From an optimization exercise on the open Yosys and OpenROAD flow, aimed at small area; shortcuts taken in it are not production practice.
Where RTL was checked, it was by simulation tests only, not by an equivalence proof against the original.
Not every run is shown, and edits may drop behaviour that the tests do not exercise.
Function not checked in runs 9 and 10: the RTL went through the layout flow alone.
Power figures rest on the tool's default switching activity, not on a simulated workload.

===== flow/design.v =====
module mux2_to_1(input_a,input_b,sel,result);
input [15:0] input_a;
input [15:0] input_b;
input sel;
output [15:0] result;
reg    [15:0] result;
always@(*)
begin
	case(sel)
	0:begin result <= input_a; end
	1:begin result <= input_b; end
	default: begin result <= 16'b0; end
	endcase
end
endmodule
module mux2_to_1_3bit(input_a,input_b,sel,result);
input [2:0] input_a;
input [2:0] input_b;
input sel;
output [2:0] result;
reg    [2:0] result;
always@(*)
begin
	case(sel)
	0:begin result <= input_a; end
	1:begin result <= input_b; end
	default: begin result <= 3'b0; end
	endcase
end
endmodule
module mux3Bit_4_to_1(input_a,input_b, input_c, input_d, sel,result);
input [2:0] input_a;
input [2:0] input_b;
input [2:0] input_c;
input [2:0] input_d;
input [1:0] sel;
output reg [2:0] result;
always@(*)
begin
	case(sel)
	2'b00:begin result <= input_a; end
	2'b01:begin result <= input_b; end
	2'b10:begin result <= input_c; end
	2'b11:begin result <= input_d; end
	default: begin result <= 3'b0; end
	endcase
end
endmodule
module mux4_to_1(input_a,input_b, input_c, input_d, sel,result);
input [15:0] input_a;
input [15:0] input_b;
input [15:0] input_c;
input [15:0] input_d;
input [1:0]sel;
output [15:0] result;
reg    [15:0] result;
always@(*)
begin
	case(sel)
	2'b00:begin result <= input_a; end
	2'b01:begin result <= input_b; end
	2'b10:begin result <= input_c; end
	2'b11:begin result <= input_d; end
	default: begin result <= 16'b0; end
	endcase
end
endmodule
module register(clk, in, out);
input [15:0] in;
output reg [15:0] out;
input clk;
always @(posedge clk)begin
out <= in;
end
endmodule 
module register2bit(clk, in, out); 
input [1:0] in;
output reg [1:0] out;
input clk;
always @(posedge clk)begin
out <= in;
end
endmodule 
module regsel(clk, regwrite, in, out);
input [15:0] in;
output reg [15:0] out;
input clk, regwrite;
always @(posedge clk)begin
out <= regwrite == 1'b1 ? in : out;
end
endmodule 
module regsel2bit(reset, clk, regwrite, in, out);
input [1:0] in;
output reg [1:0] out;
input reset, clk, regwrite;
always @(posedge clk)begin
out <= reset == 1'b0 ? 2'b00 : regwrite == 1'b1 ? in : out;
end
endmodule 
module regfile(reset, clk, rdAddrA, rdDataA, rdDataB, rdAddrB, wrenbl, wrAddr, wrData, rg0, rg1, rg2, rg3, rg4, rg5, rg6, rg7);
input reset, clk, wrenbl; 
input [2:0] rdAddrA, rdAddrB, wrAddr;
input[15:0] wrData;
output[15:0] rdDataA, rdDataB; 
output reg [15:0] rg0, rg1, rg2, rg3, rg4, rg5, rg6, rg7;
assign rdDataA = rdAddrA == 3'd0 ? rg0 :
		    rdAddrA == 3'd1 ? rg1 :
		    rdAddrA == 3'd2 ? rg2 :
		    rdAddrA == 3'd3 ? rg3 : 
			 rdAddrA == 3'd4 ? rg4 :
		    rdAddrA == 3'd5 ? rg5 :
		    rdAddrA == 3'd6 ? rg6 : 
			 rdAddrA == 3'd7 ? rg7 : 15'd0;
assign rdDataB = rdAddrB == 3'd0 ? rg0 :
		    rdAddrB == 3'd1 ? rg1 :
		    rdAddrB == 3'd2 ? rg2 :
		    rdAddrB == 3'd3 ? rg3 : 
			 rdAddrB == 3'd4 ? rg4 :
		    rdAddrB == 3'd5 ? rg5 :
		    rdAddrB == 3'd6 ? rg6 : 
			 rdAddrB == 3'd7 ? rg7 : 15'd0;
always @ (posedge clk) begin
		if(reset==0) begin
			rg0<=16'h0000; rg1<=16'h0000; rg2<=16'h0000; rg3<=16'h0000;
			rg4<=16'h0000; rg5<=16'h0000; rg6<=16'h0000; rg7<=16'h0000;
		end
		else if(wrenbl)
			case(wrAddr)
				3'd0: rg0<=wrData;
				3'd1: rg1<=wrData;
				3'd2: rg2<=wrData;
				3'd3: rg3<=wrData;
				3'd4: rg4<=wrData;
				3'd5: rg5<=wrData;
				3'd6: rg6<=wrData;
				3'd7: rg7<=wrData;
			endcase
end			
endmodule
module alu(r1, r2, op, carry, zf, out1); 		 
input [15:0] r1, r2;
input[1:0] op;
output carry, zf;
output reg [15:0] out1;
always @(*)
begin
case(op)
2'b00: out1 <= r1+r2;              
2'b01: out1 <= r1-r2;					 
2'b10: out1 <= ~(r1&r2); 			 
2'b11: out1 <= 16'h1111;					 
endcase
end
assign zf = out1 == 16'h0000 ? 1'b1 : 1'b0;
assign carry= ((r1&16'h8000)==(r2&16'h8000)) ? ((r1&16'h8000)==16'h8000 ? 1'b1: 1'b0): ((out1 & 16'h8000)==16'h8000 ? 1'b0: 1'b1);
endmodule
module Encoder (enbl, inst, dout, out_en, clk, reset);
input enbl, clk, reset;
input [7:0] inst;
output reg [2:0] dout; 
reg [7:0] din;
output reg out_en;
always @ (posedge clk) begin
if (reset==1'b0) begin din<=8'b00000000; end
	else if (enbl==1'b1) begin din<=inst; end
	else din[dout]<=1'b0;
end
always @(*) begin
	 if (din[0]==1'b1) begin  dout<=3'b000;  out_en<=1'b1; end
else if (din[1]==1'b1) begin  dout<=3'b001;  out_en<=1'b1; end
else if (din[2]==1'b1) begin  dout<=3'b010;  out_en<=1'b1; end
else if (din[3]==1'b1) begin  dout<=3'b011;  out_en<=1'b1; end
else if (din[4]==1'b1) begin  dout<=3'b100;  out_en<=1'b1; end
else if (din[5]==1'b1) begin  dout<=3'b101;   out_en<=1'b1;end
else if (din[6]==1'b1) begin  dout<=3'b110;  out_en<=1'b1; end
else if (din[7]==1'b1) begin  dout<=3'b111;  out_en<=1'b1; end
else begin dout<=3'b000; out_en<=1'b0; end
end
endmodule 
module Datapath(reset, clk, memAddr, memWrData, R_pc, ccr_update,
 memDataOut, aluSrca, aluScrb, RegDst, RegWrite, B_C,
 MemtoReg, IorD, IrWrite, Aluop, instr, zero, overflow, flagreg,aluout,aluRegOut, irOut,enbl,C_add, out_en,regA_in, rg0, rg1, rg2, rg3, rg4, rg5, rg6, rg7);
input reset, clk,  ccr_update,enbl;
input wire [15:0] memDataOut;
output wire [15:0] memAddr, memWrData;
input aluSrca, RegWrite, regA_in,   IrWrite; 
input [1:0] Aluop,R_pc,  B_C,aluScrb, RegDst, MemtoReg,IorD;
output [15:0] instr,aluRegOut,aluout; output zero, overflow; output [1:0] flagreg; 
output [15:0]irOut;
wire [15:0] aluRegOut, irOut,mux_b_A_out, mux_after_mdr_Out, regFileOutA, regFileOutB, regAout, regBout, small_mux_before_alu_out, big_mux_before_alu_out;
wire [2:0] mux_after_ir_out, Pc_sel, mux4B_C_out;
output [15:0]  rg0, rg1, rg2, rg3, rg4, rg5, rg6, rg7;
wire [2:0]regCkBits= irOut[11:9];
output wire [2:0]C_add;
output wire out_en;
wire [15:0] count_addr;
assign count_addr[15:3]=13'b0000000000000;
assign count_addr[2:0]=C_add;
wire [2:0]regAkBits= irOut[8:6];            
wire [2:0]regBkBits= irOut[5:3];
wire [15:0]ir2signextend_kbaad= (irOut[5]==0)?(irOut & 16'h003F):(irOut | 16'hFFC0);
wire [15:0]jtype_signextend_kbaad= (irOut[8]==0)?(irOut & 16'h01FF):(irOut | 16'hFE00);
wire [15:0] aluout; 
wire [15:0]instr=irOut;
wire [7:0]inst=irOut[7:0];
wire [1:0]flags;
assign flags[0]= zero;
assign flags[1]= overflow;
assign memWrData= regFileOutB;
mux4_to_1 mux_after_pc(regFileOutA,regAout,16'h0000, aluout, IorD, memAddr); 
mux2_to_1 mux_bef_RegA(regFileOutA, aluout, regA_in,mux_b_A_out );
regsel ir( clk, IrWrite, memDataOut, irOut);
mux3Bit_4_to_1 mux4PcSelect(regAkBits,regBkBits,regCkBits, 3'b111, R_pc, Pc_sel);
mux3Bit_4_to_1 mux_after_ir(regBkBits, regCkBits, 3'b111, C_add, RegDst, mux_after_ir_out);
mux3Bit_4_to_1 mux4B_C(regBkBits,regAkBits, C_add, regCkBits, B_C, mux4B_C_out);
mux4_to_1 mux_after_mdr(memDataOut, aluRegOut,aluout, jtype_signextend_kbaad, MemtoReg , mux_after_mdr_Out);  
regfile regFile(reset, clk, Pc_sel, regFileOutA, regFileOutB, mux4B_C_out, RegWrite, mux_after_ir_out, mux_after_mdr_Out, rg0, rg1, rg2, rg3, rg4, rg5, rg6, rg7);
register regA(clk, mux_b_A_out, regAout);
register regB(clk, regFileOutB, regBout);
mux2_to_1 small_mux_before_alu(regAout, regFileOutA, aluSrca, small_mux_before_alu_out);
mux4_to_1 big_mux_before_alu(regFileOutB, ir2signextend_kbaad, count_addr, 16'h0001, aluScrb, big_mux_before_alu_out);      
alu alu1(small_mux_before_alu_out, big_mux_before_alu_out, Aluop, overflow, zero, aluout);
regsel2bit flagregs(reset, clk, ccr_update, flags, flagreg );
register aluOutReg(clk, aluout, aluRegOut);
Encoder encoder(enbl, inst, C_add, out_en, clk, reset);
endmodule
module controller(reset, clk, mem_read, mem_write,  R_pc,
						alusrc_a, alusrc_b, regdst, reg_w,b_c, memtoreg,
						i_d, ir_w, alu_op, inst, car_zer, st,ccr_update,enbl,count, out_en,regA_in);
input clk, reset;
output reg mem_read, mem_write,  alusrc_a, reg_w,  ir_w, ccr_update,enbl,regA_in;
input [15:0] inst;
input [1:0] car_zer;
input [2:0] count;
input out_en;
output [15:0]st;
output reg [1:0] alusrc_b,i_d, alu_op,R_pc,b_c, regdst, memtoreg;
reg [15:0]state;
reg [15:0]next_state;
assign st=state;
parameter state_reset 			= 16'b0000000000000000;
parameter read 					= 16'b0000000000000001;
parameter decode 					= 16'b0000000000000010;
parameter adi_execute 			= 16'b0000000000000100;
parameter regw_frm_aluout 		= 16'b0000000000001000;
parameter i_type_load 			= 16'b0000000000010000;
parameter lhi_execute 			= 16'b0000000000100000;
parameter i_type_store 			= 16'b0000000010000000;
parameter branch_compare 		= 16'b0000000100000000;
parameter br_check 				= 16'b0000001000000000;
parameter br_yes 					= 16'b0000010000000000;
parameter jmp_add 				= 16'b0000100000000000;
parameter jmp_store_pc 			= 16'b0001000000000000;
parameter add 						= 16'b0010000000000000;
parameter nanda 					= 16'b0100000000000000;
parameter jlr 						= 16'b1000000000000000;
parameter lw_execute 			= 16'b1000000000000011;
parameter sw_execute 			= 16'b1000000000000101;
parameter LM1 						= 16'b1000000000111100;
parameter LM2			 			= 16'b1000000001111111;
parameter SM1			 			= 16'b1111000001111111;
parameter SM2			 			= 16'b0000100001111110;
always @(posedge clk) begin 
		if(reset==0) begin 
			state <= state_reset; 
		end
		else begin 
			state <= next_state;  
		end
end 
always @(*) begin
		if(reset==0) next_state=state_reset;
		else
			case(state)
	 state_reset:  begin 
						next_state=read; 
						end
	 read: 			begin 
						next_state=decode; 
						end
	 decode: 
		begin
			if(inst [15:12] == 4'b0000 ) begin
					if ( inst[1:0] ==2'b00 )next_state = add;	
					else if( inst[1:0] ==2'b10 ) begin                      
						 if (car_zer == 2'b10 || car_zer == 2'b11)           
								next_state = add;
						 else  
								next_state = read;
					end
					else if( inst[1:0] ==2'b01 ) begin                     
						 if (car_zer==2'b01 || car_zer==2'b11)              
								next_state = add;
						 else  
								next_state = read;
					end
					else 
						next_state = read;
			end
			else if(inst [15:12] == 4'b0010 ) begin
					if ( inst[1:0] ==2'b00 )	next_state = nanda;	
					else if( inst[1:0] ==2'b10 ) begin                      
						 if (car_zer == 2'b10 || car_zer == 2'b11)           
								next_state = nanda;
						 else  
								next_state = read;
					end
					else if( inst[1:0] ==2'b01 ) begin                     
						 if (car_zer==2'b01 || car_zer==2'b11)              
								next_state = nanda;
						 else  
								next_state = read;
					end				
					else next_state = read;
			end
			else if(inst [15:12] == 4'b0001 ) begin
				    next_state=adi_execute;    
			end      
         else if(inst [15:12] == 4'b0011 ) begin
					   next_state= lhi_execute;   
			end                         
	      else if(inst [15:12] == 4'b0100 ) begin
					next_state=lw_execute;      end 						 
			else if(inst [15:12] == 4'b0101 ) begin											
					next_state=sw_execute;      end                  
			else if(inst [15:12] == 4'b0110 ) begin
						  next_state= LM1; end                  
				else if(inst [15:12] == 4'b0111 ) begin
                    next_state=  SM1;  end                 
			else if(inst [15:12] == 4'b1100 ) begin
               next_state= branch_compare;  end      
			else if(inst [15:12] == 4'b1000 ) begin
               next_state= jmp_add;    end       
			else if(inst [15:12] == 4'b1001 ) begin
               next_state= jmp_add;    end       
			else next_state= read;
		end
	LM1: begin next_state=LM2; end
	LM2: begin if(out_en==1) next_state=LM2; 
					else next_state=read;		end
	SM1: begin next_state=SM2; end
	SM2: begin if(out_en==1) next_state=SM2; 
					else next_state=read;		end		
	add:		begin next_state=regw_frm_aluout; end
	nanda:	begin next_state=read; end
	adi_execute:		begin next_state=read; end  
	lw_execute:      begin next_state=i_type_load; end
	sw_execute:      begin next_state=i_type_store; end
	branch_compare: begin next_state=br_check; end
	br_check:begin 
					if (car_zer == 2'b01 || car_zer == 2'b11 ) next_state=br_yes;
					else next_state=read; 
				end
	jmp_add: begin if (inst[12]== 1'b0)  next_state=jmp_store_pc;
					else next_state=jlr; 
				end					
	jlr: begin next_state=read; end
	regw_frm_aluout: begin next_state=read; end
	lhi_execute: begin next_state=read; end
	i_type_load: begin next_state=read; end
	i_type_store: begin next_state= read; end
	br_yes: begin next_state= read; end
	jmp_store_pc: begin next_state = read; end
	default: next_state = state_reset;
		endcase
end
always @ (state ,out_en) begin
	case(state)
	state_reset:
		  begin
	  mem_read <= 1'b0;
	  mem_write <= 1'b0;
	  R_pc <= 2'b11;         
	  alusrc_a <= 1'b1;
	  alusrc_b <= 2'b11;
	  regdst <= 2'b10;
	  reg_w <= 1'b0;
	  memtoreg <= 2'b10;
	  i_d <= 2'b00;
	  ir_w <= 1'b0;
	  alu_op <= 2'b00;
	  b_c<=2'b00;
	  ccr_update<=1'b0;
	  enbl<=0;
	  regA_in<=0;
	  end
	read:
	  begin
	  mem_read <= 1'b1;
	  mem_write <= 1'b0;
	  R_pc <= 2'b11;         
	  alusrc_a <= 1'b1;
	  alusrc_b <= 2'b11;
	  regdst <= 2'b10;
	  reg_w <= 1'b1;
	  memtoreg <= 2'b10;
	  i_d <= 2'b00;
	  ir_w <= 1'b1;
	  alu_op <= 2'b00;
	  b_c<=2'b00;
	  ccr_update<=1'b0;
	  enbl<=0;
	  regA_in<=0;
	  end
	 	decode:
	  begin
	  mem_read <= 1'b0;     
	  mem_write <= 1'b0;    
	  R_pc <= 2'b00;          
	  alusrc_a <= 1'b1;    
	  alusrc_b <= 2'b11;  
	  regdst <= 2'b10;     
	  reg_w <= 1'b0;      
	  memtoreg <= 2'b10;    
	  i_d <= 2'b00;  			 
	  ir_w <= 1'b0;	
	  alu_op <= 2'b00;       
	  b_c<=2'b00;
	  ccr_update<=1'b0;
	  enbl<=0;
	  regA_in<=0;
	  end	 	
	LM1:
	  begin
	  mem_read <= 1'b1;
	  mem_write <= 1'b0;
	  R_pc <= 2'b10;         
	  alusrc_a <= 1'b1;
	  alusrc_b <= 2'b10;
	  regdst <= 2'b11;		 
	  reg_w <= 1'b0;
	  memtoreg <= 2'b00;		 
	  i_d <= 2'b11;
	  ir_w <= 1'b0;
	  alu_op <= 2'b00;
	  b_c<=2'b10;				 
	  ccr_update<=1'b0;
	  enbl<=1;
	  regA_in<=0;
	  end
LM2:
	  begin
	  mem_read <= 1'b1;
	  mem_write <= 1'b0;
	  R_pc <= 2'b10;         
	  alusrc_a <= 1'b0;
	  alusrc_b <= 2'b11;
	  regdst <= 2'b11;		 
	  reg_w <= out_en;
	  memtoreg <= 2'b00;
	  i_d <= 2'b01;
	  ir_w <= 1'b0;
	  alu_op <= 2'b00;
	  b_c<=2'b00;
	  ccr_update<=1'b0;
	  enbl<=0;
	  regA_in<=1;
	  end
SM1:
	  begin
	  mem_read <= 1'b1;
	  mem_write <= 1'b0;
	  R_pc <= 2'b10;         
	  alusrc_a <= 1'b1;
	  alusrc_b <= 2'b10;
	  regdst <= 2'b11;		 
	  reg_w <= 1'b0;
	  memtoreg <= 2'b00;		 
	  i_d <= 2'b11;
	  ir_w <= 1'b0;
	  alu_op <= 2'b00;
	  b_c<=2'b10;				 
	  ccr_update<=1'b0;
	  enbl<=1;
	  regA_in<=0;
	  end
SM2:
	  begin
	  mem_read <= 1'b0;
	  mem_write <= out_en;
	  R_pc <= 2'b10;         
	  alusrc_a <= 1'b0;
	  alusrc_b <= 2'b11;
	  regdst <= 2'b11;		 
	  reg_w <= 1'b0;
	  memtoreg <= 2'b00;
	  i_d <= 2'b01;
	  ir_w <= 1'b0;
	  alu_op <= 2'b00;
	  b_c<=2'b10;
	  ccr_update<=1'b0;
	  enbl<=0;
	  regA_in<=1;
	  end
	add:
	  begin
	  mem_read <= 1'b0;     
	  mem_write <= 1'b0;    
	  R_pc <= 2'b10;          
	  alusrc_a <= 1'b0;    
	  alusrc_b <= 2'b00;  
	  regdst <= 2'b00;     
	  reg_w <= 1'b0;      
	  memtoreg <= 2'b10;    
	  i_d <= 2'b00;  			 
	  ir_w <= 1'b0;	
	  alu_op <= 2'b00;
	  b_c<=2'b01;
	  ccr_update<=1'b1;
	  enbl<=0;
	  regA_in<=0;
	  end
	regw_frm_aluout:
	  begin
	  mem_read <= 1'b0;     
	  mem_write <= 1'b0;    
	  R_pc <= 2'b10;         
	  alusrc_a <= 1'b0;     
	  alusrc_b <= 2'b00;    
	  regdst <= 2'b00;                   
	  reg_w <= 1'b1;      
	  memtoreg <= 2'b10;   
	  i_d <= 2'b00;  			 
	  ir_w <= 1'b0;	
	  alu_op <= 2'b00;
	  b_c<=2'b01;
	  ccr_update<=1'b0;
		enbl<=0;
	  regA_in<=0;
	  end		  
	nanda:
	  begin
	  mem_read <= 1'b0;     
	  mem_write <= 1'b0;    
	  R_pc <= 2'b10;          
	  alusrc_a <= 1'b1;    
	  alusrc_b <= 2'b00;  
	  regdst <= 2'b00;     
	  reg_w <= 1'b1;      
	  memtoreg <= 2'b10;    
	  i_d <= 2'b00;  			 
	  ir_w <= 1'b0;	
	  alu_op <= 2'b10;
	  b_c<=2'b01;
	  ccr_update<=1'b0;
		enbl<=0;
	  regA_in<=0;
	  end	  
	lhi_execute:
	  begin
	  mem_read <= 1'b1;     
	  mem_write <= 1'b0;    
	  R_pc <= 2'b00;          
	  alusrc_a <= 1'b0;     
	  alusrc_b <= 2'b00;    
	  regdst <= 2'b01;              
	  reg_w <= 1'b1;      
	  memtoreg <= 2'b11;    
	  i_d <= 2'b00;  			 
	  ir_w <= 1'b0;	       
	  alu_op <= 2'b10;       
	  b_c<=2'b00;
	  ccr_update<=1'b0;
	  enbl<=0;
	  regA_in<=0;
	  end	 	  
	adi_execute:
	  begin
	  mem_read <= 1'b0;      
	  mem_write <= 1'b0;     
	  R_pc <= 2'b00;                 
	  alusrc_a <= 1'b0;         
	  alusrc_b <= 2'b01;  
	  regdst <= 2'b01;                   
	  reg_w <= 1'b1;      
	  memtoreg <= 2'b10;    
	  i_d <= 2'b00;       
	  ir_w <= 1'b0;	
	  alu_op <= 2'b00;
	  b_c<=2'b11;        
	  ccr_update<=1'b1;
	  enbl<=0;
	  regA_in<=0;
	  end	  
	lw_execute:
	  begin
	  mem_read <= 1'b1;      
	  mem_write <= 1'b0;     
	  R_pc <= 2'b00;                 
	  alusrc_a <= 1'b0;         
	  alusrc_b <= 2'b01;  
	  regdst <= 2'b01;     
	  reg_w <= 1'b1;      
	  memtoreg <= 2'b00;    
	  i_d <= 2'b11;       
	  ir_w <= 1'b0;	
	  alu_op <= 2'b00;
	  b_c<=2'b11;        
	  ccr_update<=1'b0;
	  enbl<=0;
	  regA_in<=0;
	  end	  
	sw_execute:
	  begin
	  mem_read <= 1'b0;      
	  mem_write <= 1'b0;     
	  R_pc <= 2'b00;                 
	  alusrc_a <= 1'b0;         
	  alusrc_b <= 2'b01;  
	  regdst <= 2'b10;     
	  reg_w <= 1'b0;      
	  memtoreg <= 2'b11;    
	  i_d <= 2'b00;       
	  ir_w <= 1'b0;	
	  alu_op <= 2'b00;
	  b_c<=2'b11;        
	  ccr_update<=1'b0;
	  enbl<=0;
	  regA_in<=0;
	  end	  
	i_type_load:
	  begin
	  mem_read <= 1'b0;     
	  mem_write <= 1'b0;   
	  R_pc <= 2'b10;                 
	  alusrc_a <= 1'b0;   
	  alusrc_b <= 2'b10;   
	  regdst <= 2'b01;                  
	  reg_w <= 1'b0;      
	  memtoreg <= 2'b00;      
	  i_d <= 2'b11;  			
	  ir_w <= 1'b0;	
	  alu_op <= 2'b00;      
	  b_c<=2'b00;	
	  ccr_update<=1'b1;
	  enbl<=0;
	  regA_in<=0;
	  end		
	i_type_store:
	  begin
     mem_read <= 1'b0;     
	  mem_write <= 1'b1;   
	  R_pc <= 2'b00;       
	  alusrc_a <= 1'b0;   
	  alusrc_b <= 2'b01;   
	  regdst <= 2'b01;       
	  reg_w <= 1'b0;          
	  memtoreg <= 2'b00;      
	  i_d <= 2'b11;  			
	  ir_w <= 1'b0;	
	  alu_op <= 2'b00;      
	  b_c<=2'b11;
	  ccr_update<=1'b0;
	  enbl<=0;
	  regA_in<=0;
	  end	
   branch_compare: 
    begin
	  mem_read <= 1'b0;      
	  mem_write <= 1'b0;     
	  R_pc <= 2'b00;                 
	  alusrc_a <= 1'b0;         
	  alusrc_b <= 2'b00;  
	  regdst <= 2'b10;     
	  reg_w <= 1'b0;       
	  memtoreg <= 2'b00;    
	  i_d <= 2'b00;       
	  ir_w <= 1'b0;	
	  alu_op <= 2'b01;
	  b_c<=2'b11;        
	  ccr_update<=1'b1;
	  enbl<=0;
	  regA_in<=0;
	  end	
   br_check: 
    begin
	  mem_read <= 1'b0;      
	  mem_write <= 1'b0;     
	  R_pc <= 2'b00;                 
	  alusrc_a <= 1'b0;         
	  alusrc_b <= 2'b00;  
	  regdst <= 2'b10;     
	  reg_w <= 1'b0;       
	  memtoreg <= 2'b00;    
	  i_d <= 2'b00;       
	  ir_w <= 1'b0;	
	  alu_op <= 2'b01;
	  b_c<=2'b11;        
	  ccr_update<=1'b0;
	  enbl<=0;
	  regA_in<=0;
	  end		  
   br_yes:
	  begin
	  mem_read <= 1'b0;
	  mem_write <= 1'b0;
	  R_pc <= 2'b11;         
	  alusrc_a <= 1'b1;
	  alusrc_b <= 2'b01;
	  regdst <= 2'b10;
	  reg_w <= 1'b1;
	  memtoreg <= 2'b10;
	  i_d <= 2'b00;
	  ir_w <= 1'b0;
	  alu_op <= 2'b00;
	  b_c <=2'b11;    
	  ccr_update<=1'b0;
	  enbl<=0;
	  regA_in<=0;
	  end
   jmp_add:
	  begin
	  mem_read <= 1'b0;
	  mem_write <= 1'b0;
	  R_pc <= 2'b11;         
	  alusrc_a <= 1'b1;
	  alusrc_b <= 2'b10;	 
	  regdst <= 2'b01;
	  reg_w <= 1'b1;
	  memtoreg <= 2'b10;
	  i_d <= 2'b00;
	  ir_w <= 1'b0;
	  alu_op <= 2'b00;
	  b_c <=2'b11;    
	  ccr_update<=1'b0;
	  enbl<=0;
	  regA_in<=0;
	  end
   jmp_store_pc:
	  begin
	  mem_read <= 1'b0;
	  mem_write <= 1'b0;
	  R_pc <= 2'b11;         
	  alusrc_a <= 1'b1;
	  alusrc_b <= 2'b01;
	  regdst <= 2'b10;
	  reg_w <= 1'b1;
	  memtoreg <= 2'b10;
	  i_d <= 2'b00;
	  ir_w <= 1'b0;
	  alu_op <= 2'b00;
	  b_c <=2'b11;    
	  ccr_update<=1'b0;
	  enbl<=0;
	  regA_in<=0;
	  end
   jlr:
	  begin
	  mem_read <= 1'b0;
	  mem_write <= 1'b0;
	  R_pc <= 2'b00;         
	  alusrc_a <= 1'b1;
	  alusrc_b <= 2'b10;
	  regdst <= 2'b10;
	  reg_w <= 1'b1;
	  memtoreg <= 2'b10;
	  i_d <= 2'b00;
	  ir_w <= 1'b0;
	  alu_op <= 2'b00;
	  b_c <=2'b00;    
	  ccr_update<=1'b0;
	  enbl<=0;
	  regA_in<=0;
	  end
	  default:
		begin
	  mem_read <= 1'b1;
	  mem_write <= 1'b0;
	  R_pc <= 2'b11;         
	  alusrc_a <= 1'b1;
	  alusrc_b <= 2'b11;
	  regdst <= 2'b10;
	  reg_w <= 1'b1;
	  memtoreg <= 2'b10;
	  i_d <= 2'b00;
	  ir_w <= 1'b1;
	  alu_op <= 2'b00;
	  b_c<=2'b00;
	  ccr_update<=1'b0;
	  enbl<=0;
	  regA_in<=0;
	  end
endcase
	  end
endmodule	  
module risc(clk, reset, mem_addr, mem_wdata, mem_rdata, mem_read, mem_write,
            rg0, rg1, rg2, rg3, rg4, rg5, rg6, rg7);
input clk, reset;
output [15:0] mem_addr, mem_wdata;
input  [15:0] mem_rdata;
output mem_read, mem_write;
wire ccr_update,aluSrca, regA_in, RegWrite, IrWrite, zero, overflow, enbl;
wire [1:0] aluSrcb,  R_pc, RegDst, Aluop,b_c, MemtoReg, IorD, flagreg;
wire [2:0] count;
wire out_en;
output [15:0] rg0, rg1, rg2, rg3, rg4, rg5, rg6, rg7;
wire [15:0] memAddr, memWrData, memDataOut, instr;
wire [15:0]st1,o2,o4, irOutt;
assign mem_addr = memAddr;
assign mem_wdata = memWrData;
assign memDataOut = mem_rdata;
Datapath dp (reset, clk, memAddr, memWrData, R_pc, ccr_update,
 memDataOut, aluSrca, aluSrcb, RegDst, RegWrite, b_c,
 MemtoReg, IorD, IrWrite, Aluop, instr, zero, overflow, flagreg,o4,o2,irOutt,enbl,count, out_en,regA_in,  rg0, rg1, rg2, rg3, rg4, rg5, rg6, rg7);
controller con(reset, clk, mem_read, mem_write,  R_pc,
				aluSrca, aluSrcb, RegDst, RegWrite, b_c, MemtoReg,
				IorD, IrWrite, Aluop, instr, flagreg,st1, ccr_update,enbl,count, out_en,regA_in);
endmodule

===== flow/run.sh =====
#!/bin/bash
# synth_recipe.tcl (not shown) runs the flow's synth.tcl, then flattens the netlist and writes it again
# the make line also repeats each setting of config.mk as NAME=value (left out here)
make -C /OpenROAD-flow-scripts/flow DESIGN_CONFIG=/design/flow/config.mk WORK_HOME=/design/flow/orfs CLKGATE_MAP_FILE= SYNTH_SCRIPT=/design/flow/synth_recipe.tcl finish

===== flow/config.mk =====
export PLATFORM = sky130hd
export DESIGN_NAME = risc
export DESIGN_NICKNAME = risc
export VERILOG_FILES = /design/flow/design.v
export SDC_FILE = /design/flow/constraint.sdc
export NUM_CORES = 4
export LEC_CHECK = 0
export CAP_MARGIN = 20
export CORE_MARGIN = 2
export CORE_UTILIZATION = 40
export SLEW_MARGIN = 20

===== flow/constraint.sdc =====
create_clock -name core_clock -period 10.0 [get_ports {clk}]
set_input_delay 2.0000 -clock core_clock [delete_from_list [all_inputs] [get_ports {clk}]]
set_output_delay 2.0000 -clock core_clock [all_outputs]
set_load 0.01 [all_outputs]

**Run 1: drive-strength map**

Scale: 4 px per um.
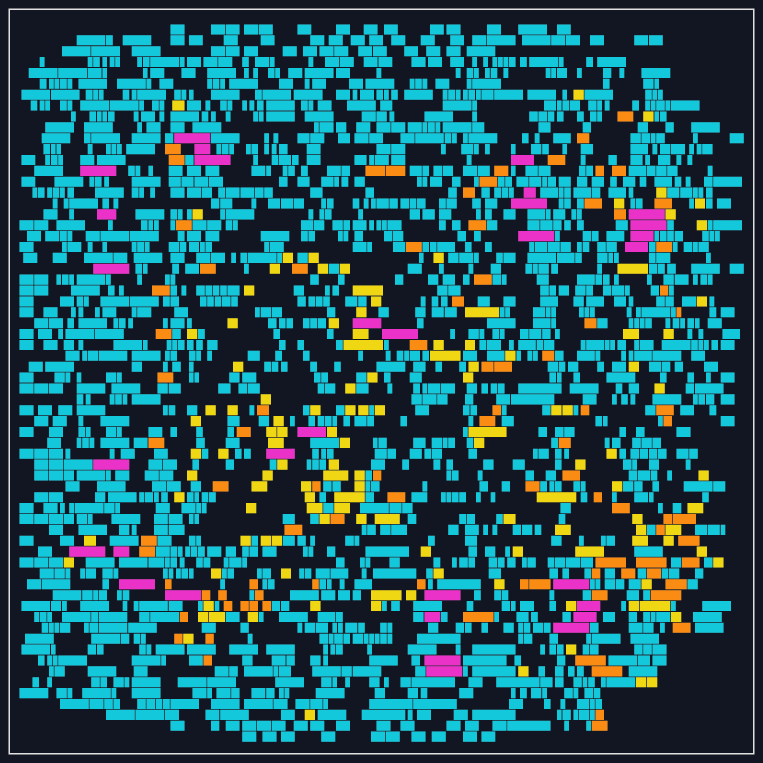
legend:
  yellow:
    size: x3 and x4
    cells: 124
    share: 6.4%
    most_used: buf_4
  cyan:
    size: x1 and smaller
    cells: 1684
    share: 87%
    most_used: nand2_1
  orange:
    size: x2
    cells: 90
    share: 4.7%
    most_used: or2_2
  magenta:
    size: x6 and larger
    cells: 31
    share: 1.6%
    most_used: clkbuf_16
final instance area: 16500 um^2
Area growth syn-to-layout: 25.3%
Signal buffers: 277

**Run 1: wiring heat map**

Scale: 2 px per um. 37 x 37 tiles, from white (low) to dark blue (high), scaled to the fullest tile. Values are wire area over tile area, all layers added.
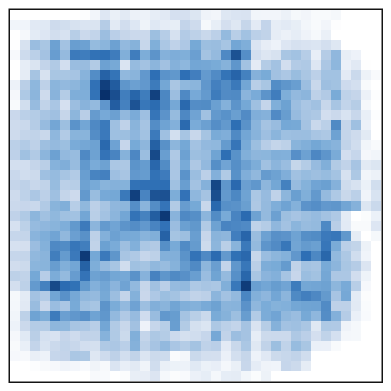
mean over tiles: 0.32
densest ninth of the die: center
fullest tile: 0.89
routed vias: 15200
Post-Route WL: 65600 um
WL/cell: 27.7 um
gr usage total: 37.7%

**Run 1: the clock network**

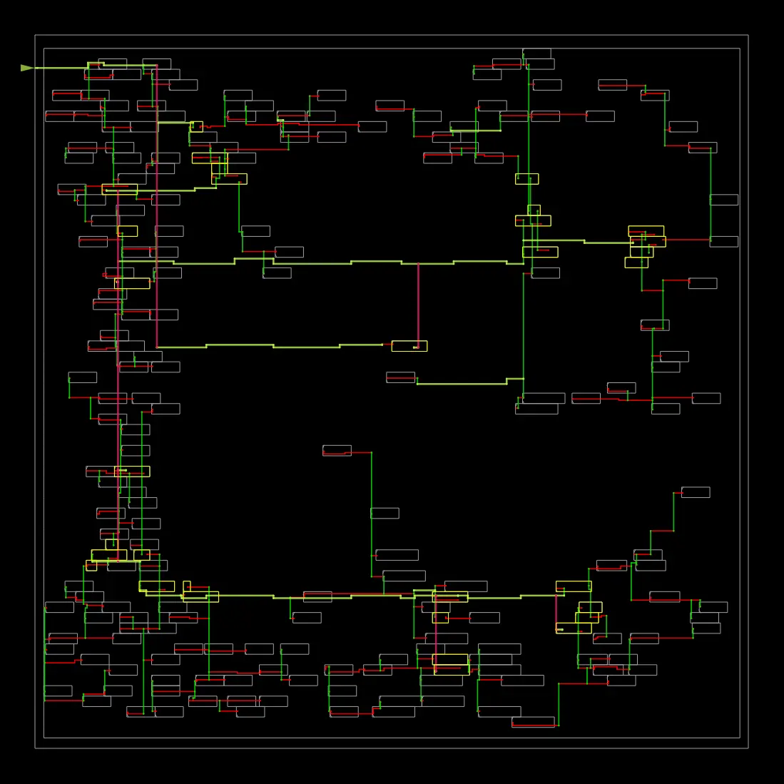
CTS buffer count: 17
clk sinks: 186
FFs & Latches: 186
clk_buf instances: 19
Layout Skew: 19.6 ps

-- run 1: report_power, final --
part	total [W]	switching, W	internal [W]	leakage [nW]
Combinational	0.00225	0.00143	0.000819	4.45
Sequential	0.000978	0.000138	0.000840	1.53
Clock	0.000717	0.000361	0.000356	0.298
Total	0.00394	0.00193	0.00202	6.27
-- run 1: routing by layer --
metal | vias to the layer above | part of all wire [%] | wire length [um]
met3 | 185 | 10 | 6590
met1 | 7286 | 42 | 27500
met5 | - | 0 | 0
met2 | 986 | 43 | 28000
li1 | 6770 | - | -
met4 | 0 | 5.4 | 3510
-- run 1: worst max-delay path, delay by kind of cell (launching register included) --
kind            cells  cell delay (ps)
xor+xnor            1              150
fa+ha+maj           2              730
buf+inv             3              870
simple gates        6             1770
flops               1              440
mux                 1              200
compound gates     15             2880
-- run 1: kinds of logic after synthesis --
group | Yosys count | share of synthesized area [%]
AND/OR/NAND/NOR | 745 | 27.2
AO/OA/AOI/OAI | 511 | 26.7
flip-flops | 186 | 29.4
buffers and inverters | 147 | 5.11
multiplexers | 99 | 7.71
XOR/XNOR | 27 | 1.79
adder cells (fa/ha/maj) | 22 | 2.14
==> notes.md, run 1 <==
status complete, no violations; Initial Util 40.6%; Final Util 50.9%; Via density 6.42; first-pass GRT wire length 94700 um; Final HPWL DP 50400 um; CP max stage delay 640 ps; largest net degree at the start of global routing 91; mean post-synth cell area 7.61 um^2; slowest stage cell, crit path or4_4; fillers 3206; worst hold path class reg2reg; most frequent cells after synthesis nand2_1, dfxtp_1, nor2_1, a21oi_1, mux2i_1; DP Area 15700 um^2; Power Dens Cells 238 nW/um^2; fin. max-slew vios 0; most common cell in the netlist nand2_1; # rows 66; Well Taps 442; H-tree Lvls 4; sequential fraction of the synthesis area 29.4%; vias in the first global route 14000; top_reg_cell synth dfxtp_1; Clock Pin Slew Worst Setup and Hold Paths 70 ps; sequential cell area share 23.5%; top cell class by occupied area multi-input gates; multi-input combinational area share 53.3%; fin crit period 9520 ps; Die Height 186 um; period utilization 95.2%; Worst Setup SP con.state[8]; RSZ-0062 raised after global routing false; met2 Use GR 56.9%; FFs w/ async S/R, synth 0%; WHS Path Cells 2; FF/Latch Area 3890 um^2; crit path DAT 7520 ps; largest cells by area after synthesis dfxtp_1, nand2_1, mux2i_1; Multi-input comb cells 1404; Clk Tree Root Cell clkbuf_16; DP Worst Slack 390 ps; P_leak 6.27 nW; # DRC 0; Max Cap Viol 0; Post-Syn Area 13200 um^2; die footprint 34500 um^2; CP Class reg2out; leading area contributor after synthesis dfxtp_1; setup TNS 0 ps; GRT Max-Usage Layer met2; initial antenna violation count 0; placed cells 2322; Setup crit start kind flop; r2r startpoint con.state[8]; Final WS setup 479 ps; Chip Width 186 um; worst rel slew slack 27.2%; Max Freq 0.105 GHz; met3 Track Usage GR 7.49%; Seq cells post-synth 186; antenna cells 0; worst skew pair latency 480 ps; synth unique cells 103; Clock buf/inv share 3.74%; Reg2Reg Depth 30; Setup crit end mem_addr[14]; area of the multi-input gates 8820 um^2; share of cells above drive strength 1 12.7%; Layout non-clock buf frac 15.4%; routing usage on met1 51.6%; RR Endpoint dp.regFile.rg7[14]; Max FO, Critical Path 10; clock buffer depth 2; number of synthesis warnings 10; Inverters, non-clock 30; Least-Margin Pin Slew 1090 ps; IO Pins 180; Min-Delay Endpoint dp.regFile.rg0[12]; hold_buf cts 0; starting DRC count in detailed routing 2089; port bufs 179; total design power 0.00394 W; number of flops mapped to enable cells by yosys 16; Final Hold Viols 0; R2R Setup Slk 2550 ps; post_cts resized 1; peak supply drop 0.152 mV; commonest non-fill, non-tap cell in the layout nand2_1; CP endpoint kind output pin; Non-Filler Instances 2371; Mapped Nets 1777; most frequent cells in the layout nand2_1, clkdlybuf4s50_1, dfxtp_1; final hold slack 508 ps; post-route ant nets 0; worst path required time 8000 ps; Worst path most repeated cell o21ai_0; post-CTS setup buffer count 6; gr ovfl total 0; gp weighted congestion 1.02; hold_sp dp.regFile.rg0[12]; Nets 1956; top cell type's share of synthesized area 25.8%; CTS tree done; cell count after synthesis 1737; Core Area 32500 um^2; endpoints failing setup 0; drt first pass iters 6
**Run 1: signal wires on met1**

Scale: 2 px per um. Cells faint in the background.
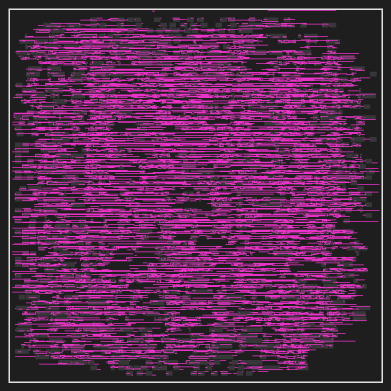

## Run 2: files that changed since run 1, shown whole
==> flow/design.v <==
module risc(clk, reset, mem_addr, mem_wdata, mem_rdata, mem_read, mem_write,
            rg0, rg1, rg2, rg3, rg4, rg5, rg6, rg7);
input clk, reset;
output [15:0] mem_addr, mem_wdata;
input  [15:0] mem_rdata;
output mem_read, mem_write;
output reg [15:0] rg0, rg1, rg2, rg3, rg4, rg5, rg6, rg7;
localparam P_RST = 3'd0, P_FET = 3'd1, P_DEC = 3'd2,
           P_E1  = 3'd3, P_E2  = 3'd4, P_E3  = 3'd5;
reg [2:0]  ph;
reg [15:0] ir;
reg [15:0] t;
reg        cf, zf;
wire fet = ph == P_FET;
wire dec = ph == P_DEC;
wire e1  = ph == P_E1;
wire e2  = ph == P_E2;
wire e3  = ph == P_E3;
wire [3:0] op = ir[15:12];
wire [2:0] ra = ir[11:9];
wire [2:0] rb = ir[8:6];
wire [2:0] rc = ir[5:3];
wire [1:0] cz = ir[1:0];
wire o_add  = op == 4'b0000;
wire o_adi  = op == 4'b0001;
wire o_nand = op == 4'b0010;
wire o_lhi  = op == 4'b0011;
wire o_lw   = op == 4'b0100;
wire o_sw   = op == 4'b0101;
wire o_lm   = op == 4'b0110;
wire o_sm   = op == 4'b0111;
wire o_lmsm = op[3:1] == 3'b011;
wire o_j    = op[3:1] == 3'b100;
wire o_jal  = op == 4'b1000;
wire o_jlr  = op == 4'b1001;
wire o_beq  = op == 4'b1100;
wire [15:0] sext6 = {{10{ir[5]}}, ir[5:0]};
wire [15:0] sext9 = {{7{ir[8]}}, ir[8:0]};
wire [7:0] msk = ir[7:0];
wire       out_en = |msk;
reg  [2:0] cadd;
always @(*) begin
  casez (msk)
    8'b???????1: cadd = 3'd0;
    8'b??????10: cadd = 3'd1;
    8'b?????100: cadd = 3'd2;
    8'b????1000: cadd = 3'd3;
    8'b???10000: cadd = 3'd4;
    8'b??100000: cadd = 3'd5;
    8'b?1000000: cadd = 3'd6;
    default:     cadd = 3'd7;
  endcase
end
wire cond_ok = (cz == 2'b00) | (cz == 2'b10 & cf) | (cz == 2'b01 & zf);
wire dec_go  = ((o_add | o_nand) & cond_ok) | o_adi | o_lhi | o_lw | o_sw |
               o_lmsm | o_j | o_beq;
reg [2:0] aaddr;
always @(*) begin
  aaddr = 3'd7;
  if (dec)
    aaddr = o_beq ? ra : rb;
  else if (e1)
    aaddr = (o_lhi | o_beq) ? rb : o_j ? 3'd7 : ra;
  else if (e2)
    aaddr = o_lmsm ? cadd : o_jal ? 3'd7 : o_jlr ? rb : ra;
end
reg [15:0] pa;
always @(*) begin
  case (aaddr)
    3'd0: pa = rg0;
    3'd1: pa = rg1;
    3'd2: pa = rg2;
    3'd3: pa = rg3;
    3'd4: pa = rg4;
    3'd5: pa = rg5;
    3'd6: pa = rg6;
    default: pa = rg7;
  endcase
end
wire a_t = (e1 & (o_adi | o_lw | o_sw)) | (e2 & (o_add | o_lmsm | o_sw | o_beq | o_lw));
wire [15:0] a = a_t ? t : pa;
wire b_t   = e1 & (o_add | o_nand | o_beq);
wire b_imm = (dec & (o_adi | o_lw | o_sw)) | (e2 & o_jal) | e3;
wire b_ff  = dec & o_beq;
wire [15:0] b = ({16{b_t}} & t) | ({16{b_imm}} & sext6) | {16{b_ff}};
wire cin   = fet | (e1 & o_beq) | (e2 & o_lmsm);
wire nand_op = (dec & o_beq) | (e1 & o_nand);
wire [15:0] sum = a + b + {15'd0, cin};
wire [15:0] y = nand_op ? ~(a & b) : sum;
wire z15  = ~|a[14:0];
wire a15  = a[15];
wire r2s  = b[15] ^ (e1 & o_beq);
wire fcar = (a15 == r2s) ? a15 : ~y[15];
assign mem_addr  = a;
assign mem_wdata = pa;
assign mem_read  = fet | (e1 & (o_lhi | o_lw | o_lmsm)) | (e2 & o_lm);
assign mem_write = e2 & ((o_sw) | (o_sm & out_en));
wire wen = fet | (e1 & (o_adi | o_lhi | o_lw | o_nand | o_j)) |
           (e2 & (o_add | (o_lm & out_en) | o_j)) | e3;
reg [2:0] waddr;
always @(*) begin
  waddr = 3'd7;
  if (e1)
    waddr = o_nand ? rc : ra;
  else if (e2)
    waddr = o_add ? rc : o_lm ? cadd : 3'd7;
end
wire [15:0] wd = (e1 & o_lw) | (e2 & o_lm) ? mem_rdata :
                 (e1 & o_lhi) ? sext9 : y;
wire [15:0] wdg = wd & {16{reset}};
wire [7:0] we;
genvar k;
generate for (k = 0; k < 8; k = k + 1) begin : g_we
  assign we[k] = ~reset | (wen & waddr == k);
end endgenerate
always @(posedge clk) begin
  if (we[0]) rg0 <= wdg;
  if (we[1]) rg1 <= wdg;
  if (we[2]) rg2 <= wdg;
  if (we[3]) rg3 <= wdg;
  if (we[4]) rg4 <= wdg;
  if (we[5]) rg5 <= wdg;
  if (we[6]) rg6 <= wdg;
  if (we[7]) rg7 <= wdg;
end
always @(posedge clk) t <= y;
always @(posedge clk) begin
  if (fet)
    ir <= mem_rdata;
  else if (e2 & o_lmsm)
    ir[7:0] <= msk & (msk - 8'd1);
end
always @(posedge clk) begin
  if (!reset) begin
    cf <= 1'b0;
    zf <= 1'b0;
  end else begin
    if (dec & o_add & cond_ok) begin
      cf <= a15;
      zf <= z15;
    end
    if (dec & o_lw) begin
      cf <= 1'b0;
      zf <= z15 & ~a15;
    end
    if (dec & o_adi) cf <= fcar;
    if (e1 & o_adi) zf <= z15 & ~a15;
    if (e1 & o_beq) cf <= fcar;
    if (e2 & o_beq) zf <= z15 & ~a15;
  end
end
always @(posedge clk) begin
  if (!reset)
    ph <= P_RST;
  else case (ph)
    P_RST: ph <= P_FET;
    P_FET: ph <= P_DEC;
    P_DEC: ph <= dec_go ? P_E1 : P_FET;
    P_E1:  ph <= (o_add | o_lw | o_sw | o_lmsm | o_beq | o_j) ? P_E2 : P_FET;
    P_E2:  ph <= (o_lmsm & out_en) ? P_E2 :
                 (o_beq & z15 & ~a15) ? P_E3 : P_FET;
    default: ph <= P_FET;
  endcase
end
endmodule
**Run 2: signal wires on met1**

Scale: 3 px per um. Cells faint in the background.
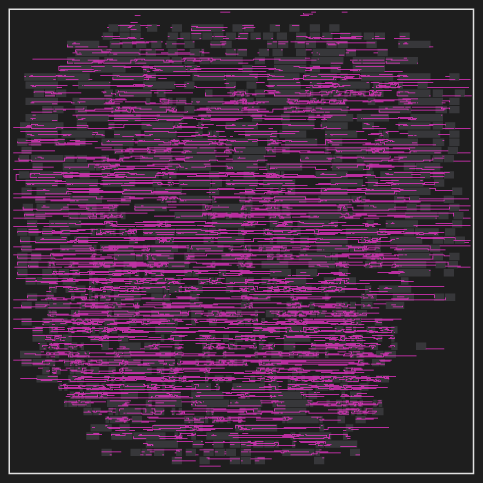
main direction: horizontal
share of all routed wire: 43%
wire length on this layer: 14300 um
longest straight run: 51.5 um
nets with wire on the layer: 950

**Run 2: wiring heat map**

Scale: 2 px per um. 31 x 31 tiles, from white (low) to dark blue (high), scaled to the fullest tile. Values are wire area over tile area, all layers added.
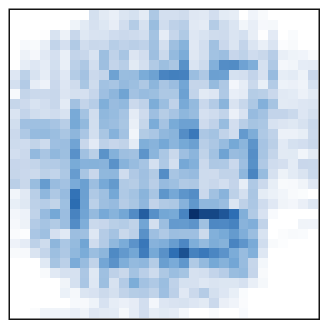
tiles over half the peak: 11%
fullest tile: 0.86
mean over tiles: 0.23
densest ninth of the die: center
emptiest ninth of the die: south-east
nearly empty tiles: 13%

==> notes.md, run 2 <==
cell count after synthesis 839 (-52%); worst skew pair latency 440 ps (-40 ps); met3 Track Usage GR 5.07% (-2.4 points); Top Consumer registers; commonest non-fill, non-tap cell in the layout clkdlybuf4s50_1; Max Freq 0.140 GHz (+33%); WL/cell 25.5 um (-7.7%); Final Hold Viols 0 (unchanged); GRT Max-Usage Layer met2; gp weighted congestion 0.989 (-2.7%); P_leak 4.42 nW (-30%); Final Util 53.1% (+2.3 points); largest cells by area after synthesis edfxtp_1, dfxtp_1, nand2_1; multi-input combinational area share 34.1% (-19 points); clk_buf instances 18 (-1); number of synthesis warnings 1 (-9); Signal buffers 197 (-29%); WHS Path Cells 3 (+1); post-CTS setup buffer count 0 (-6); Seq cells post-synth 165 (-11%); number of flops mapped to enable cells by yosys 144 (+128); top cell class by occupied area sequential cells; DR WL met2 14800 um (-47%); combinational power share 27.5% (-29 points); status complete, no violations; Inverters, non-clock 21 (-30%); endpoints failing setup 0 (unchanged); Post-Syn Area 9030 um^2 (-32%); CP endpoint kind output pin; period utilization 71.4% (-24 points); Int Pwr 0.00149 W (-26%); most common cell in the netlist edfxtp_1; CTS buffer count 17 (unchanged); DP Worst Slack 3140 ps (+2750 ps); clk sinks 165 (-11%); starting DRC count in detailed routing 882 (-58%); FF/Latch Area 4740 um^2 (+22%); Layout non-clock buf frac 16.5% (+1.1 points); crit path DAT 5140 ps (-2380 ps); H-tree Lvls 4 (unchanged); DR WL met3 2590 um (-61%); R2R Setup Slk 3000 ps (+450 ps); Non-Filler Instances 1286 (-46%); Switching Fraction 32.7% (-16 points); worst path required time 8000 ps (about the same); worst hold path class reg2reg; Comb. pwr 0.000606 W (-73%); Setup crit start kind flop; antenna cells 0 (unchanged); Reg2Reg Depth 21 (-30%); total design power 0.00221 W (-44%); Switch Pwr 0.000721 W (-63%); FFs w/ async S/R, synth 0% (unchanged); fin crit period 7140 ps (-2380 ps); Final HPWL DP 23900 um (-53%); largest net degree at the start of global routing 42 (-54%); IO Pins 180 (unchanged); area of the multi-input gates 3980 um^2 (-55%); Die Height 154 um (-17%); fin. max-slew vios 0 (unchanged); initial antenna violation count 0 (unchanged); Setup crit end mem_addr[5]
[run 2: cell count changes after synthesis, sizes merged, moves of 20 or more]
cell    delta
a211oi    -24
edfxtp   +128
nand2    -209
o21ai     -48
nand4     -20
or2       -25
a31oi     -24
nor2      -85
nand3     -51
mux2i     -56
dfxtp    -149
clkbuf    -39
a21oi     -95
[run 2: cell families (layout without fill, tap and decap cells)]
kind of cell,after synthesis,after routing,synth area share (%)
buffers and inverters,83,250,4.20
xor gates and xnor gates,12,12,1.16
adders and majority gates,19,19,2.77
AOI/OAI and AO/OA,239,239,18.9
DFF,165,165,52.5
muxes,41,41,4.99
and+or+nand+nor,280,280,15.4
[run 2: worst reg2reg max path: stages, from the launching register on]
cell       delay [ps]
dfxtp_1           720
nand3b_1          390
nor2_1            770
nand2_1           220
and3_1            220
buf_4             260
o311ai_1          330
a211o_1           140
o211ai_1          260
fa_1              540
fa_1              410
a21o_1            170
a21oi_1           220
o21bai_1           90
a21oi_1           220
o21bai_1           80
a21oi_1           350
nor2_1             90
a2111oi_0         440
o22ai_1           240
o211ai_1          220
a21oi_1           280
**Run 2: clock wires, drivers and flops**

Scale: 3 px per um.
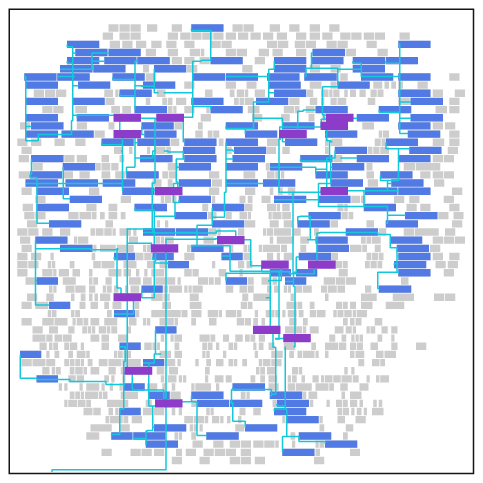

--- run 3 (diff from run 2) ---
--- a/flow/design.v
+++ b/flow/design.v
@@ -39,3 +39,9 @@
 wire [7:0] msk = ir[7:0];
-wire       out_en = |msk;
+wire [8:0] mlow;
+assign mlow[0] = 1'b0;
+genvar m;
+generate for (m = 0; m < 8; m = m + 1) begin : g_msk
+  assign mlow[m+1] = mlow[m] | msk[m];
+end endgenerate
+wire       out_en = mlow[8];
 reg  [2:0] cadd;
@@ -87,4 +93,12 @@
 wire nand_op = (dec & o_beq) | (e1 & o_nand);
-wire [15:0] sum = a + b + {15'd0, cin};
-wire [15:0] y = nand_op ? ~(a & b) : sum;
+wire [16:0] c;
+wire [15:0] sum;
+assign c[0] = cin;
+genvar i;
+generate for (i = 0; i < 16; i = i + 1) begin : g_add
+  assign sum[i]  = a[i] ^ b[i] ^ c[i];
+  assign c[i+1]  = (a[i] & b[i]) | (c[i] & (a[i] ^ b[i]));
+end endgenerate
+wire [15:0] nandv = ~(pa & (t | {16{b_ff}}));
+wire [15:0] y = nand_op ? nandv : sum;
 wire z15  = ~|a[14:0];
@@ -130,3 +144,3 @@
   else if (e2 & o_lmsm)
-    ir[7:0] <= msk & (msk - 8'd1);
+    ir[7:0] <= msk & mlow[7:0];
 end
==> flow/flow/run.sh (new file) <==
#!/bin/bash
# The standard layout (standard.sh) with these changes to how the layout
# is made:
#  - synthesis: synth_recipe.tcl unchanged, except that ABC maps the logic with
#    an area script (flow/area.abc); see flow/area_synth.tcl;
#  - each port gets a buf_1 as its port buffer;
#  - CTS uses clkbuf_8 cells and no dummy loads.
# make's output goes to standard.log; ORFS's per-step logs stay under orfs/logs.
set -euo pipefail
WORK=$(pwd)
export AREA_ABC_SCRIPT=$WORK/flow/area.abc
export FLOW_SYNTH_TCL=$WORK/synth_recipe.tcl
export BUFFER_PORTS_ARGS="-buffer_cell sky130_fd_sc_hd__buf_1"
export CTS_ARGS="-sink_clustering_enable -repair_clock_nets -dont_use_dummy_load -buf_list sky130_fd_sc_hd__clkbuf_8"
sed "s|SYNTH_SCRIPT=[^ ]*|SYNTH_SCRIPT=$WORK/flow/area_synth.tcl|" standard.sh > my_standard.sh
grep -q "SYNTH_SCRIPT=$WORK/flow/area_synth.tcl" my_standard.sh
bash my_standard.sh > standard.log 2>&1
==> flow/flow/area.abc (new file) <==
strash
dc2
dch -f
map -a
strash
dc2
dch -f
map -a
strash
dch -f
map -a
==> flow/flow/area_synth.tcl (new file) <==
# The standard flow's synthesis script (synth_recipe.tcl, sourced unchanged) with one
# change: ABC's technology mapping uses flow/area.abc, an area-oriented
# script, in place of ORFS's script. Registers are mapped before ABC runs,
# so they are exactly the standard synthesis's.
proc abc {args} {
  set i [lsearch -exact $args -script]
  if { $i >= 0 } {
    lset args [expr { $i + 1 }] $::env(AREA_ABC_SCRIPT)
  }
  yosys abc {*}$args
}
source $::env(FLOW_SYNTH_TCL)
==> flow/standard.sh (new file) <==
#!/bin/bash
# synth_recipe.tcl (not shown) runs the flow's synth.tcl, then flattens the netlist and writes it again
# the make line also repeats each setting of config.mk as NAME=value (left out here)
make -C /OpenROAD-flow-scripts/flow DESIGN_CONFIG=/design/flow/config.mk WORK_HOME=/design/flow/orfs CLKGATE_MAP_FILE= SYNTH_SCRIPT=/design/flow/synth_recipe.tcl "${@:-finish}"
--- a/flow/config.mk
+++ b/flow/config.mk
@@ -10,2 +10,3 @@
 export CORE_UTILIZATION = 40
+export GPL_TIMING_DRIVEN = 0
 export SLEW_MARGIN = 20
removed: flow/run.sh
**Run 3: clock wires, drivers and flops**

Scale: 3 px per um.
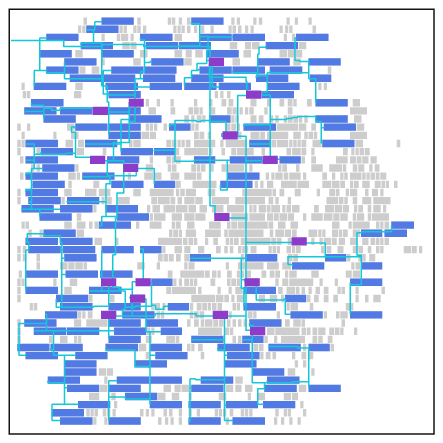
legend:
  purple:
    item: clock-net drivers
    count: 17
  cyan:
    item: clock wires
    length: 1850 um
  blue:
    item: flip-flops
    count: 165
flops lie: all over the die
routed clock nets: 18

**Run 3: wiring heat map**

Scale: 3 px per um. 28 x 28 tiles, from white (low) to dark blue (high), scaled to the fullest tile. Values are wire area over tile area, all layers added.
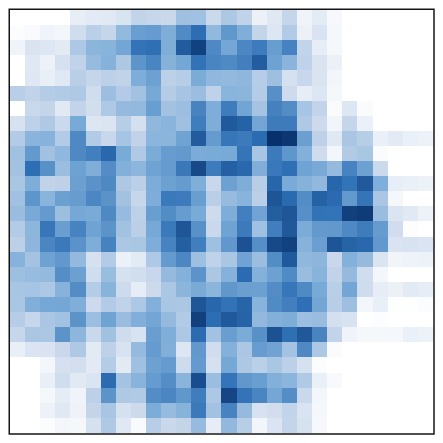
tiles over half the peak: 29%
fullest tile: 0.63
densest ninth of the die: center
nearly empty tiles: 16%

==> notes.md, run 3 <==
Max Freq 0.103 GHz (-26%); Setup crit start kind flop; Final HPWL DP 18900 um (-21%); most frequent cells after synthesis edfxtp_1, clkinv_1, a21oi_1, nor2_1, nand2_1; number of flops mapped to enable cells by yosys 144 (unchanged); fin. max-slew vios 0 (unchanged); most frequent cells in the layout buf_1, edfxtp_1, a21oi_1; Comb. pwr 0.000530 W (-13%); worst hold path class reg2reg; status complete, no violations; Post-Route WL 26400 um; initial antenna violation count 0 (unchanged); Final Hold Viols 0 (unchanged); period utilization 96.7% (+25 points); Well Taps 234; share of cells above drive strength 1 16.0%; Clock buf/inv share 2.44%; clk_buf instances 17 (-1); CP Class reg2reg; area of the multi-input gates 2800 um^2 (-30%); Worst path most repeated cell fa_2; WL/cell 23.0 um (-9.7%); DR WL met3 2340 um (-9.8%); total design power 0.00186 W (-16%); DR WL met2 12500 um (-16%); crit path DAT 9900 ps (+4760 ps); FFs w/ async S/R, synth 0% (unchanged); largest cells by area after synthesis edfxtp_1, dfxtp_1, a22oi_1; cell count after synthesis 672 (-20%); Post-Syn Area 7510 um^2 (-17%); Multi-input comb cells 425; multi-input combinational area share 29.3% (-4.9 points); Power Dens Cells 194 nW/um^2; commonest non-fill, non-tap cell in the layout buf_1; number of synthesis warnings 1 (unchanged); CTS buffer count 17 (unchanged); Die Height 141 um (-8.5%); Via density 5.84; Signal buffers 226 (+15%); fin crit period 9670 ps (+2520 ps); worst path required time 10230 ps (+2230 ps); clk sinks 165 (unchanged); routing usage on met1 35.4%; DP Worst Slack -2480 ps (-5620 ps); P_leak 3.21 nW (-27%); worst skew pair latency 460 ps (+20 ps); combinational power share 28.6% (+1.1 points); port bufs 179; Seq cells post-synth 165 (unchanged); endpoints failing setup 0 (unchanged); IO Pins 180 (unchanged); gp weighted congestion 0.969 (-2.0%); gr ovfl total 0; die footprint 19900 um^2; Int Pwr 0.00121 W (-18%); Crit path max-delay family adder cells; placed cells 1107; Clock Pin Slew Worst Setup and Hold Paths 70 ps; Layout non-clock buf frac 12.2% (-4.3 points); largest net degree at the start of global routing 22 (-48%); CTS tree done; final hold slack 495 ps; Clk Tree Root Cell clkbuf_8; met3 Track Usage GR 5.84% (+0.77 points); peak supply drop 0.0904 mV; wire length on met1 10800 um; Switch Pwr 0.000643 W (-11%); sequential fraction of the synthesis area 63.1%; Inverters, non-clock 81 (+290%); H-tree Lvls 4 (unchanged); highest metal used met4; Top Consumer registers; CP endpoint kind flop; Mapped Nets 705; Final Util 51.5% (-1.6 points); top cell class by occupied area sequential cells; antenna cells 0 (unchanged); most common cell in the netlist edfxtp_1; DP Area 8930 um^2; Switching Fraction 34.7% (+2.0 points); routed vias 6700; FF/Latch Area 4750 um^2 (about the same); setup TNS 0 ps; CP Buf/Inv Count 8; GRT Max-Usage Layer met2; starting DRC count in detailed routing 737 (-16%); Non-Filler Instances 1148 (-11%)
run 3: cell types whose count changed after synthesis, moves of 21 or more:
| cell | before | now |
|---|---|---|
| clkinv_1 | 0 | 81 |
| a22oi_1 | 2 | 55 |
| clkbuf_1 | 34 | 0 |
| a21oi_1 | 44 | 71 |
| mux2i_1 | 27 | 0 |
| o21ai_0 | 39 | 64 |
| inv_1 | 21 | 0 |
run 3: timing repair:
action	4_1_cts	5_1_grt
setup endpoints to repair	62	26
hold endpoints to repair	0	0
gates resized for setup	46	28
setup buffers	13	11
hold buffers	0	0
pin swaps	10	8
run 3: kinds of logic (layout without fill, tap and decap cells):
| logic type | Yosys count | in the layout | synth area share [%] |
|---|---|---|---|
| AOI/OAI and AO/OA | 229 | 229 | 18.4 |
| xor gates and xnor gates | 2 | 2 | 0.233 |
| adders and majority gates | 15 | 15 | 4.00 |
| buffers and inverters | 82 | 324 | 4.15 |
| DFF | 165 | 165 | 63.1 |
| and+or+nand+nor | 179 | 179 | 10.1 |
run 3: final timing paths:
kind,startpoint,to,slack (ps),depth (start not counted)
min,cf,cf,490,2
min reg2reg,cf,cf,490,2
max,ir[13],rg7[15],330,39
max reg2reg,ir[13],rg7[15],330,39
**Run 3: drive-strength map**

Scale: 4 px per um.
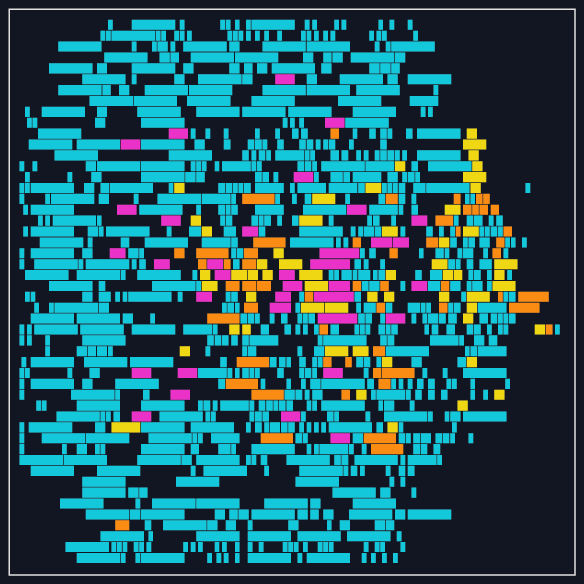

--- run 4 (diff from run 3) ---
--- a/flow/config.mk
+++ b/flow/config.mk
@@ -9,3 +9,3 @@
 export CORE_MARGIN = 2
-export CORE_UTILIZATION = 40
+export CORE_UTILIZATION = 60
 export GPL_TIMING_DRIVEN = 0
**Run 4: drive-strength map**

Scale: 6 px per um.
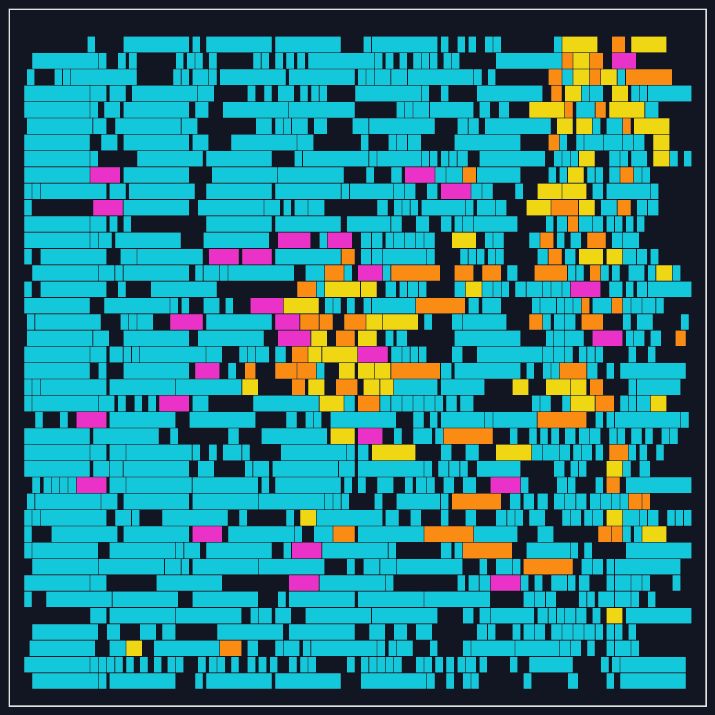
legend:
  magenta:
    size: x6 and larger
    cells: 27
    share: 3.0%
    most_used: clkbuf_8
  cyan:
    size: x1 and smaller
    cells: 763
    share: 84%
    most_used: buf_1
  orange:
    size: x2
    cells: 62
    share: 6.8%
    most_used: nor2_2
  yellow:
    size: x3 and x4
    cells: 56
    share: 6.2%
    most_used: buf_4
Area growth syn-to-layout: 24.5%
Signal buffers: 220

==> notes.md, run 4 <==
status complete, no violations; hold_buf cts 0 (unchanged); R2R Setup Slk 270 ps (-60 ps); most frequent cells in the layout buf_1, edfxtp_1, a21oi_1; WP depth 40 (+2.6%); worst path required time 10310 ps (+80 ps); Switch Pwr 0.000663 W (+3.2%); die footprint 13400 um^2 (-32%); starting DRC count in detailed routing 1151 (+56%); WHS Path Cells 2 (unchanged); CP Class reg2reg; # DRC 0; leading area contributor after synthesis edfxtp_1; sequential fraction of the synthesis area 63.1% (unchanged); met3 Track Usage GR 12.0% (+6.2 points); Post-Syn Area 7510 um^2 (unchanged); Via density 6.54 (+12%); cell count after synthesis 672 (unchanged); slowest stage cell, crit path edfxtp_1; Core Area 12100 um^2; peak supply drop 0.160 mV (+77%); Clock Pin Slew Worst Setup and Hold Paths 70 ps (about the same); number of flops mapped to enable cells by yosys 144 (unchanged); Setup crit start kind flop; Die Height 116 um (-18%); Top Consumer registers; antenna cells 0 (unchanged); share of power burned in the clock network 19.3%; commonest non-fill, non-tap cell in the layout buf_1; number of synthesis warnings 1 (unchanged); period utilization 97.3% (+0.64 points); final hold slack 521 ps (+26.3 ps); gr ovfl total 0 (unchanged); top cell type's share of synthesized area 57.5%; Reg power frac 51.7%; post-route ant nets 0; Chip Width 116 um; drt first pass iters 8; fin. max-slew vios 0 (unchanged); routing usage on met1 47.6% (+12 points); CP endpoint kind flop; largest net degree at the start of global routing 26 (+18%); initial antenna violation count 0 (unchanged); Non-Filler Instances 1076 (-6.3%); Power Dens Cells 200 nW/um^2 (+3.4%); endpoints failing setup 0 (unchanged); worst rel slew slack 21.6%; GRT Max-Usage Layer met2; clk sinks 165 (unchanged); mean post-synth cell area 11.2 um^2; # rows 40; Switching Fraction 35.4% (+0.72 points); Comb. pwr 0.000543 W (+2%); CTS tree done; clock buffer depth 2; Nets 943; first-pass GRT wire length 37500 um; gp weighted congestion 1.03 (+5.9%); Worst Setup SP ir[1]; Final Hold Viols 0 (unchanged); H-tree Lvls 4 (unchanged); Worst path most repeated cell fa_2; fillers 808; combinational power share 29.0% (+0.4 points); largest cells by area after synthesis edfxtp_1, dfxtp_1, a22oi_1; CP max stage delay 440 ps; Reg2Reg Depth 40 (+2.6%); r2r startpoint ir[1]; CTS buffer count 17 (unchanged); DP Area 8670 um^2 (-3.0%); Initial Util 62.0%; Crit path max-delay family adder cells; Clk Tree Root Cell clkbuf_8; FFs w/ async S/R, synth 0% (unchanged); Int Pwr 0.00121 W (about the same); met2 Use GR 61.0%; Max Freq 0.103 GHz (-0.66%); worst skew pair latency 460 ps (about the same); final instance area 9350 um^2; sequential logic power 0.000970 W; Setup crit end cf; port bufs 179 (unchanged); Layout Skew 34.0 ps; Min-Delay Endpoint cf; worst hold path class reg2reg; Seq cells post-synth 165 (unchanged); Max FO, Critical Path 6; hold_sp cf; Clk power 0.000363 W; post_cts resized 55 (+20%); CP Buf/Inv Count 5 (-3); RR Endpoint cf; post-CTS setup buffer count 18 (+5); top_reg_cell synth edfxtp_1; synth unique cells 31; P_leak 3.17 nW (-1.2%); Final HPWL DP 18000 um (-4.6%); share of cells above drive strength 1 16.0% (about the same); Mapped Nets 705 (unchanged); most frequent cells after synthesis edfxtp_1, clkinv_1, a21oi_1, nor2_1, nand2_1; crit path DAT 10040 ps (+140 ps); Least-Margin Pin Slew 1160 ps; placed cells 1034 (-6.6%); vias in the first global route 6888; most common cell in the netlist edfxtp_1; Max Cap Viol 0; fin crit period 9730 ps (+64.4 ps); IO Pins 180 (unchanged)
**Run 4: wiring heat map**

Scale: 3 px per um. 23 x 23 tiles, from white (low) to dark blue (high), scaled to the fullest tile. Values are wire area over tile area, all layers added.
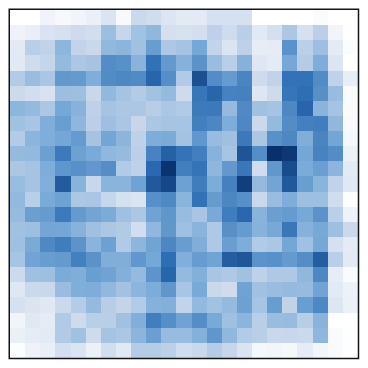
mean over tiles: 0.34
fullest tile: 0.86
tiles over half the peak: 31%
densest ninth of the die: center
gr usage total: 38.7%
Post-Route WL: 25800 um
WL/cell: 24.0 um
routed vias: 7038

-- run 4: metrics by stage --
step	worst slack [ps]	TNS [ps]	power [W]	utilization, %
4_1_cts	26.4	0	0.00184	76.0
5_1_grt	-59.2	-59.2	0.00194	77.2
3_3_place_gp	-1830	-53530	0.00143	69.4
3_5_place_dp	-2200	-73620	0.00147	71.6
2_1_floorplan	11.5	0	0.00124	-
6_report	270	0	0.00188	77.2
-- run 4: cells by family after synthesis --
group	share of synthesized area (%)
buffers and inverters	4.15
xor gates and xnor gates	0.233
and+or+nand+nor	10.1
adders and majority gates	4.00
DFF	63.1
AOI/OAI and AO/OA	18.4
-- run 4: area by class of cell --
| class | count | area (um^2) | area share (%) |
|---|---|---|---|
| Buffer | 1 | 7.51 | 0.0803 |
| Tap cell | 168 | 210 | 2.25 |
| Multi-Input combinational cell | 425 | 2800 | 29.9 |
| Clock buffer | 17 | 234 | 2.50 |
| Sequential cell | 165 | 4750 | 50.7 |
| Inverter | 81 | 330 | 3.53 |
| Timing Repair Buffer | 219 | 1030 | 11.0 |
-- run 4: per-layer routing --
metal	wire, um	up-vias
met5	0	-
li1	-	2973
met4	1450	0
met3	3440	132
met1	8810	3324
met2	12100	609
**Run 4: signal wires on met1**

Scale: 4 px per um. Cells faint in the background.
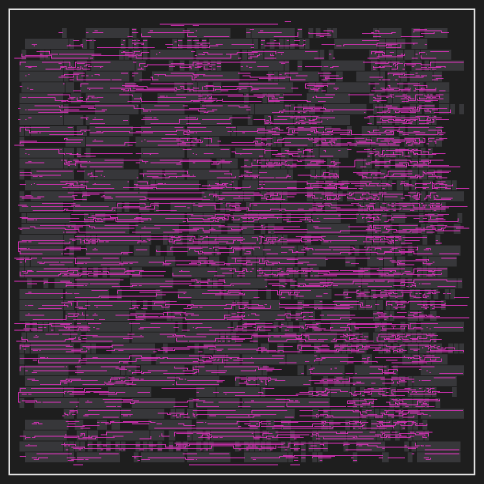

--- run 5 (diff from run 4) ---
--- a/flow/config.mk
+++ b/flow/config.mk
@@ -9,4 +9,3 @@
 export CORE_MARGIN = 2
-export CORE_UTILIZATION = 60
-export GPL_TIMING_DRIVEN = 0
+export CORE_UTILIZATION = 40
 export SLEW_MARGIN = 20
**Run 5: signal wires on met1**

Scale: 3 px per um. Cells faint in the background.
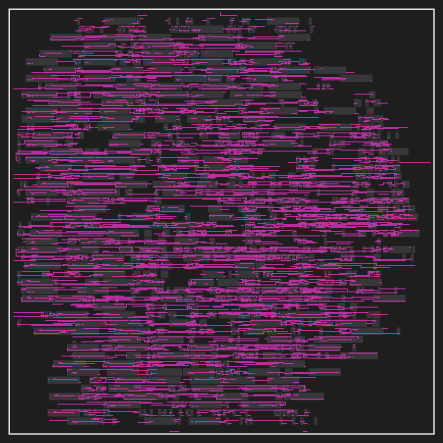
routed vias: 6736
routing usage on met1: 37.9%
Post-Route WL: 26600 um

**Run 5: drive-strength map**

Scale: 4 px per um.
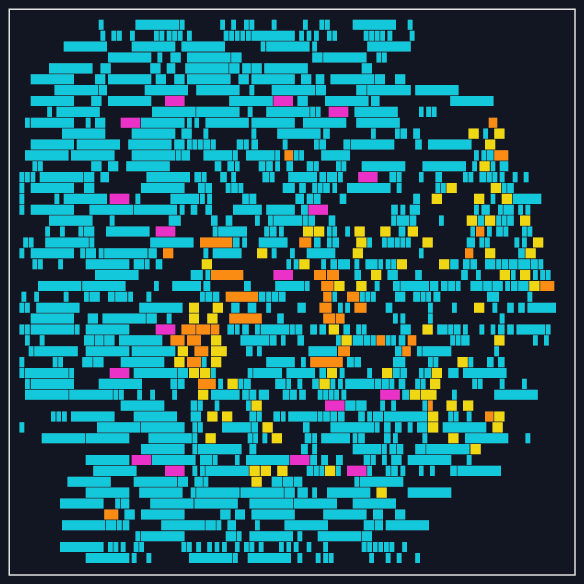
legend:
  yellow:
    size: x3 and x4
    cells: 80
    share: 8.5%
    most_used: buf_4
  cyan:
    size: x1 and smaller
    cells: 810
    share: 86%
    most_used: buf_1
  magenta:
    size: x6 and larger
    cells: 17
    share: 1.8%
    most_used: clkbuf_8
  orange:
    size: x2
    cells: 37
    share: 3.9%

==> notes.md, run 5 <==
starting DRC count in detailed routing 675 (-41%); IO Pins 180 (unchanged); drt first pass iters 5 (-3); fin. max-slew vios 0 (unchanged); Final Hold Viols 0 (unchanged); Worst Setup SP ir[14]; most frequent cells in the layout buf_1, edfxtp_1, clkinv_1; Power Dens Cells 197 nW/um^2 (-1.5%); top_reg_cell synth edfxtp_1; Initial Util 40.4% (-22 points); Signal buffers 256 (+16%); Inverters, non-clock 81 (unchanged); share of cells above drive strength 1 14.2% (-1.8 points); Multi-input comb cells 425 (unchanged); WP depth 38 (-5.0%); Clk Tree Root Cell clkbuf_8; Clock Pin Slew Worst Setup and Hold Paths 70 ps (about the same); GRT Max-Usage Layer met2; DP Area 9090 um^2 (+4.8%); DR WL met2 12300 um (+0.91%); RR Endpoint rg4[15]; CP Class reg2reg; Switch Pwr 0.000646 W (-2.7%); post-route ant nets 0 (unchanged); share of power burned in the clock network 19.7% (+0.4 points); commonest non-fill, non-tap cell in the layout buf_1; period utilization 94.5% (-2.8 points); Switching Fraction 34.7% (-0.65 points); met2 Use GR 40.4% (-21 points); hold_buf cts 0 (unchanged); wire length on met1 11200 um (+27%); Mapped Nets 705 (unchanged); Nets 979 (+3.8%); gr ovfl total 0 (unchanged); top cell class by occupied area sequential cells; fillers 1749 (+120%); crit path DAT 9760 ps (-280 ps); first-pass GRT wire length 39400 um (+4.9%); most common cell in the netlist edfxtp_1; leading area contributor after synthesis edfxtp_1; most frequent cells after synthesis edfxtp_1, clkinv_1, a21oi_1, nor2_1, nand2_1; FFs w/ async S/R, synth 0% (unchanged); worst path required time 10310 ps (about the same); sequential fraction of the synthesis area 63.1% (unchanged); largest cells by area after synthesis edfxtp_1, dfxtp_1, a22oi_1; mean post-synth cell area 11.2 um^2 (unchanged); Chip Width 141 um (+22%); CP Buf/Inv Count 7 (+2); vias in the first global route 6499 (-5.6%); Final Util 50.7% (-27 points); Setup crit start kind flop; final instance area 9420 um^2 (+0.66%); Non-Filler Instances 1178 (+9.5%); Max Cap Viol 0 (unchanged); worst skew pair latency 480 ps (+20 ps); # DRC 0 (unchanged); largest net degree at the start of global routing 25 (-3.8%); die footprint 19900 um^2 (+48%); DP Worst Slack -95.2 ps (+2110 ps); top cell type's share of synthesized area 57.5% (unchanged); FF/Latch Area 4740 um^2 (about the same); highest metal used met4; # rows 50 (+25%); total design power 0.00186 W (-0.87%); P_leak 3.26 nW (+2.7%); Setup crit end rg4[15]; initial antenna violation count 0 (unchanged); slowest stage cell, crit path fa_1; number of synthesis warnings 1 (unchanged); number of flops mapped to enable cells by yosys 144 (unchanged); endpoints failing setup 0 (unchanged); peak supply drop 0.0993 mV (-38%); synth unique cells 31 (unchanged); sequential cell area share 50.4% (-0.34 points); worst rel slew slack 29.2% (+7.5 points); Post-Syn Area 7510 um^2 (unchanged); Crit path max-delay family adder cells; hold_sp cf; Core Area 18600 um^2 (+53%); Layout Skew 38.8 ps (+4.83 ps); Reg power frac 52.1% (+0.4 points); status complete, no violations; area of the multi-input gates 2590 um^2 (-7.6%); CP max stage delay 440 ps (about the same); Via density 5.72 (-13%); clock buffer depth 2 (unchanged); r2r startpoint ir[14]; Well Taps 234 (+39%); RSZ-0062 raised after global routing false; setup TNS 0 ps (unchanged); CTS buffer count 17 (unchanged); Worst path most repeated cell fa_1; gp weighted congestion 0.932 (-9.2%); Least-Margin Pin Slew 1050 ps (-112 ps); Final WS setup 551 ps (+281 ps); clk_buf instances 17 (unchanged); Seq cells post-synth 165 (unchanged); sequential logic power 0.000968 W (about the same); Max Freq 0.106 GHz (+3.0%); met3 Track Usage GR 6.15% (-5.9 points); Top Consumer registers; worst hold path class reg2reg; Max FO, Critical Path 8 (+2); combinational power share 28.2% (-0.8 points); H-tree Lvls 4 (unchanged); CTS tree done; gr usage total 26.8% (-12 points); placed cells 1157 (+12%); final hold slack 527 ps (+5.60 ps); Clock buf/inv share 2.49% (-0.016 points); Int Pwr 0.00121 W (+0.13%); antenna cells 0 (unchanged); FFs & Latches 165 (unchanged); Final HPWL DP 19400 um (+7.6%); WL/cell 22.6 um (-5.9%); Reg2Reg Depth 38 (-5.0%); clk sinks 165 (unchanged); cell count after synthesis 672 (unchanged); Area growth syn-to-layout 25.3%; CP endpoint kind flop; Die Height 141 um (+22%); fin crit period 9450 ps (-281 ps); DR WL met3 2460 um (-29%); R2R Setup Slk 550 ps (+280 ps); port bufs 179 (unchanged); multi-input combinational area share 27.5% (-2.5 points); Layout non-clock buf frac 13.3% (+2.2 points); Clk power 0.000366 W (about the same); Comb. pwr 0.000525 W (-3%)
==> run 5: timing repair <==
| action | in CTS | in global routing |
|---|---|---|
| setup buffers | 2 | 2 |
| setup endpoints to repair | 17 | 35 |
| pin swaps | 1 | 5 |
| gates resized for setup | 4 | 19 |
| endpoints found under the hold margin | 0 | 0 |
==> run 5: logic make-up after synthesis <==
| kind of cell | Yosys count | synth area share [%] |
|---|---|---|
| xor gates and xnor gates | 2 | 0.233 |
| DFF | 165 | 63.1 |
| AOI/OAI and AO/OA | 229 | 18.4 |
| buffers and inverters | 82 | 4.15 |
| adders and majority gates | 15 | 4.00 |
| and+or+nand+nor | 179 | 10.1 |
==> run 5: how the worst min path moves through the flow <==
| stage | endpoint | slack, ps | depth (start not counted) |
|---|---|---|---|
| 5_1_grt | cf | 540 | 2 |
| 2_1_floorplan | cf | 470 | 2 |
| 6_report | cf | 530 | 2 |
| 3_3_place_gp | cf | 510 | 2 |
| 4_1_cts | cf | 520 | 2 |
| 3_5_place_dp | cf | 510 | 2 |
**Run 5: the clock network**

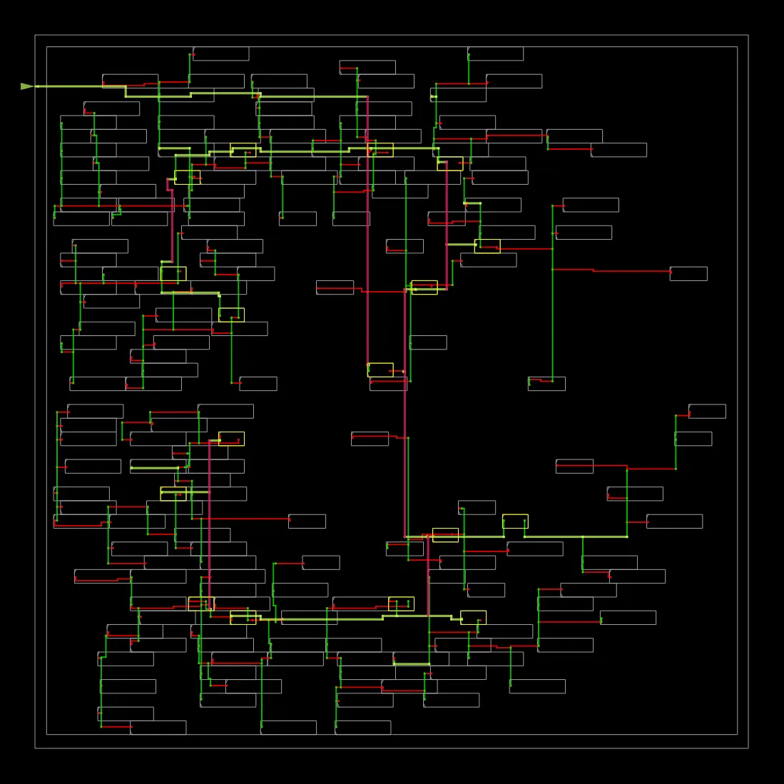

--- run 6 (diff from run 5) ---
--- a/flow/design.v
+++ b/flow/design.v
@@ -7,5 +7,6 @@
 output reg [15:0] rg0, rg1, rg2, rg3, rg4, rg5, rg6, rg7;
-localparam P_RST = 3'd0, P_FET = 3'd1, P_DEC = 3'd2,
-           P_E1  = 3'd3, P_E2  = 3'd4, P_E3  = 3'd5;
+localparam P_RST = 3'd0, P_FET = 3'd1, P_DEC = 3'd2, P_E1 = 3'd3,
+           P_E2  = 3'd4, P_E3  = 3'd5, P_E2L = 3'd6;
 reg [2:0]  ph;
+reg [2:0]  aq;
 reg [15:0] ir;
@@ -18,2 +19,3 @@
 wire e3  = ph == P_E3;
+wire e2l = ph == P_E2L;
 wire [3:0] op = ir[15:12];
@@ -45,14 +47,14 @@
 end endgenerate
-wire       out_en = mlow[8];
-reg  [2:0] cadd;
+wire       m_any = mlow[8];
+reg  [2:0] m_idx;
 always @(*) begin
   casez (msk)
-    8'b???????1: cadd = 3'd0;
-    8'b??????10: cadd = 3'd1;
-    8'b?????100: cadd = 3'd2;
-    8'b????1000: cadd = 3'd3;
-    8'b???10000: cadd = 3'd4;
-    8'b??100000: cadd = 3'd5;
-    8'b?1000000: cadd = 3'd6;
-    default:     cadd = 3'd7;
+    8'b???????1: m_idx = 3'd0;
+    8'b??????10: m_idx = 3'd1;
+    8'b?????100: m_idx = 3'd2;
+    8'b????1000: m_idx = 3'd3;
+    8'b???10000: m_idx = 3'd4;
+    8'b??100000: m_idx = 3'd5;
+    8'b?1000000: m_idx = 3'd6;
+    default:     m_idx = 3'd7;
   endcase
@@ -62,12 +64,33 @@
                o_lmsm | o_j | o_beq;
-reg [2:0] aaddr;
-always @(*) begin
-  aaddr = 3'd7;
-  if (dec)
-    aaddr = o_beq ? ra : rb;
+wire beq_taken;
+reg [2:0] nph;
+always @(*) begin
+  case (ph)
+    P_RST: nph = P_FET;
+    P_FET: nph = P_DEC;
+    P_DEC: nph = dec_go ? P_E1 : P_FET;
+    P_E1:  nph = o_lmsm ? (m_any ? P_E2 : P_E2L) :
+                 (o_add | o_lw | o_sw | o_beq | o_j) ? P_E2 : P_FET;
+    P_E2:  nph = o_lmsm ? (m_any ? P_E2 : P_E2L) :
+                 beq_taken ? P_E3 : P_FET;
+    default: nph = P_FET;
+  endcase
+end
+wire [3:0] n_op = mem_rdata[15:12];
+reg  [2:0] na;
+always @(*) begin
+  na = 3'd7;
+  if (nph == P_FET)
+    na = 3'd7;
+  else if (fet)
+    na = (n_op == 4'b1100) ? mem_rdata[11:9] : mem_rdata[8:6];
+  else if (dec)
+    na = (o_lhi | o_beq) ? rb : o_j ? 3'd7 : ra;
   else if (e1)
-    aaddr = (o_lhi | o_beq) ? rb : o_j ? 3'd7 : ra;
+    na = o_lmsm ? m_idx : o_jlr ? rb : o_jal ? 3'd7 : ra;
   else if (e2)
-    aaddr = o_lmsm ? cadd : o_jal ? 3'd7 : o_jlr ? rb : ra;
-end
+    na = o_lmsm ? m_idx : 3'd7;
+end
+always @(posedge clk) aq <= na;
+wire [2:0] aaddr = aq;
 reg [15:0] pa;
@@ -85,10 +108,17 @@
 end
-wire a_t = (e1 & (o_adi | o_lw | o_sw)) | (e2 & (o_add | o_lmsm | o_sw | o_beq | o_lw));
+wire [3:0] nop = mem_rdata[15:12];
+wire n_adi_lw_sw = nop == 4'b0001 || nop == 4'b0100 || nop == 4'b0101;
+wire n_beq       = nop == 4'b1100;
+reg a_t, b_t, b_imm, b_ff, cin, nand_op;
+always @(posedge clk) begin
+  a_t     <= (dec & (o_adi | o_lw | o_sw)) | (e1 & (o_add | o_lw | o_sw | o_beq)) |
+             ((e1 | e2) & o_lmsm);
+  b_t     <= dec & (((o_add | o_nand) & cond_ok) | o_beq);
+  b_imm   <= (fet & n_adi_lw_sw) | (e1 & o_jal) | (e2 & beq_taken);
+  b_ff    <= fet & n_beq;
+  cin     <= (nph == P_FET) | (dec & o_beq) | ((e1 | e2) & o_lmsm & m_any);
+  nand_op <= (fet & n_beq) | (dec & o_nand & cond_ok);
+end
 wire [15:0] a = a_t ? t : pa;
-wire b_t   = e1 & (o_add | o_nand | o_beq);
-wire b_imm = (dec & (o_adi | o_lw | o_sw)) | (e2 & o_jal) | e3;
-wire b_ff  = dec & o_beq;
 wire [15:0] b = ({16{b_t}} & t) | ({16{b_imm}} & sext6) | {16{b_ff}};
-wire cin   = fet | (e1 & o_beq) | (e2 & o_lmsm);
-wire nand_op = (dec & o_beq) | (e1 & o_nand);
 wire [16:0] c;
@@ -107,8 +137,9 @@
 wire fcar = (a15 == r2s) ? a15 : ~y[15];
+assign beq_taken = o_beq & z15 & ~a15;
 assign mem_addr  = a;
 assign mem_wdata = pa;
-assign mem_read  = fet | (e1 & (o_lhi | o_lw | o_lmsm)) | (e2 & o_lm);
-assign mem_write = e2 & ((o_sw) | (o_sm & out_en));
+assign mem_read  = fet | (e1 & (o_lhi | o_lw | o_lmsm)) | ((e2 | e2l) & o_lm);
+assign mem_write = e2 & (o_sw | o_sm);
 wire wen = fet | (e1 & (o_adi | o_lhi | o_lw | o_nand | o_j)) |
-           (e2 & (o_add | (o_lm & out_en) | o_j)) | e3;
+           (e2 & (o_add | o_lm | o_j)) | e3;
 reg [2:0] waddr;
@@ -119,3 +150,3 @@
   else if (e2)
-    waddr = o_add ? rc : o_lm ? cadd : 3'd7;
+    waddr = o_add ? rc : o_lm ? aq : 3'd7;
 end
@@ -143,3 +174,3 @@
     ir <= mem_rdata;
-  else if (e2 & o_lmsm)
+  else if ((e1 | e2) & o_lmsm)
     ir[7:0] <= msk & mlow[7:0];
@@ -168,11 +199,4 @@
     ph <= P_RST;
-  else case (ph)
-    P_RST: ph <= P_FET;
-    P_FET: ph <= P_DEC;
-    P_DEC: ph <= dec_go ? P_E1 : P_FET;
-    P_E1:  ph <= (o_add | o_lw | o_sw | o_lmsm | o_beq | o_j) ? P_E2 : P_FET;
-    P_E2:  ph <= (o_lmsm & out_en) ? P_E2 :
-                 (o_beq & z15 & ~a15) ? P_E3 : P_FET;
-    default: ph <= P_FET;
-  endcase
+  else
+    ph <= nph;
 end
**Run 6: the clock network**

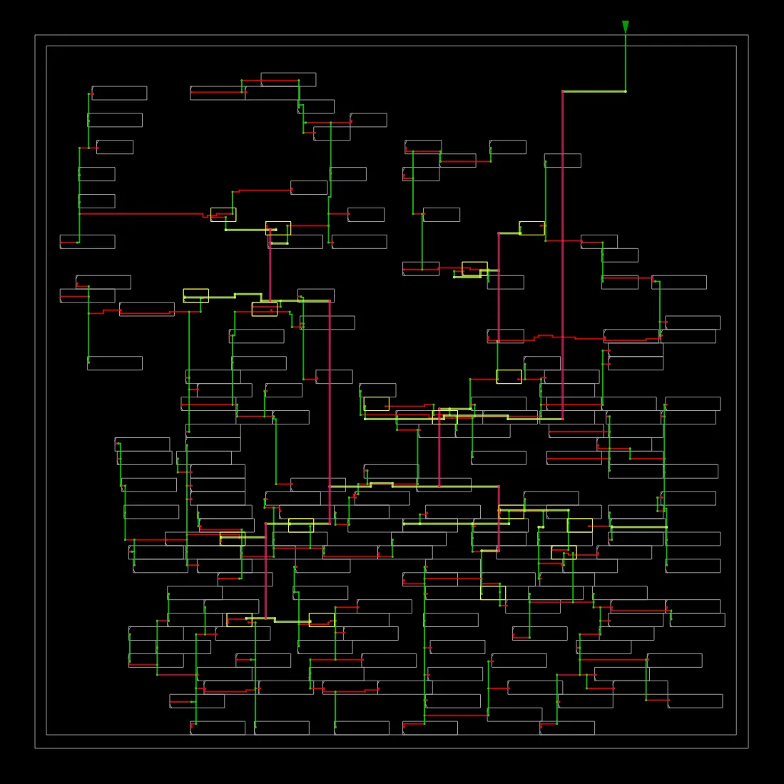
FFs & Latches: 174
Layout Skew: 33.0 ps
clk sinks: 174
worst skew pair latency: 470 ps

**Run 6: signal wires on met1**

Scale: 3 px per um. Cells faint in the background.
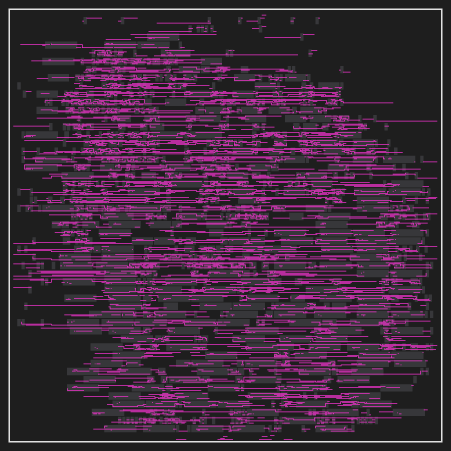
longest straight run: 43.1 um
share of all routed wire: 40%
routed vias: 6740
Post-Route WL: 27100 um
routing usage on met1: 35.6%

==> notes.md, run 6 <==
largest net degree at the start of global routing 25 (unchanged); Core Area 19300 um^2 (+3.7%); cell count after synthesis 700 (+4.2%); fin. max-slew vios 0 (unchanged); status complete, no violations; Clk Tree Root Cell clkbuf_8; CP max stage delay 500 ps (+60 ps); met2 Use GR 42.0% (+1.6 points); Final HPWL DP 19800 um (+2.4%); Layout non-clock buf frac 8.79% (-4.5 points); antenna cells 0 (unchanged); WP depth 29 (-24%); hold_buf cts 0 (unchanged); DP Area 8980 um^2 (-1.2%); H-tree Lvls 4 (unchanged); FF/Latch Area 4920 um^2 (+3.8%); placed cells 1161 (+0.35%); Post-Syn Area 7800 um^2 (+3.8%); most common cell in the netlist edfxtp_1; CP Class reg2reg; sequential cell area share 53.3% (+2.9 points); period utilization 90.6% (-3.9 points); gr usage total 26.3% (-0.52 points); total design power 0.00209 W (+12%); number of synthesis warnings 1 (unchanged); GRT Max-Usage Layer met2; largest cells by area after synthesis edfxtp_1, dfxtp_1, a22oi_1; endpoints failing setup 0 (unchanged); DR WL met3 2640 um (+7.5%); Int Pwr 0.00131 W (+8.0%); RSZ-0062 raised after global routing false; WL/cell 23.0 um (+1.7%); FFs w/ async S/R, synth 0% (unchanged); mean post-synth cell area 11.1 um^2 (-0.37%); Inverters, non-clock 88 (+8.6%); final hold slack 567 ps (+40.0 ps); final instance area 9240 um^2 (-1.9%); # DRC 0 (unchanged); Min-Delay Endpoint cf; Die Height 144 um (+1.8%); r2r startpoint aq[2]; Initial Util 40.5% (about the same); gp weighted congestion 0.909 (-2.5%); gr ovfl total 0 (unchanged); commonest non-fill, non-tap cell in the layout buf_1; post-CTS setup buffer count 0 (-2); hold_sp cf; P_leak 3.13 nW (-3.8%); Max Freq 0.110 GHz (+4.3%); post-route ant nets 0 (unchanged); Non-Filler Instances 1179 (+0.085%); Least-Margin Pin Slew 1150 ps (+97.7 ps); DR WL met2 12800 um (+4.7%); Via density 5.72 (about the same); sequential fraction of the synthesis area 63.1% (about the same); synth unique cells 32 (+3.2%); most frequent cells in the layout buf_1, edfxtp_1, clkinv_1; Power Dens Cells 226 nW/um^2 (+15%); wire length on met1 10900 um (-2.8%); Seq cells post-synth 174 (+5.5%); worst hold path class reg2reg; leading area contributor after synthesis edfxtp_1; clock buffer depth 2 (unchanged); Signal buffers 198 (-23%); Switch Pwr 0.000779 W (+21%); CP endpoint kind flop; Chip Width 144 um (+1.8%); setup TNS 0 ps (unchanged); area of the multi-input gates 2610 um^2 (+0.77%); multi-input combinational area share 28.2% (+0.74 points); Well Taps 265 (+13%); Setup crit start kind flop; Max FO, Critical Path 8 (unchanged); IO Pins 180 (unchanged); share of power burned in the clock network 17.7% (-2.0 points); Mapped Nets 733 (+4.0%); Reg power frac 51.8% (-0.3 points); initial antenna violation count 0 (unchanged); number of flops mapped to enable cells by yosys 144 (unchanged); die footprint 20600 um^2 (+3.7%); R2R Setup Slk 940 ps (+390 ps); post_cts resized 0 (-4); Nets 949 (-3.1%); Clock Pin Slew Worst Setup and Hold Paths 70 ps (about the same); Final WS setup 936 ps (+385 ps); peak supply drop 0.102 mV (+2.7%); combinational power share 30.6% (+2.4 points); starting DRC count in detailed routing 689 (+2.1%); clk_buf instances 17 (unchanged); Area growth syn-to-layout 18.5%; Clock buf/inv share 2.53% (+0.047 points); CP Buf/Inv Count 5 (-2); Final Util 47.9% (-2.7 points); top cell class by occupied area sequential cells; vias in the first global route 6253 (-3.8%)
==> run 6: changes by cell type after synthesis, moves of 6 or more <==
cell      previous run  this run
a211oi_1             2         8
clkinv_1            81        88
dfxtp_1             21        30
nand3_1              7        14
nor3_1              18        12
o211ai_1            10         1
==> run 6: worst max-delay path by stage <==
stage	start	endpoint
3_3_place_gp	aq[2]	rg4[15]
6_report	aq[2]	rg3[15]
2_1_floorplan	aq[2]	rg0[15]
3_5_place_dp	aq[2]	rg4[15]
4_1_cts	aq[2]	rg3[15]
5_1_grt	aq[2]	rg3[15]
==> run 6: cells by family (layout without fill, tap and decap cells) <==
family	Yosys count	in the layout	synth area share [%]
AND/OR/NAND/NOR	179	179	9.63
XOR/XNOR	3	3	0.337
buffers and inverters	89	303	4.33
adder cells (fa/ha/maj)	15	15	3.85
flip-flops	174	174	63.1
AO/OA/AOI/OAI	240	240	18.7
==> run 6: power by group through the flow <==
stage	registers, W	logic [W]	clock network, W
2_1_floorplan	0.00112	0.000304	0
3_3_place_gp	0.00110	0.000629	0
3_5_place_dp	0.00110	0.000635	0
4_1_cts	0.00108	0.000638	0.000374
5_1_grt	0.00109	0.000702	0.000402
6_report	0.00108	0.000639	0.000369
**Run 6: wiring heat map**

Scale: 2 px per um. 29 x 29 tiles, from white (low) to dark blue (high), scaled to the fullest tile. Values are wire area over tile area, all layers added.
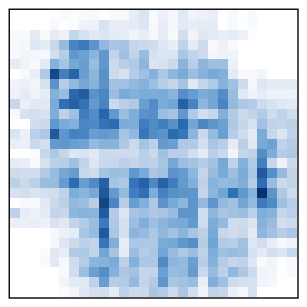

--- run 7 (diff from run 6) ---
--- a/flow/config.mk
+++ b/flow/config.mk
@@ -7,5 +7,5 @@
 export LEC_CHECK = 0
-export CAP_MARGIN = 20
+export CAP_MARGIN = 0
 export CORE_MARGIN = 2
 export CORE_UTILIZATION = 40
-export SLEW_MARGIN = 20
+export SLEW_MARGIN = 0
**Run 7: wiring heat map**

Scale: 2 px per um. 29 x 29 tiles, from white (low) to dark blue (high), scaled to the fullest tile. Values are wire area over tile area, all layers added.
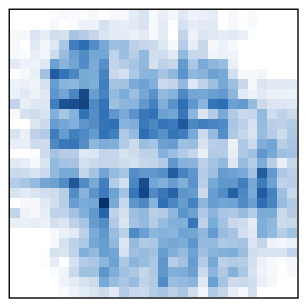
nearly empty tiles: 11%
mean over tiles: 0.22
densest ninth of the die: center
emptiest ninth of the die: north-east
fullest tile: 0.68

==> notes.md, run 7 <==
status complete, no violations; Non-Filler Instances 1178 (-0.085%); worst hold path class reg2reg; worst path required time 10300 ps; Setup crit start kind flop; Switching Fraction 37.3%; Initial Util 40.5% (unchanged); total design power 0.00209 W (about the same); starting DRC count in detailed routing 715 (+3.8%); peak supply drop 0.102 mV (-0.18%); largest net degree at the start of global routing 25 (unchanged); r2r startpoint aq[2]; Max Cap Viol 0; leading area contributor after synthesis edfxtp_1; vias in the first global route 6253 (unchanged); # rows 51; Final Hold Viols 0; Worst path most repeated cell fa_1; Int Pwr 0.00131 W (about the same); Crit path max-delay family adder cells; port bufs 179; Nets 948 (-0.11%); share of power burned in the clock network 17.7% (about the same); clock buffer depth 2 (unchanged); met2 Use GR 42.0% (unchanged); most common cell in the netlist edfxtp_1; DP Worst Slack 1020 ps; worst skew pair latency 470 ps (about the same); clk sinks 174 (unchanged); die footprint 20600 um^2 (unchanged); sequential logic power 0.00108 W (about the same); fin crit period 9050 ps; Max FO, Critical Path 8 (unchanged); gr ovfl total 0 (unchanged); Comb. pwr 0.000636 W (about the same); H-tree Lvls 4 (unchanged); Reg power frac 51.8% (about the same); largest cells by area after synthesis edfxtp_1, dfxtp_1, a22oi_1; WL/cell 22.9 um (-0.28%); post_cts resized 0 (unchanged); final hold slack 567 ps (+0.250 ps); combinational power share 30.5% (about the same); Final Util 47.8% (-0.13 points); antenna cells 0 (unchanged); synth unique cells 32 (unchanged); Mapped Nets 733 (unchanged); # DRC 0 (unchanged); Post-Syn Area 7800 um^2 (unchanged); DP Area 8980 um^2 (unchanged); CP max stage delay 500 ps (about the same); sequential fraction of the synthesis area 63.1% (unchanged); CP Class reg2reg; Switch Pwr 0.000779 W (about the same); IO Pins 180 (unchanged); cell count after synthesis 700 (unchanged); Final WS setup 952 ps (+15.2 ps); met3 Track Usage GR 5.73%; Clk Tree Root Cell clkbuf_8; Final HPWL DP 19800 um (unchanged); gr usage total 26.3% (unchanged); most frequent cells in the layout buf_1, edfxtp_1, clkinv_1; slowest stage cell, crit path fa_1; final instance area 9210 um^2 (-0.27%); number of synthesis warnings 1 (unchanged); Seq cells post-synth 174 (unchanged); first-pass GRT wire length 38900 um; post-CTS setup buffer count 0 (unchanged); Power Dens Cells 227 nW/um^2 (+0.22%); top_reg_cell synth edfxtp_1; placed cells 1161 (unchanged); number of flops mapped to enable cells by yosys 144 (unchanged); Least-Margin Pin Slew 1320 ps (+169 ps); Top Consumer registers; commonest non-fill, non-tap cell in the layout buf_1; crit path DAT 9350 ps; hold_buf cts 0 (unchanged); routing usage on met1 35.6% (unchanged); Clock Pin Slew Worst Setup and Hold Paths 70 ps (about the same); worst rel slew slack 12.1%; Core Area 19300 um^2 (unchanged); Clk power 0.000369 W (about the same); Area growth syn-to-layout 18.1%; FFs w/ async S/R, synth 0% (unchanged); RSZ-0062 raised after global routing false; fin. max-slew vios 0 (unchanged); drt first pass iters 5; mean post-synth cell area 11.1 um^2 (unchanged); Worst Setup SP aq[2]; WP depth 29 (unchanged); period utilization 90.5% (-0.15 points); top cell type's share of synthesized area 55.4%; GRT Max-Usage Layer met2; share of cells above drive strength 1 5.26%; Max Freq 0.111 GHz (+0.17%); most frequent cells after synthesis edfxtp_1, clkinv_1, a21oi_1, nor2_1, o21ai_0; Setup crit end rg3[15]; Via density 5.71 (-0.12%); Die Height 144 um (unchanged); CP endpoint kind flop; R2R Setup Slk 950 ps (+20 ps); endpoints failing setup 0 (unchanged); CTS tree done; CP Buf/Inv Count 5 (unchanged); post-route ant nets 0 (unchanged); P_leak 3.13 nW (-0.25%); setup TNS 0 ps (unchanged); CTS buffer count 17; initial antenna violation count 0 (unchanged); gp weighted congestion 0.909 (unchanged); Reg2Reg Depth 29; RR Endpoint rg3[15]; Layout Skew 32.9 ps (-0.0712 ps); Chip Width 144 um (unchanged)
**Run 7: signal wires on met1**

Scale: 3 px per um. Cells faint in the background.
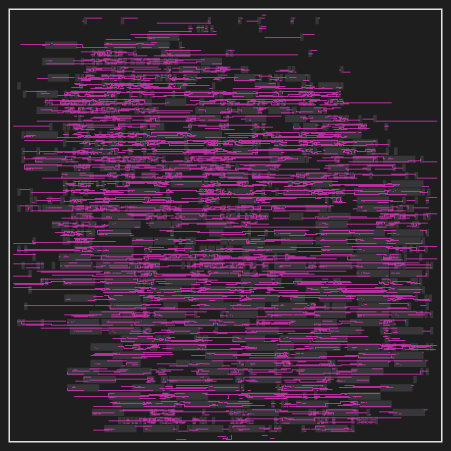
routed vias: 6726
Post-Route WL: 27000 um

==> run 7: kinds of logic after synthesis <==
| group | after synthesis | share of synthesized area (%) |
|---|---|---|
| compound gates | 240 | 18.7 |
| simple gates | 179 | 9.63 |
| flops | 174 | 63.1 |
| buf+inv | 89 | 4.33 |
| fa+ha+maj | 15 | 3.85 |
| xor+xnor | 3 | 0.337 |
==> run 7: layout make-up <==
class                   count  area (um^2)
well taps                 265          332
inverters                  88          330
fillers                  1847        10100
flip-flops and latches    174         4920
multi-input cells         437         2590
clock buffers              17          234
repair buffers            197          807
==> run 7: metal layers <==
layer,routed length (um),vias to the layer above,share of wire [%]
li1,-,3031,-
met1,10900,3274,41
met2,12900,374,48
met3,2550,47,9.5
met4,599,0,2.2
met5,0,-,0
==> run 7: worst min-delay path by stage <==
stage / to / cells after the start / slack, ps / startpoint
floorplan: cf / 2 / 510 / cf
global placement: cf / 2 / 550 / cf
detailed placement: cf / 2 / 540 / cf
CTS: cf / 2 / 570 / cf
global route: cf / 2 / 590 / cf
finish: cf / 2 / 570 / cf
--- run 8 (diff from run 7) ---
--- a/flow/flow/run.sh
+++ b/flow/flow/run.sh
@@ -13,3 +13,3 @@
 export BUFFER_PORTS_ARGS="-buffer_cell sky130_fd_sc_hd__buf_1"
-export CTS_ARGS="-sink_clustering_enable -repair_clock_nets -dont_use_dummy_load -buf_list sky130_fd_sc_hd__clkbuf_8"
+export CTS_ARGS="-sink_clustering_enable -repair_clock_nets -dont_use_dummy_load -buf_list {sky130_fd_sc_hd__clkbuf_4 sky130_fd_sc_hd__clkbuf_8}"
 sed "s|SYNTH_SCRIPT=[^ ]*|SYNTH_SCRIPT=$WORK/flow/area_synth.tcl|" standard.sh > my_standard.sh
**Run 8: drive-strength map**

Scale: 4 px per um.
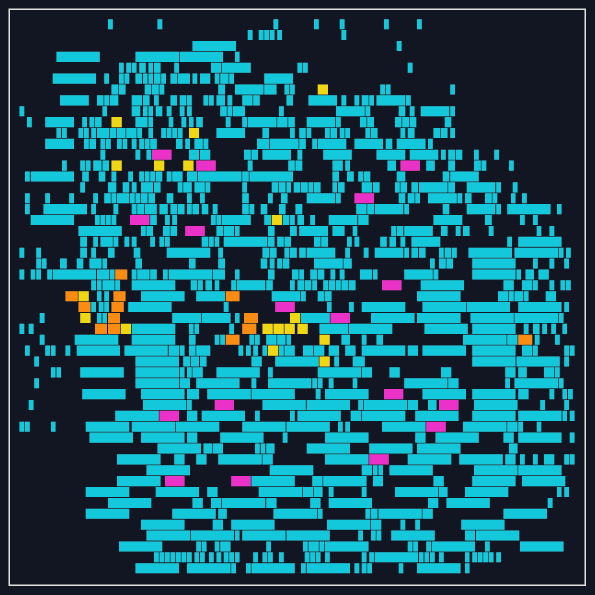
legend:
  magenta:
    size: x6 and larger
    cells: 17
    share: 1.9%
    most_used: clkbuf_8
  orange:
    size: x2
    cells: 13
    share: 1.4%
    most_used: o21ai_2
  yellow:
    size: x3 and x4
    cells: 18
    share: 2.0%
    most_used: buf_4
  cyan:
    size: x1 and smaller
    cells: 865
    share: 95%
    most_used: buf_1
Signal buffers: 197
Final WS setup: 952 ps
Area growth syn-to-layout: 18.1%

**Run 8: clock wires, drivers and flops**

Scale: 3 px per um.
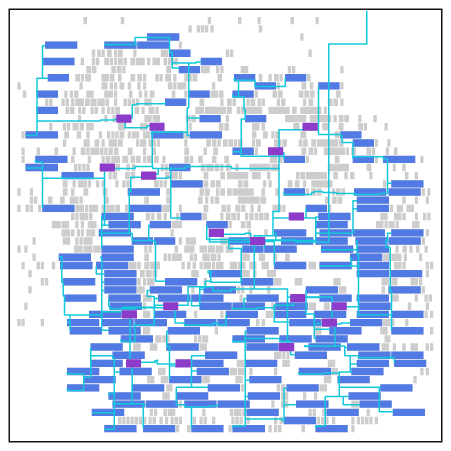
legend:
  cyan:
    item: clock wires
    length: 1970 um
  blue:
    item: flip-flops
    count: 174
  purple:
    item: clock-net drivers
    count: 17
routed clock nets: 18
flops lie: all over the die

==> notes.md, run 8 <==
CTS buffer count 17 (unchanged); Switching Fraction 37.3% (unchanged); Worst path most repeated cell fa_1; Int Pwr 0.00131 W (unchanged); Via density 5.71 (unchanged); starting DRC count in detailed routing 715 (unchanged); R2R Setup Slk 950 ps (about the same); Initial Util 40.5% (unchanged); Non-Filler Instances 1178 (unchanged); Clock Pin Slew Worst Setup and Hold Paths 70 ps (about the same); antenna cells 0 (unchanged); # DRC 0 (unchanged); Nets 948 (unchanged); mean post-synth cell area 11.1 um^2 (unchanged); Chip Width 144 um (unchanged); worst path required time 10300 ps (about the same); most frequent cells after synthesis edfxtp_1, clkinv_1, a21oi_1, nor2_1, o21ai_0; FF/Latch Area 4920 um^2 (unchanged); share of cells above drive strength 1 5.26% (unchanged); period utilization 90.5% (unchanged); initial antenna violation count 0 (unchanged); worst hold path class reg2reg; Post-Route WL 27000 um (unchanged); highest metal used met4; worst rel slew slack 12.1% (unchanged); slowest stage cell, crit path fa_1; largest cells by area after synthesis edfxtp_1, dfxtp_1, a22oi_1; DP Worst Slack 1020 ps (unchanged); Core Area 19300 um^2 (unchanged); Post-Syn Area 7800 um^2 (unchanged); Final Hold Viols 0 (unchanged); Worst Setup SP aq[2]; hold_buf cts 0 (unchanged); DR WL met2 12900 um (unchanged); synth unique cells 32 (unchanged); final instance area 9210 um^2 (unchanged); largest net degree at the start of global routing 25 (unchanged); status complete, no violations; number of flops mapped to enable cells by yosys 144 (unchanged); combinational power share 30.5% (about the same); peak supply drop 0.102 mV (unchanged); cell count after synthesis 700 (unchanged); die footprint 20600 um^2 (unchanged); hold_sp cf; DP Area 8980 um^2 (unchanged); CP endpoint kind flop; Setup crit start kind flop; WHS Path Cells 2 (unchanged); number of synthesis warnings 1 (unchanged); RR Endpoint rg3[15]; WL/cell 22.9 um (unchanged); Clk Tree Root Cell clkbuf_8; Reg2Reg Depth 29 (unchanged); P_leak 3.13 nW (unchanged); RSZ-0062 raised after global routing false; area of the multi-input gates 2590 um^2 (unchanged); CP max stage delay 500 ps (about the same); most common cell in the netlist edfxtp_1; CP Class reg2reg; FFs w/ async S/R, synth 0% (unchanged); gr usage total 26.3% (unchanged); Final Util 47.8% (unchanged); total design power 0.00209 W (unchanged); leading area contributor after synthesis edfxtp_1; GRT Max-Usage Layer met2; H-tree Lvls 4 (unchanged); setup TNS 0 ps (unchanged); port bufs 179 (unchanged); gr ovfl total 0 (unchanged); drt first pass iters 5 (unchanged); Max FO, Critical Path 8 (unchanged); post-route ant nets 0 (unchanged); fin crit period 9050 ps (unchanged); sequential fraction of the synthesis area 63.1% (unchanged); wire length on met1 10900 um (unchanged); gp weighted congestion 0.909 (unchanged)
run 8: cell counts after synthesis:
Identical to the previous run, type by type.
run 8: area by class of cell:
cell class,instances,area share [%]
multi-input cells,437,28.1
inverters,88,3.59
clock buffers,17,2.54
repair buffers,197,8.76
well taps,265,3.60
flip-flops and latches,174,53.4
run 8: power groups by stage:
stage	clock (W)	sequential, W	combinational, W
global route	0.000402	0.00109	0.000699
detailed placement	0	0.00110	0.000635
global placement	0	0.00110	0.000629
floorplan	0	0.00112	0.000304
CTS	0.000374	0.00108	0.000638
finish	0.000369	0.00108	0.000636
run 8: kinds of logic (layout without fill, tap and decap cells):
family	Yosys count	after routing	synth area share, %
XOR/XNOR	3	3	0.337
flip-flops	174	174	63.1
AND/OR/NAND/NOR	179	179	9.63
adder cells (fa/ha/maj)	15	15	3.85
AO/OA/AOI/OAI	240	240	18.7
buffers and inverters	89	302	4.33
run 8: critical path: cells and delay by family (launching register included):
family / cells / cell delay, ps
compound gates: 5 / 960
xor+xnor: 1 / 130
fa+ha+maj: 15 / 6200
buf+inv: 5 / 720
flops: 1 / 480
simple gates: 3 / 400
**Run 8: the clock network**

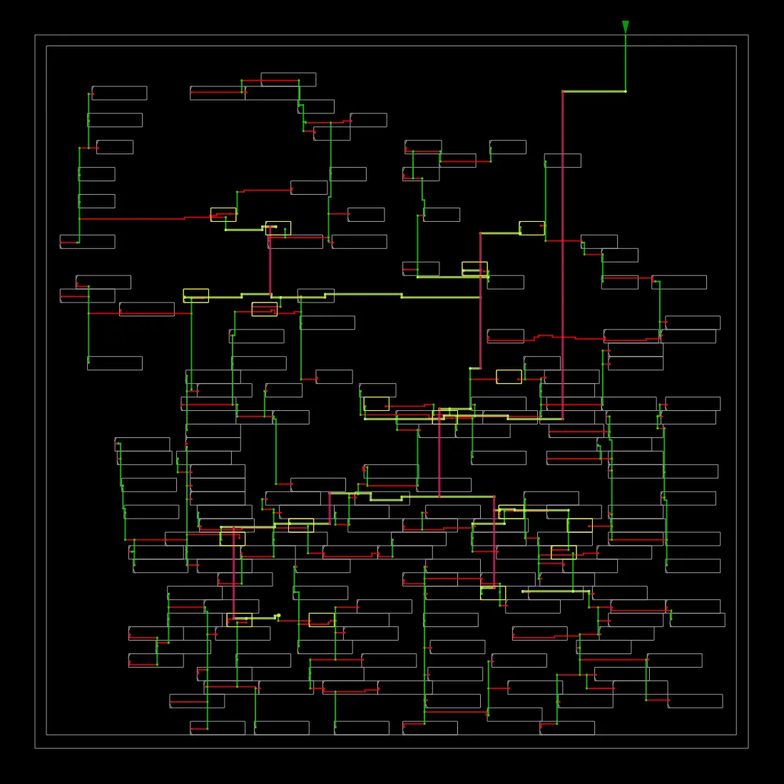

--- run 9 (diff from run 8) ---
--- a/flow/design.v
+++ b/flow/design.v
@@ -152,5 +152,6 @@
 end
-wire [15:0] wd = (e1 & o_lw) | (e2 & o_lm) ? mem_rdata :
-                 (e1 & o_lhi) ? sext9 : y;
-wire [15:0] wdg = wd & {16{reset}};
+wire wd_m = reset & ((e1 & o_lw) | (e2 & o_lm));
+wire wd_s = reset & e1 & o_lhi;
+wire wd_y = reset & ~((e1 & (o_lw | o_lhi)) | (e2 & o_lm));
+wire [15:0] wdg = ({16{wd_m}} & mem_rdata) | ({16{wd_s}} & sext9) | ({16{wd_y}} & y);
 wire [7:0] we;
@@ -177,20 +178,10 @@
 end
+wire add_go = dec & o_add & cond_ok;
+wire cf_en  = ~reset | add_go | (dec & (o_lw | o_adi)) | (e1 & o_beq);
+wire cf_d   = reset & (add_go ? a15 : ~(dec & o_lw) & fcar);
+wire zf_en  = ~reset | add_go | (dec & o_lw) | (e1 & o_adi) | (e2 & o_beq);
+wire zf_d   = reset & z15 & (~a15 | add_go);
 always @(posedge clk) begin
-  if (!reset) begin
-    cf <= 1'b0;
-    zf <= 1'b0;
-  end else begin
-    if (dec & o_add & cond_ok) begin
-      cf <= a15;
-      zf <= z15;
-    end
-    if (dec & o_lw) begin
-      cf <= 1'b0;
-      zf <= z15 & ~a15;
-    end
-    if (dec & o_adi) cf <= fcar;
-    if (e1 & o_adi) zf <= z15 & ~a15;
-    if (e1 & o_beq) cf <= fcar;
-    if (e2 & o_beq) zf <= z15 & ~a15;
-  end
+  if (cf_en) cf <= cf_d;
+  if (zf_en) zf <= zf_d;
 end
--- a/flow/flow/run.sh
+++ b/flow/flow/run.sh
@@ -13,3 +13,3 @@
 export BUFFER_PORTS_ARGS="-buffer_cell sky130_fd_sc_hd__buf_1"
-export CTS_ARGS="-sink_clustering_enable -repair_clock_nets -dont_use_dummy_load -buf_list {sky130_fd_sc_hd__clkbuf_4 sky130_fd_sc_hd__clkbuf_8}"
+export CTS_ARGS="-sink_clustering_enable -repair_clock_nets -dont_use_dummy_load -buf_list sky130_fd_sc_hd__clkbuf_8"
 sed "s|SYNTH_SCRIPT=[^ ]*|SYNTH_SCRIPT=$WORK/flow/area_synth.tcl|" standard.sh > my_standard.sh
**Run 9: the clock network**

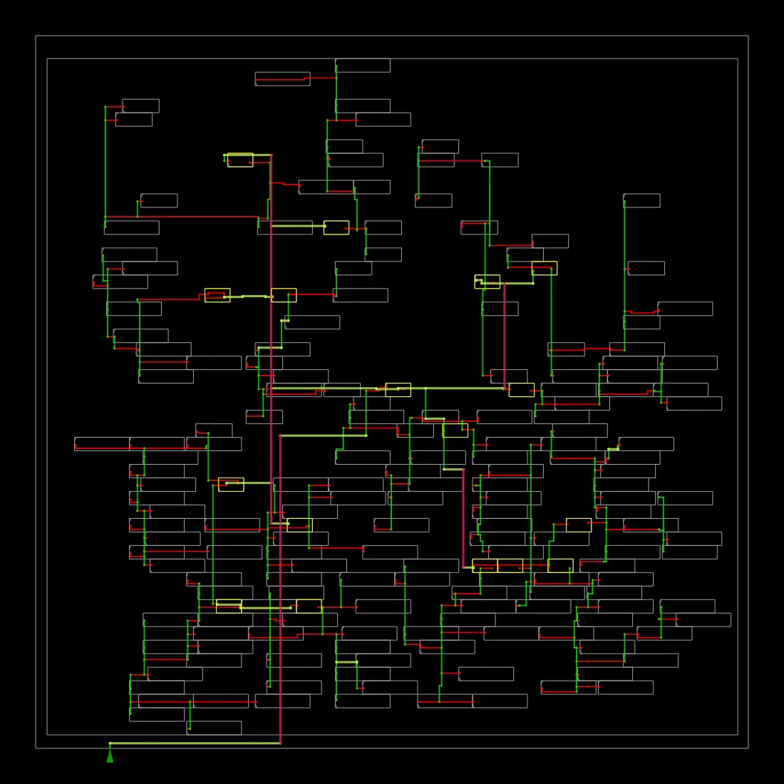
Layout Skew: 30.0 ps
clk_buf instances: 17

==> notes.md, run 9 <==
vias in the first global route 6138; sequential logic power 0.00112 W (+4%); Post-Syn Area 7770 um^2 (-0.42%); port bufs 179 (unchanged); Clk power 0.000364 W (-1%); Power Dens Cells 239 nW/um^2; highest metal used met4; cell count after synthesis 682 (-2.6%); Reg power frac 51.0%; starting DRC count in detailed routing 848 (+19%); Worst path most repeated cell fa_1; Die Height 143 um; Clock Pin Slew Worst Setup and Hold Paths 90 ps (+20 ps); r2r startpoint aq[2]; commonest non-fill, non-tap cell in the layout buf_1; RR Endpoint rg7[15]; Core Area 18900 um^2 (-2.0%); most frequent cells in the layout buf_1, edfxtp_1, clkinv_1; R2R Setup Slk 880 ps (-70 ps); combinational power share 32.4% (+1.9 points); largest net degree at the start of global routing 24 (-4.0%); Setup crit end rg7[15]; mean post-synth cell area 11.4 um^2 (+2.2%); DR WL met3 2350 um; most common cell in the netlist edfxtp_1; status complete, no violations; WHS Path Cells 2 (unchanged); most frequent cells after synthesis edfxtp_1, clkinv_1, nand2_1, nor2_1, a22oi_1; wire length on met1 10900 um (-0.80%); worst rel slew slack 16.6% (+4.5 points); period utilization 91.2% (+0.74 points); met3 Track Usage GR 4.97%; Least-Margin Pin Slew 1250 ps; synth unique cells 34 (+6.3%); DR WL met2 12100 um (-6.5%); gr ovfl total 0 (unchanged); leading area contributor after synthesis edfxtp_1; first-pass GRT wire length 37900 um; initial antenna violation count 0 (unchanged); top_reg_cell synth edfxtp_1; Top Consumer registers; WP depth 28 (-3.4%); sequential fraction of the synthesis area 63.7% (+0.52 points); Via density 5.71 (about the same); peak supply drop 0.119 mV (+17%); endpoints failing setup 0; Reg2Reg Depth 28 (-3.4%); Max Freq 0.110 GHz; post-CTS setup buffer count 0; clock buffer depth 2; Nets 926 (-2.3%); drt first pass iters 6 (+1); H-tree Lvls 4 (unchanged); Setup crit start kind flop; hold_sp ph[1]; CP Buf/Inv Count 4 (-1); # rows 50; die footprint 20500 um^2 (-0.40%); worst hold path class reg2reg; top cell type's share of synthesized area 56.5%; RSZ-0062 raised after global routing false; CP endpoint kind flop; Max Cap Viol 0; post-route ant nets 0 (unchanged); GRT Max-Usage Layer met2; IO Pins 180; fin crit period 9120 ps (+73.8 ps); FFs w/ async S/R, synth 0% (unchanged); worst skew pair latency 460 ps; post_cts resized 0; P_leak 3.13 nW (about the same); Final HPWL DP 19100 um; Final Hold Viols 0 (unchanged); Clk Tree Root Cell clkbuf_8; crit path DAT 9260 ps; fin. max-slew vios 0; Comb. pwr 0.000709 W (+11%); number of synthesis warnings 1 (unchanged); Seq cells post-synth 174; share of power burned in the clock network 16.6%; CTS tree done; routing usage on met1 35.6%; CTS buffer count 17 (unchanged); hold_buf cts 0 (unchanged); worst path required time 10140 ps (-160 ps); # DRC 0 (unchanged); Int Pwr 0.00136 W (+3.5%); CP max stage delay 490 ps (about the same); Crit path max-delay family adder cells; Initial Util 41.1% (+0.64 points); antenna cells 0 (unchanged); largest cells by area after synthesis edfxtp_1, dfxtp_1, a22oi_1; Switching Fraction 38.1% (+0.80 points); Worst Setup SP aq[2]; Max FO, Critical Path 8 (unchanged); gp weighted congestion 0.962 (+5.9%); clk sinks 174; slowest stage cell, crit path fa_1; Switch Pwr 0.000834 W; number of flops mapped to enable cells by yosys 146 (+1.4%); Min-Delay Endpoint ph[0]; Final Util 48.4% (+0.59 points); share of cells above drive strength 1 5.72% (+0.47 points); CP Class reg2reg; Chip Width 143 um (-0.20%); met2 Use GR 39.6%; setup TNS 0 ps (unchanged); Area growth syn-to-layout 17.8%; Mapped Nets 715
**Run 9: wiring heat map**

Scale: 2 px per um. 29 x 29 tiles, from white (low) to dark blue (high), scaled to the fullest tile. Values are wire area over tile area, all layers added.
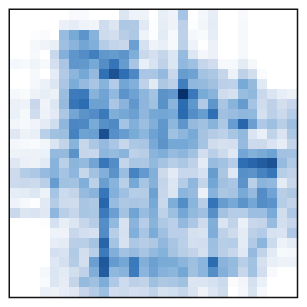
fullest tile: 0.73
tiles over half the peak: 16%
emptiest ninth of the die: north-east
mean over tiles: 0.21
nearly empty tiles: 14%
densest ninth of the die: center
WL/cell: 22.6 um
routed vias: 6568
Post-Route WL: 26000 um
gr usage total: 25.4%

-- run 9: cell types whose count changed in the layout (fill, tap and decap cells not counted), sizes merged, moves of 4 or more --
cell,change
a21oi,-15
o21ai,-11
a211oi,-7
a22oi,+5
nor2,-5
o211ai,+5
buf,-4
o22ai,+4
-- run 9: stage by stage --
step	instance area, um^2	hold WS [ps]	total power [W]	setup slack, ps	cells
5_1_grt	9150	682	0.00230	336	1151
3_5_place_dp	8910	604	0.00184	912	1134
4_1_cts	9150	609	0.00220	840	1151
6_report	9150	604	0.00219	878	1151
3_3_place_gp	8910	586	0.00184	1010	1134
2_1_floorplan	7770	530	0.00149	1310	682
-- run 9: area by class of cell --
cell class                      instances  area [um^2]
Tap cell                              260          325
Clock buffer                           17          234
Multi-Input combinational cell        418         2530
Inverter                               89          334
Fill cell                            1821         9750
Timing Repair Buffer                  193          777
Sequential cell                       174         4940
-- run 9: cells by family after synthesis --
group / Yosys count / share of synthesized area (%)
buffers and inverters: 90 / 4.40
AOI/OAI and AO/OA: 223 / 18.1
DFF: 174 / 63.7
and+or+nand+nor: 177 / 9.67
xor gates and xnor gates: 3 / 0.338
adders and majority gates: 15 / 3.87
**Run 9: drive-strength map**

Scale: 4 px per um.
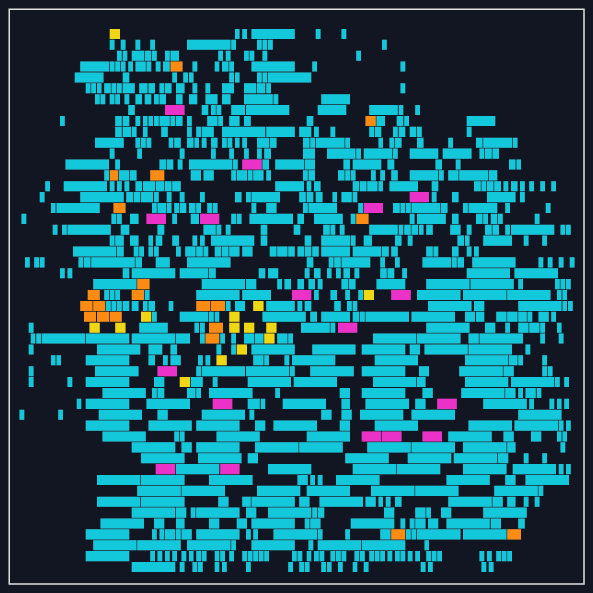

--- run 10 (diff from run 9) ---
--- a/flow/design.v
+++ b/flow/design.v
@@ -111,3 +111,3 @@
 wire n_beq       = nop == 4'b1100;
-reg a_t, b_t, b_imm, b_ff, cin, nand_op;
+reg a_t, b_t, b_imm, cin, nand_op;
 always @(posedge clk) begin
@@ -117,3 +117,2 @@
   b_imm   <= (fet & n_adi_lw_sw) | (e1 & o_jal) | (e2 & beq_taken);
-  b_ff    <= fet & n_beq;
   cin     <= (nph == P_FET) | (dec & o_beq) | ((e1 | e2) & o_lmsm & m_any);
@@ -122,3 +121,3 @@
 wire [15:0] a = a_t ? t : pa;
-wire [15:0] b = ({16{b_t}} & t) | ({16{b_imm}} & sext6) | {16{b_ff}};
+wire [15:0] b = ({16{b_t}} & t) | ({16{b_imm}} & sext6);
 wire [16:0] c;
@@ -131,3 +130,3 @@
 end endgenerate
-wire [15:0] nandv = ~(pa & (t | {16{b_ff}}));
+wire [15:0] nandv = ~(pa & (t | {16{~b_t}}));
 wire [15:0] y = nand_op ? nandv : sum;
--- a/flow/flow/run.sh
+++ b/flow/flow/run.sh
@@ -4,3 +4,4 @@
 #  - synthesis: synth_recipe.tcl unchanged, except that ABC maps the logic with
-#    an area script (flow/area.abc); see flow/area_synth.tcl;
+#    the smallest result of the area scripts flow/area*.abc; see
+#    flow/area_synth.tcl;
 #  - each port gets a buf_1 as its port buffer;
@@ -10,3 +11,3 @@
 WORK=$(pwd)
-export AREA_ABC_SCRIPT=$WORK/flow/area.abc
+export AREA_ABC_DIR=$WORK/flow
 export FLOW_SYNTH_TCL=$WORK/synth_recipe.tcl
==> flow/flow/area1.abc (new file) <==
strash
dc2
dch -f
map -a
strash
dc2
dch -f
map -a
strash
dch -f
map -a
==> flow/flow/area2.abc (new file) <==
strash
dc2
dch -f
map -a
strash
dc2
dch -f
map -a
strash
dch -f
amap
==> flow/flow/area3.abc (new file) <==
strash
dc2
resub -K 8
refactor
dc2
dch -f
map -a
strash
dc2
dch -f
map -a
strash
dch -f
map -a
==> flow/flow/area4.abc (new file) <==
strash
ifraig
scorr
dc2
dch -f
map -a
==> flow/flow/area_synth.tcl (replaced) <==
# The standard flow's synthesis script (synth_recipe.tcl, sourced unchanged) with one
# change: ABC's technology mapping runs each area-oriented script in
# flow/area*.abc in place of ORFS's script and keeps the smallest result.
# Registers are mapped before ABC runs, so they are exactly the standard
# synthesis's; only the combinational mapping differs.
proc abc {args} {
  set i [lsearch -exact $args -script]
  set l [lsearch -exact $args -liberty]
  set lib [lindex $args [expr { $l + 1 }]]
  yosys design -save my_pre_abc
  set best_area ""
  set best_script ""
  foreach script [lsort [glob $::env(AREA_ABC_DIR)/area*.abc]] {
    yosys design -load my_pre_abc
    lset args [expr { $i + 1 }] $script
    yosys abc {*}$args
    set report [tee -q -s result.string stat -liberty $lib]
    if { ![regexp {Chip area for module '[^']*': ([0-9.]+)} $report -> area] } {
      error "no area in stat report"
    }
    puts "area script [file tail $script]: $area"
    if { $best_area eq "" || $area < $best_area } {
      set best_area $area
      set best_script $script
      yosys design -save my_best_abc
    }
  }
  puts "area script chosen: [file tail $best_script] ($best_area)"
  yosys design -load my_best_abc
}
source $::env(FLOW_SYNTH_TCL)
removed: flow/flow/area.abc
**Run 10: drive-strength map**

Scale: 4 px per um.
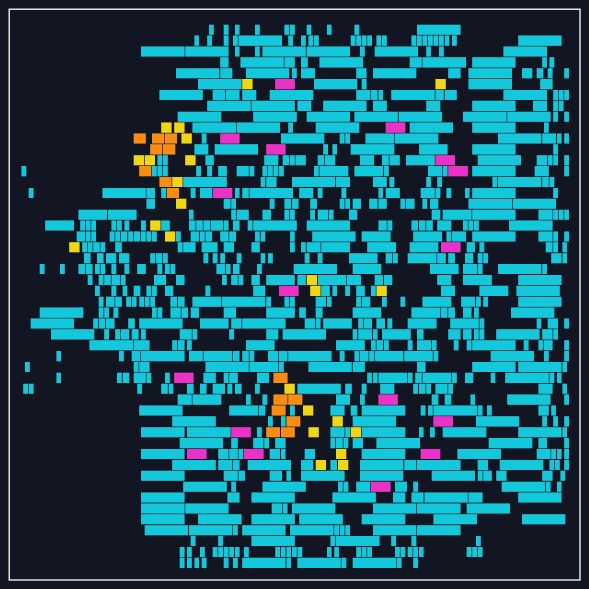
Area growth syn-to-layout: 18.8%
Final WS setup: 935 ps

**Run 10: clock wires, drivers and flops**

Scale: 3 px per um.
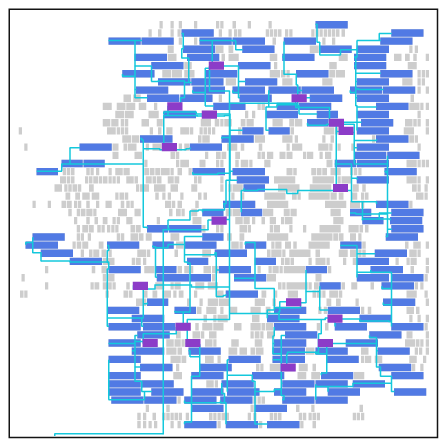
legend:
  purple:
    item: clock-net drivers
    count: 17
  blue:
    item: flip-flops
    count: 173
  cyan:
    item: clock wires
    length: 1890 um
flops lie: all over the die
routed clock nets: 18
worst skew pair latency: 460 ps
Layout Skew: 25.4 ps
Clk power: 0.000366 W

==> notes.md, run 10 <==
most frequent cells in the layout buf_1, edfxtp_1, clkinv_1; Setup crit start kind flop; Min-Delay Endpoint t[14]; gp weighted congestion 0.940 (-2.3%); most common cell in the netlist edfxtp_1; CTS tree done; Setup crit end rg0[14]; Clock Pin Slew Worst Setup and Hold Paths 80 ps (about the same); Chip Width 142 um (-0.73%); CP Class reg2reg; number of flops mapped to enable cells by yosys 146 (unchanged); Initial Util 40.9% (-0.21 points); clk sinks 173 (-0.57%); post-CTS setup buffer count 0 (unchanged); Post-Syn Area 7650 um^2 (-1.5%); Worst path most repeated cell fa_1; antenna cells 0 (unchanged); Max FO, Critical Path 11 (+3); RR Endpoint rg0[14]; Power Dens Cells 223 nW/um^2 (-6.8%); largest cells by area after synthesis edfxtp_1, dfxtp_1, fa_1; gr usage total 25.7% (+0.27 points); Seq cells post-synth 173 (-0.57%); Die Height 142 um (-0.73%); # DRC 0 (unchanged); wire length on met1 10600 um (-2.2%); fillers 1736 (-4.7%); slowest stage cell, crit path o21ai_0; # rows 50 (unchanged); Mapped Nets 655 (-8.4%); hold_sp t[14]; fin crit period 9070 ps (-56.9 ps); IO Pins 180 (unchanged); CP endpoint kind flop; DR WL met2 12300 um (+1.7%); Worst Setup SP aq[2]; Max Freq 0.110 GHz (+0.63%); post_cts resized 0 (unchanged); gr ovfl total 0 (unchanged); H-tree Lvls 4 (unchanged); number of synthesis warnings 1 (unchanged); crit path DAT 9200 ps (-60 ps); synth unique cells 43 (+26%); peak supply drop 0.0867 mV (-27%); leading area contributor after synthesis edfxtp_1; most frequent cells after synthesis edfxtp_1, clkinv_1, nor2_1, o21ai_0, nand2_1; setup TNS 0 ps (unchanged); worst hold path class reg2reg; clock buffer depth 2 (unchanged); post-route ant nets 0 (unchanged); initial antenna violation count 0 (unchanged); Post-Route WL 26000 um (about the same); vias in the first global route 6235 (+1.6%); Final HPWL DP 18500 um (-3.1%); top_reg_cell synth edfxtp_1; first-pass GRT wire length 37800 um (-0.49%); Max Cap Viol 0 (unchanged); worst rel slew slack 28.7% (+12 points); Least-Margin Pin Slew 1060 ps (-192 ps); FFs w/ async S/R, synth 0% (unchanged); WP depth 24 (-14%); WHS Path Cells 3 (+1); DR WL met3 2420 um (+3.4%); Clk Tree Root Cell clkbuf_8; total design power 0.00203 W (-7.4%); cell count after synthesis 622 (-8.8%); worst path required time 10140 ps (about the same); Core Area 18700 um^2 (-0.99%); routed vias 6407 (-2.5%); fin. max-slew vios 0 (unchanged); endpoints failing setup 0 (unchanged); Via density 5.96 (+4.4%); CTS buffer count 17 (unchanged); r2r startpoint aq[2]; die footprint 20200 um^2 (-1.5%); starting DRC count in detailed routing 658 (-22%); hold_buf cts 0 (unchanged); commonest non-fill, non-tap cell in the layout buf_1; drt first pass iters 5 (-1); Reg2Reg Depth 24 (-14%); sequential fraction of the synthesis area 64.4% (+0.71 points); R2R Setup Slk 930 ps (+60 ps); CP max stage delay 660 ps (+170 ps); Nets 876 (-5.4%); status complete, no violations; WL/cell 24.2 um (+7.0%); port bufs 179 (unchanged); P_leak 3.07 nW (-1.8%); period utilization 90.7% (-0.57 points); Final Hold Viols 0 (unchanged)
run 10: through the flow:
stage	area, um^2	cells	hold slack (ps)	util (%)	setup slack, ps
4_1_cts	9090	1075	577	48.6	907
2_1_floorplan	7650	622	528	-	1370
5_1_grt	9090	1075	650	48.6	511
3_5_place_dp	8850	1058	561	47.3	973
6_report	9090	1075	580	48.6	935
3_3_place_gp	8850	1058	564	47.3	1140
run 10: cell families (layout without fill, tap and decap cells):
logic type	Yosys count	after routing	synth area share [%]
compound gates	197	197	18.8
xor+xnor	1	1	0.115
fa+ha+maj	15	15	3.93
buf+inv	80	299	3.97
flops	173	173	64.4
simple gates	156	156	8.77
run 10: layout make-up:
class	instances	area [um^2]	share of cell area [%]
multi-input cells	369	2490	27.4
clock buffers	17	234	2.57
well taps	234	293	3.22
repair buffers	203	852	9.38
flip-flops and latches	173	4920	54.2
inverters	79	297	3.26
run 10: report_power, final:
group | switching, W | internal [W]
logic | 0.000409 | 0.000188
clock network | 0.000216 | 0.000150
registers | 0.0000889 | 0.000975
run 10: per-layer routing:
metal  track usage (%)  up-vias
li1                  -     2865
met1              34.1     3130
met2              41.1      371
met3              6.16       41
met4              10.2        0
met5                 0        -

[re-timing with driven ports]
Ports are ideal in the flow. The routed layouts listed here were re-timed in OpenROAD. Step 1 assumes that a clkbuf_16 drives the clock port and a buf_2 every other input. Step 2 moves the port delays by t, midway between the first and last clock arrival at a register: inputs arrive t later, outputs are due t later. That takes back most of the time a late clock gives input paths. Slacks: no drivers / after step 1 / after step 2; pairs: no drivers / after step 1.
| run | shift t [ns] | setup WS [ns] | latest minus earliest clock arrival (ns) | worst register clock-pin slew, ns |
|---|---|---|---|---|
| run 1 | 0.522 | 0.479 / 0.423 / 0.945 | 0.019 / 0.019 | 0.08 / 0.08 |
| run 2 | 0.476 | 2.858 / 2.814 / 2.996 | 0.014 / 0.014 | 0.08 / 0.08 |
| run 3 | 0.482 | 0.335 / 0.335 / 0.335 | 0.042 / 0.042 | 0.10 / 0.10 |
| run 4 | 0.483 | 0.270 / 0.270 / 0.270 | 0.034 / 0.034 | 0.09 / 0.09 |
| run 5 | 0.502 | 0.551 / 0.551 / 0.551 | 0.039 / 0.038 | 0.11 / 0.11 |
| run 6 | 0.498 | 0.936 / 0.936 / 0.936 | 0.033 / 0.033 | 0.10 / 0.10 |
| run 7 | 0.498 | 0.952 / 0.952 / 0.952 | 0.033 / 0.033 | 0.10 / 0.10 |
| run 8 | 0.498 | 0.952 / 0.952 / 0.952 | 0.033 / 0.033 | 0.10 / 0.10 |
| run 9 | 0.485 | 0.878 / 0.878 / 0.878 | 0.030 / 0.030 | 0.09 / 0.09 |
| run 10 | 0.489 | 0.935 / 0.935 / 0.935 | 0.026 / 0.025 | 0.09 / 0.09 |
After both steps setup and hold are still met in every run listed.
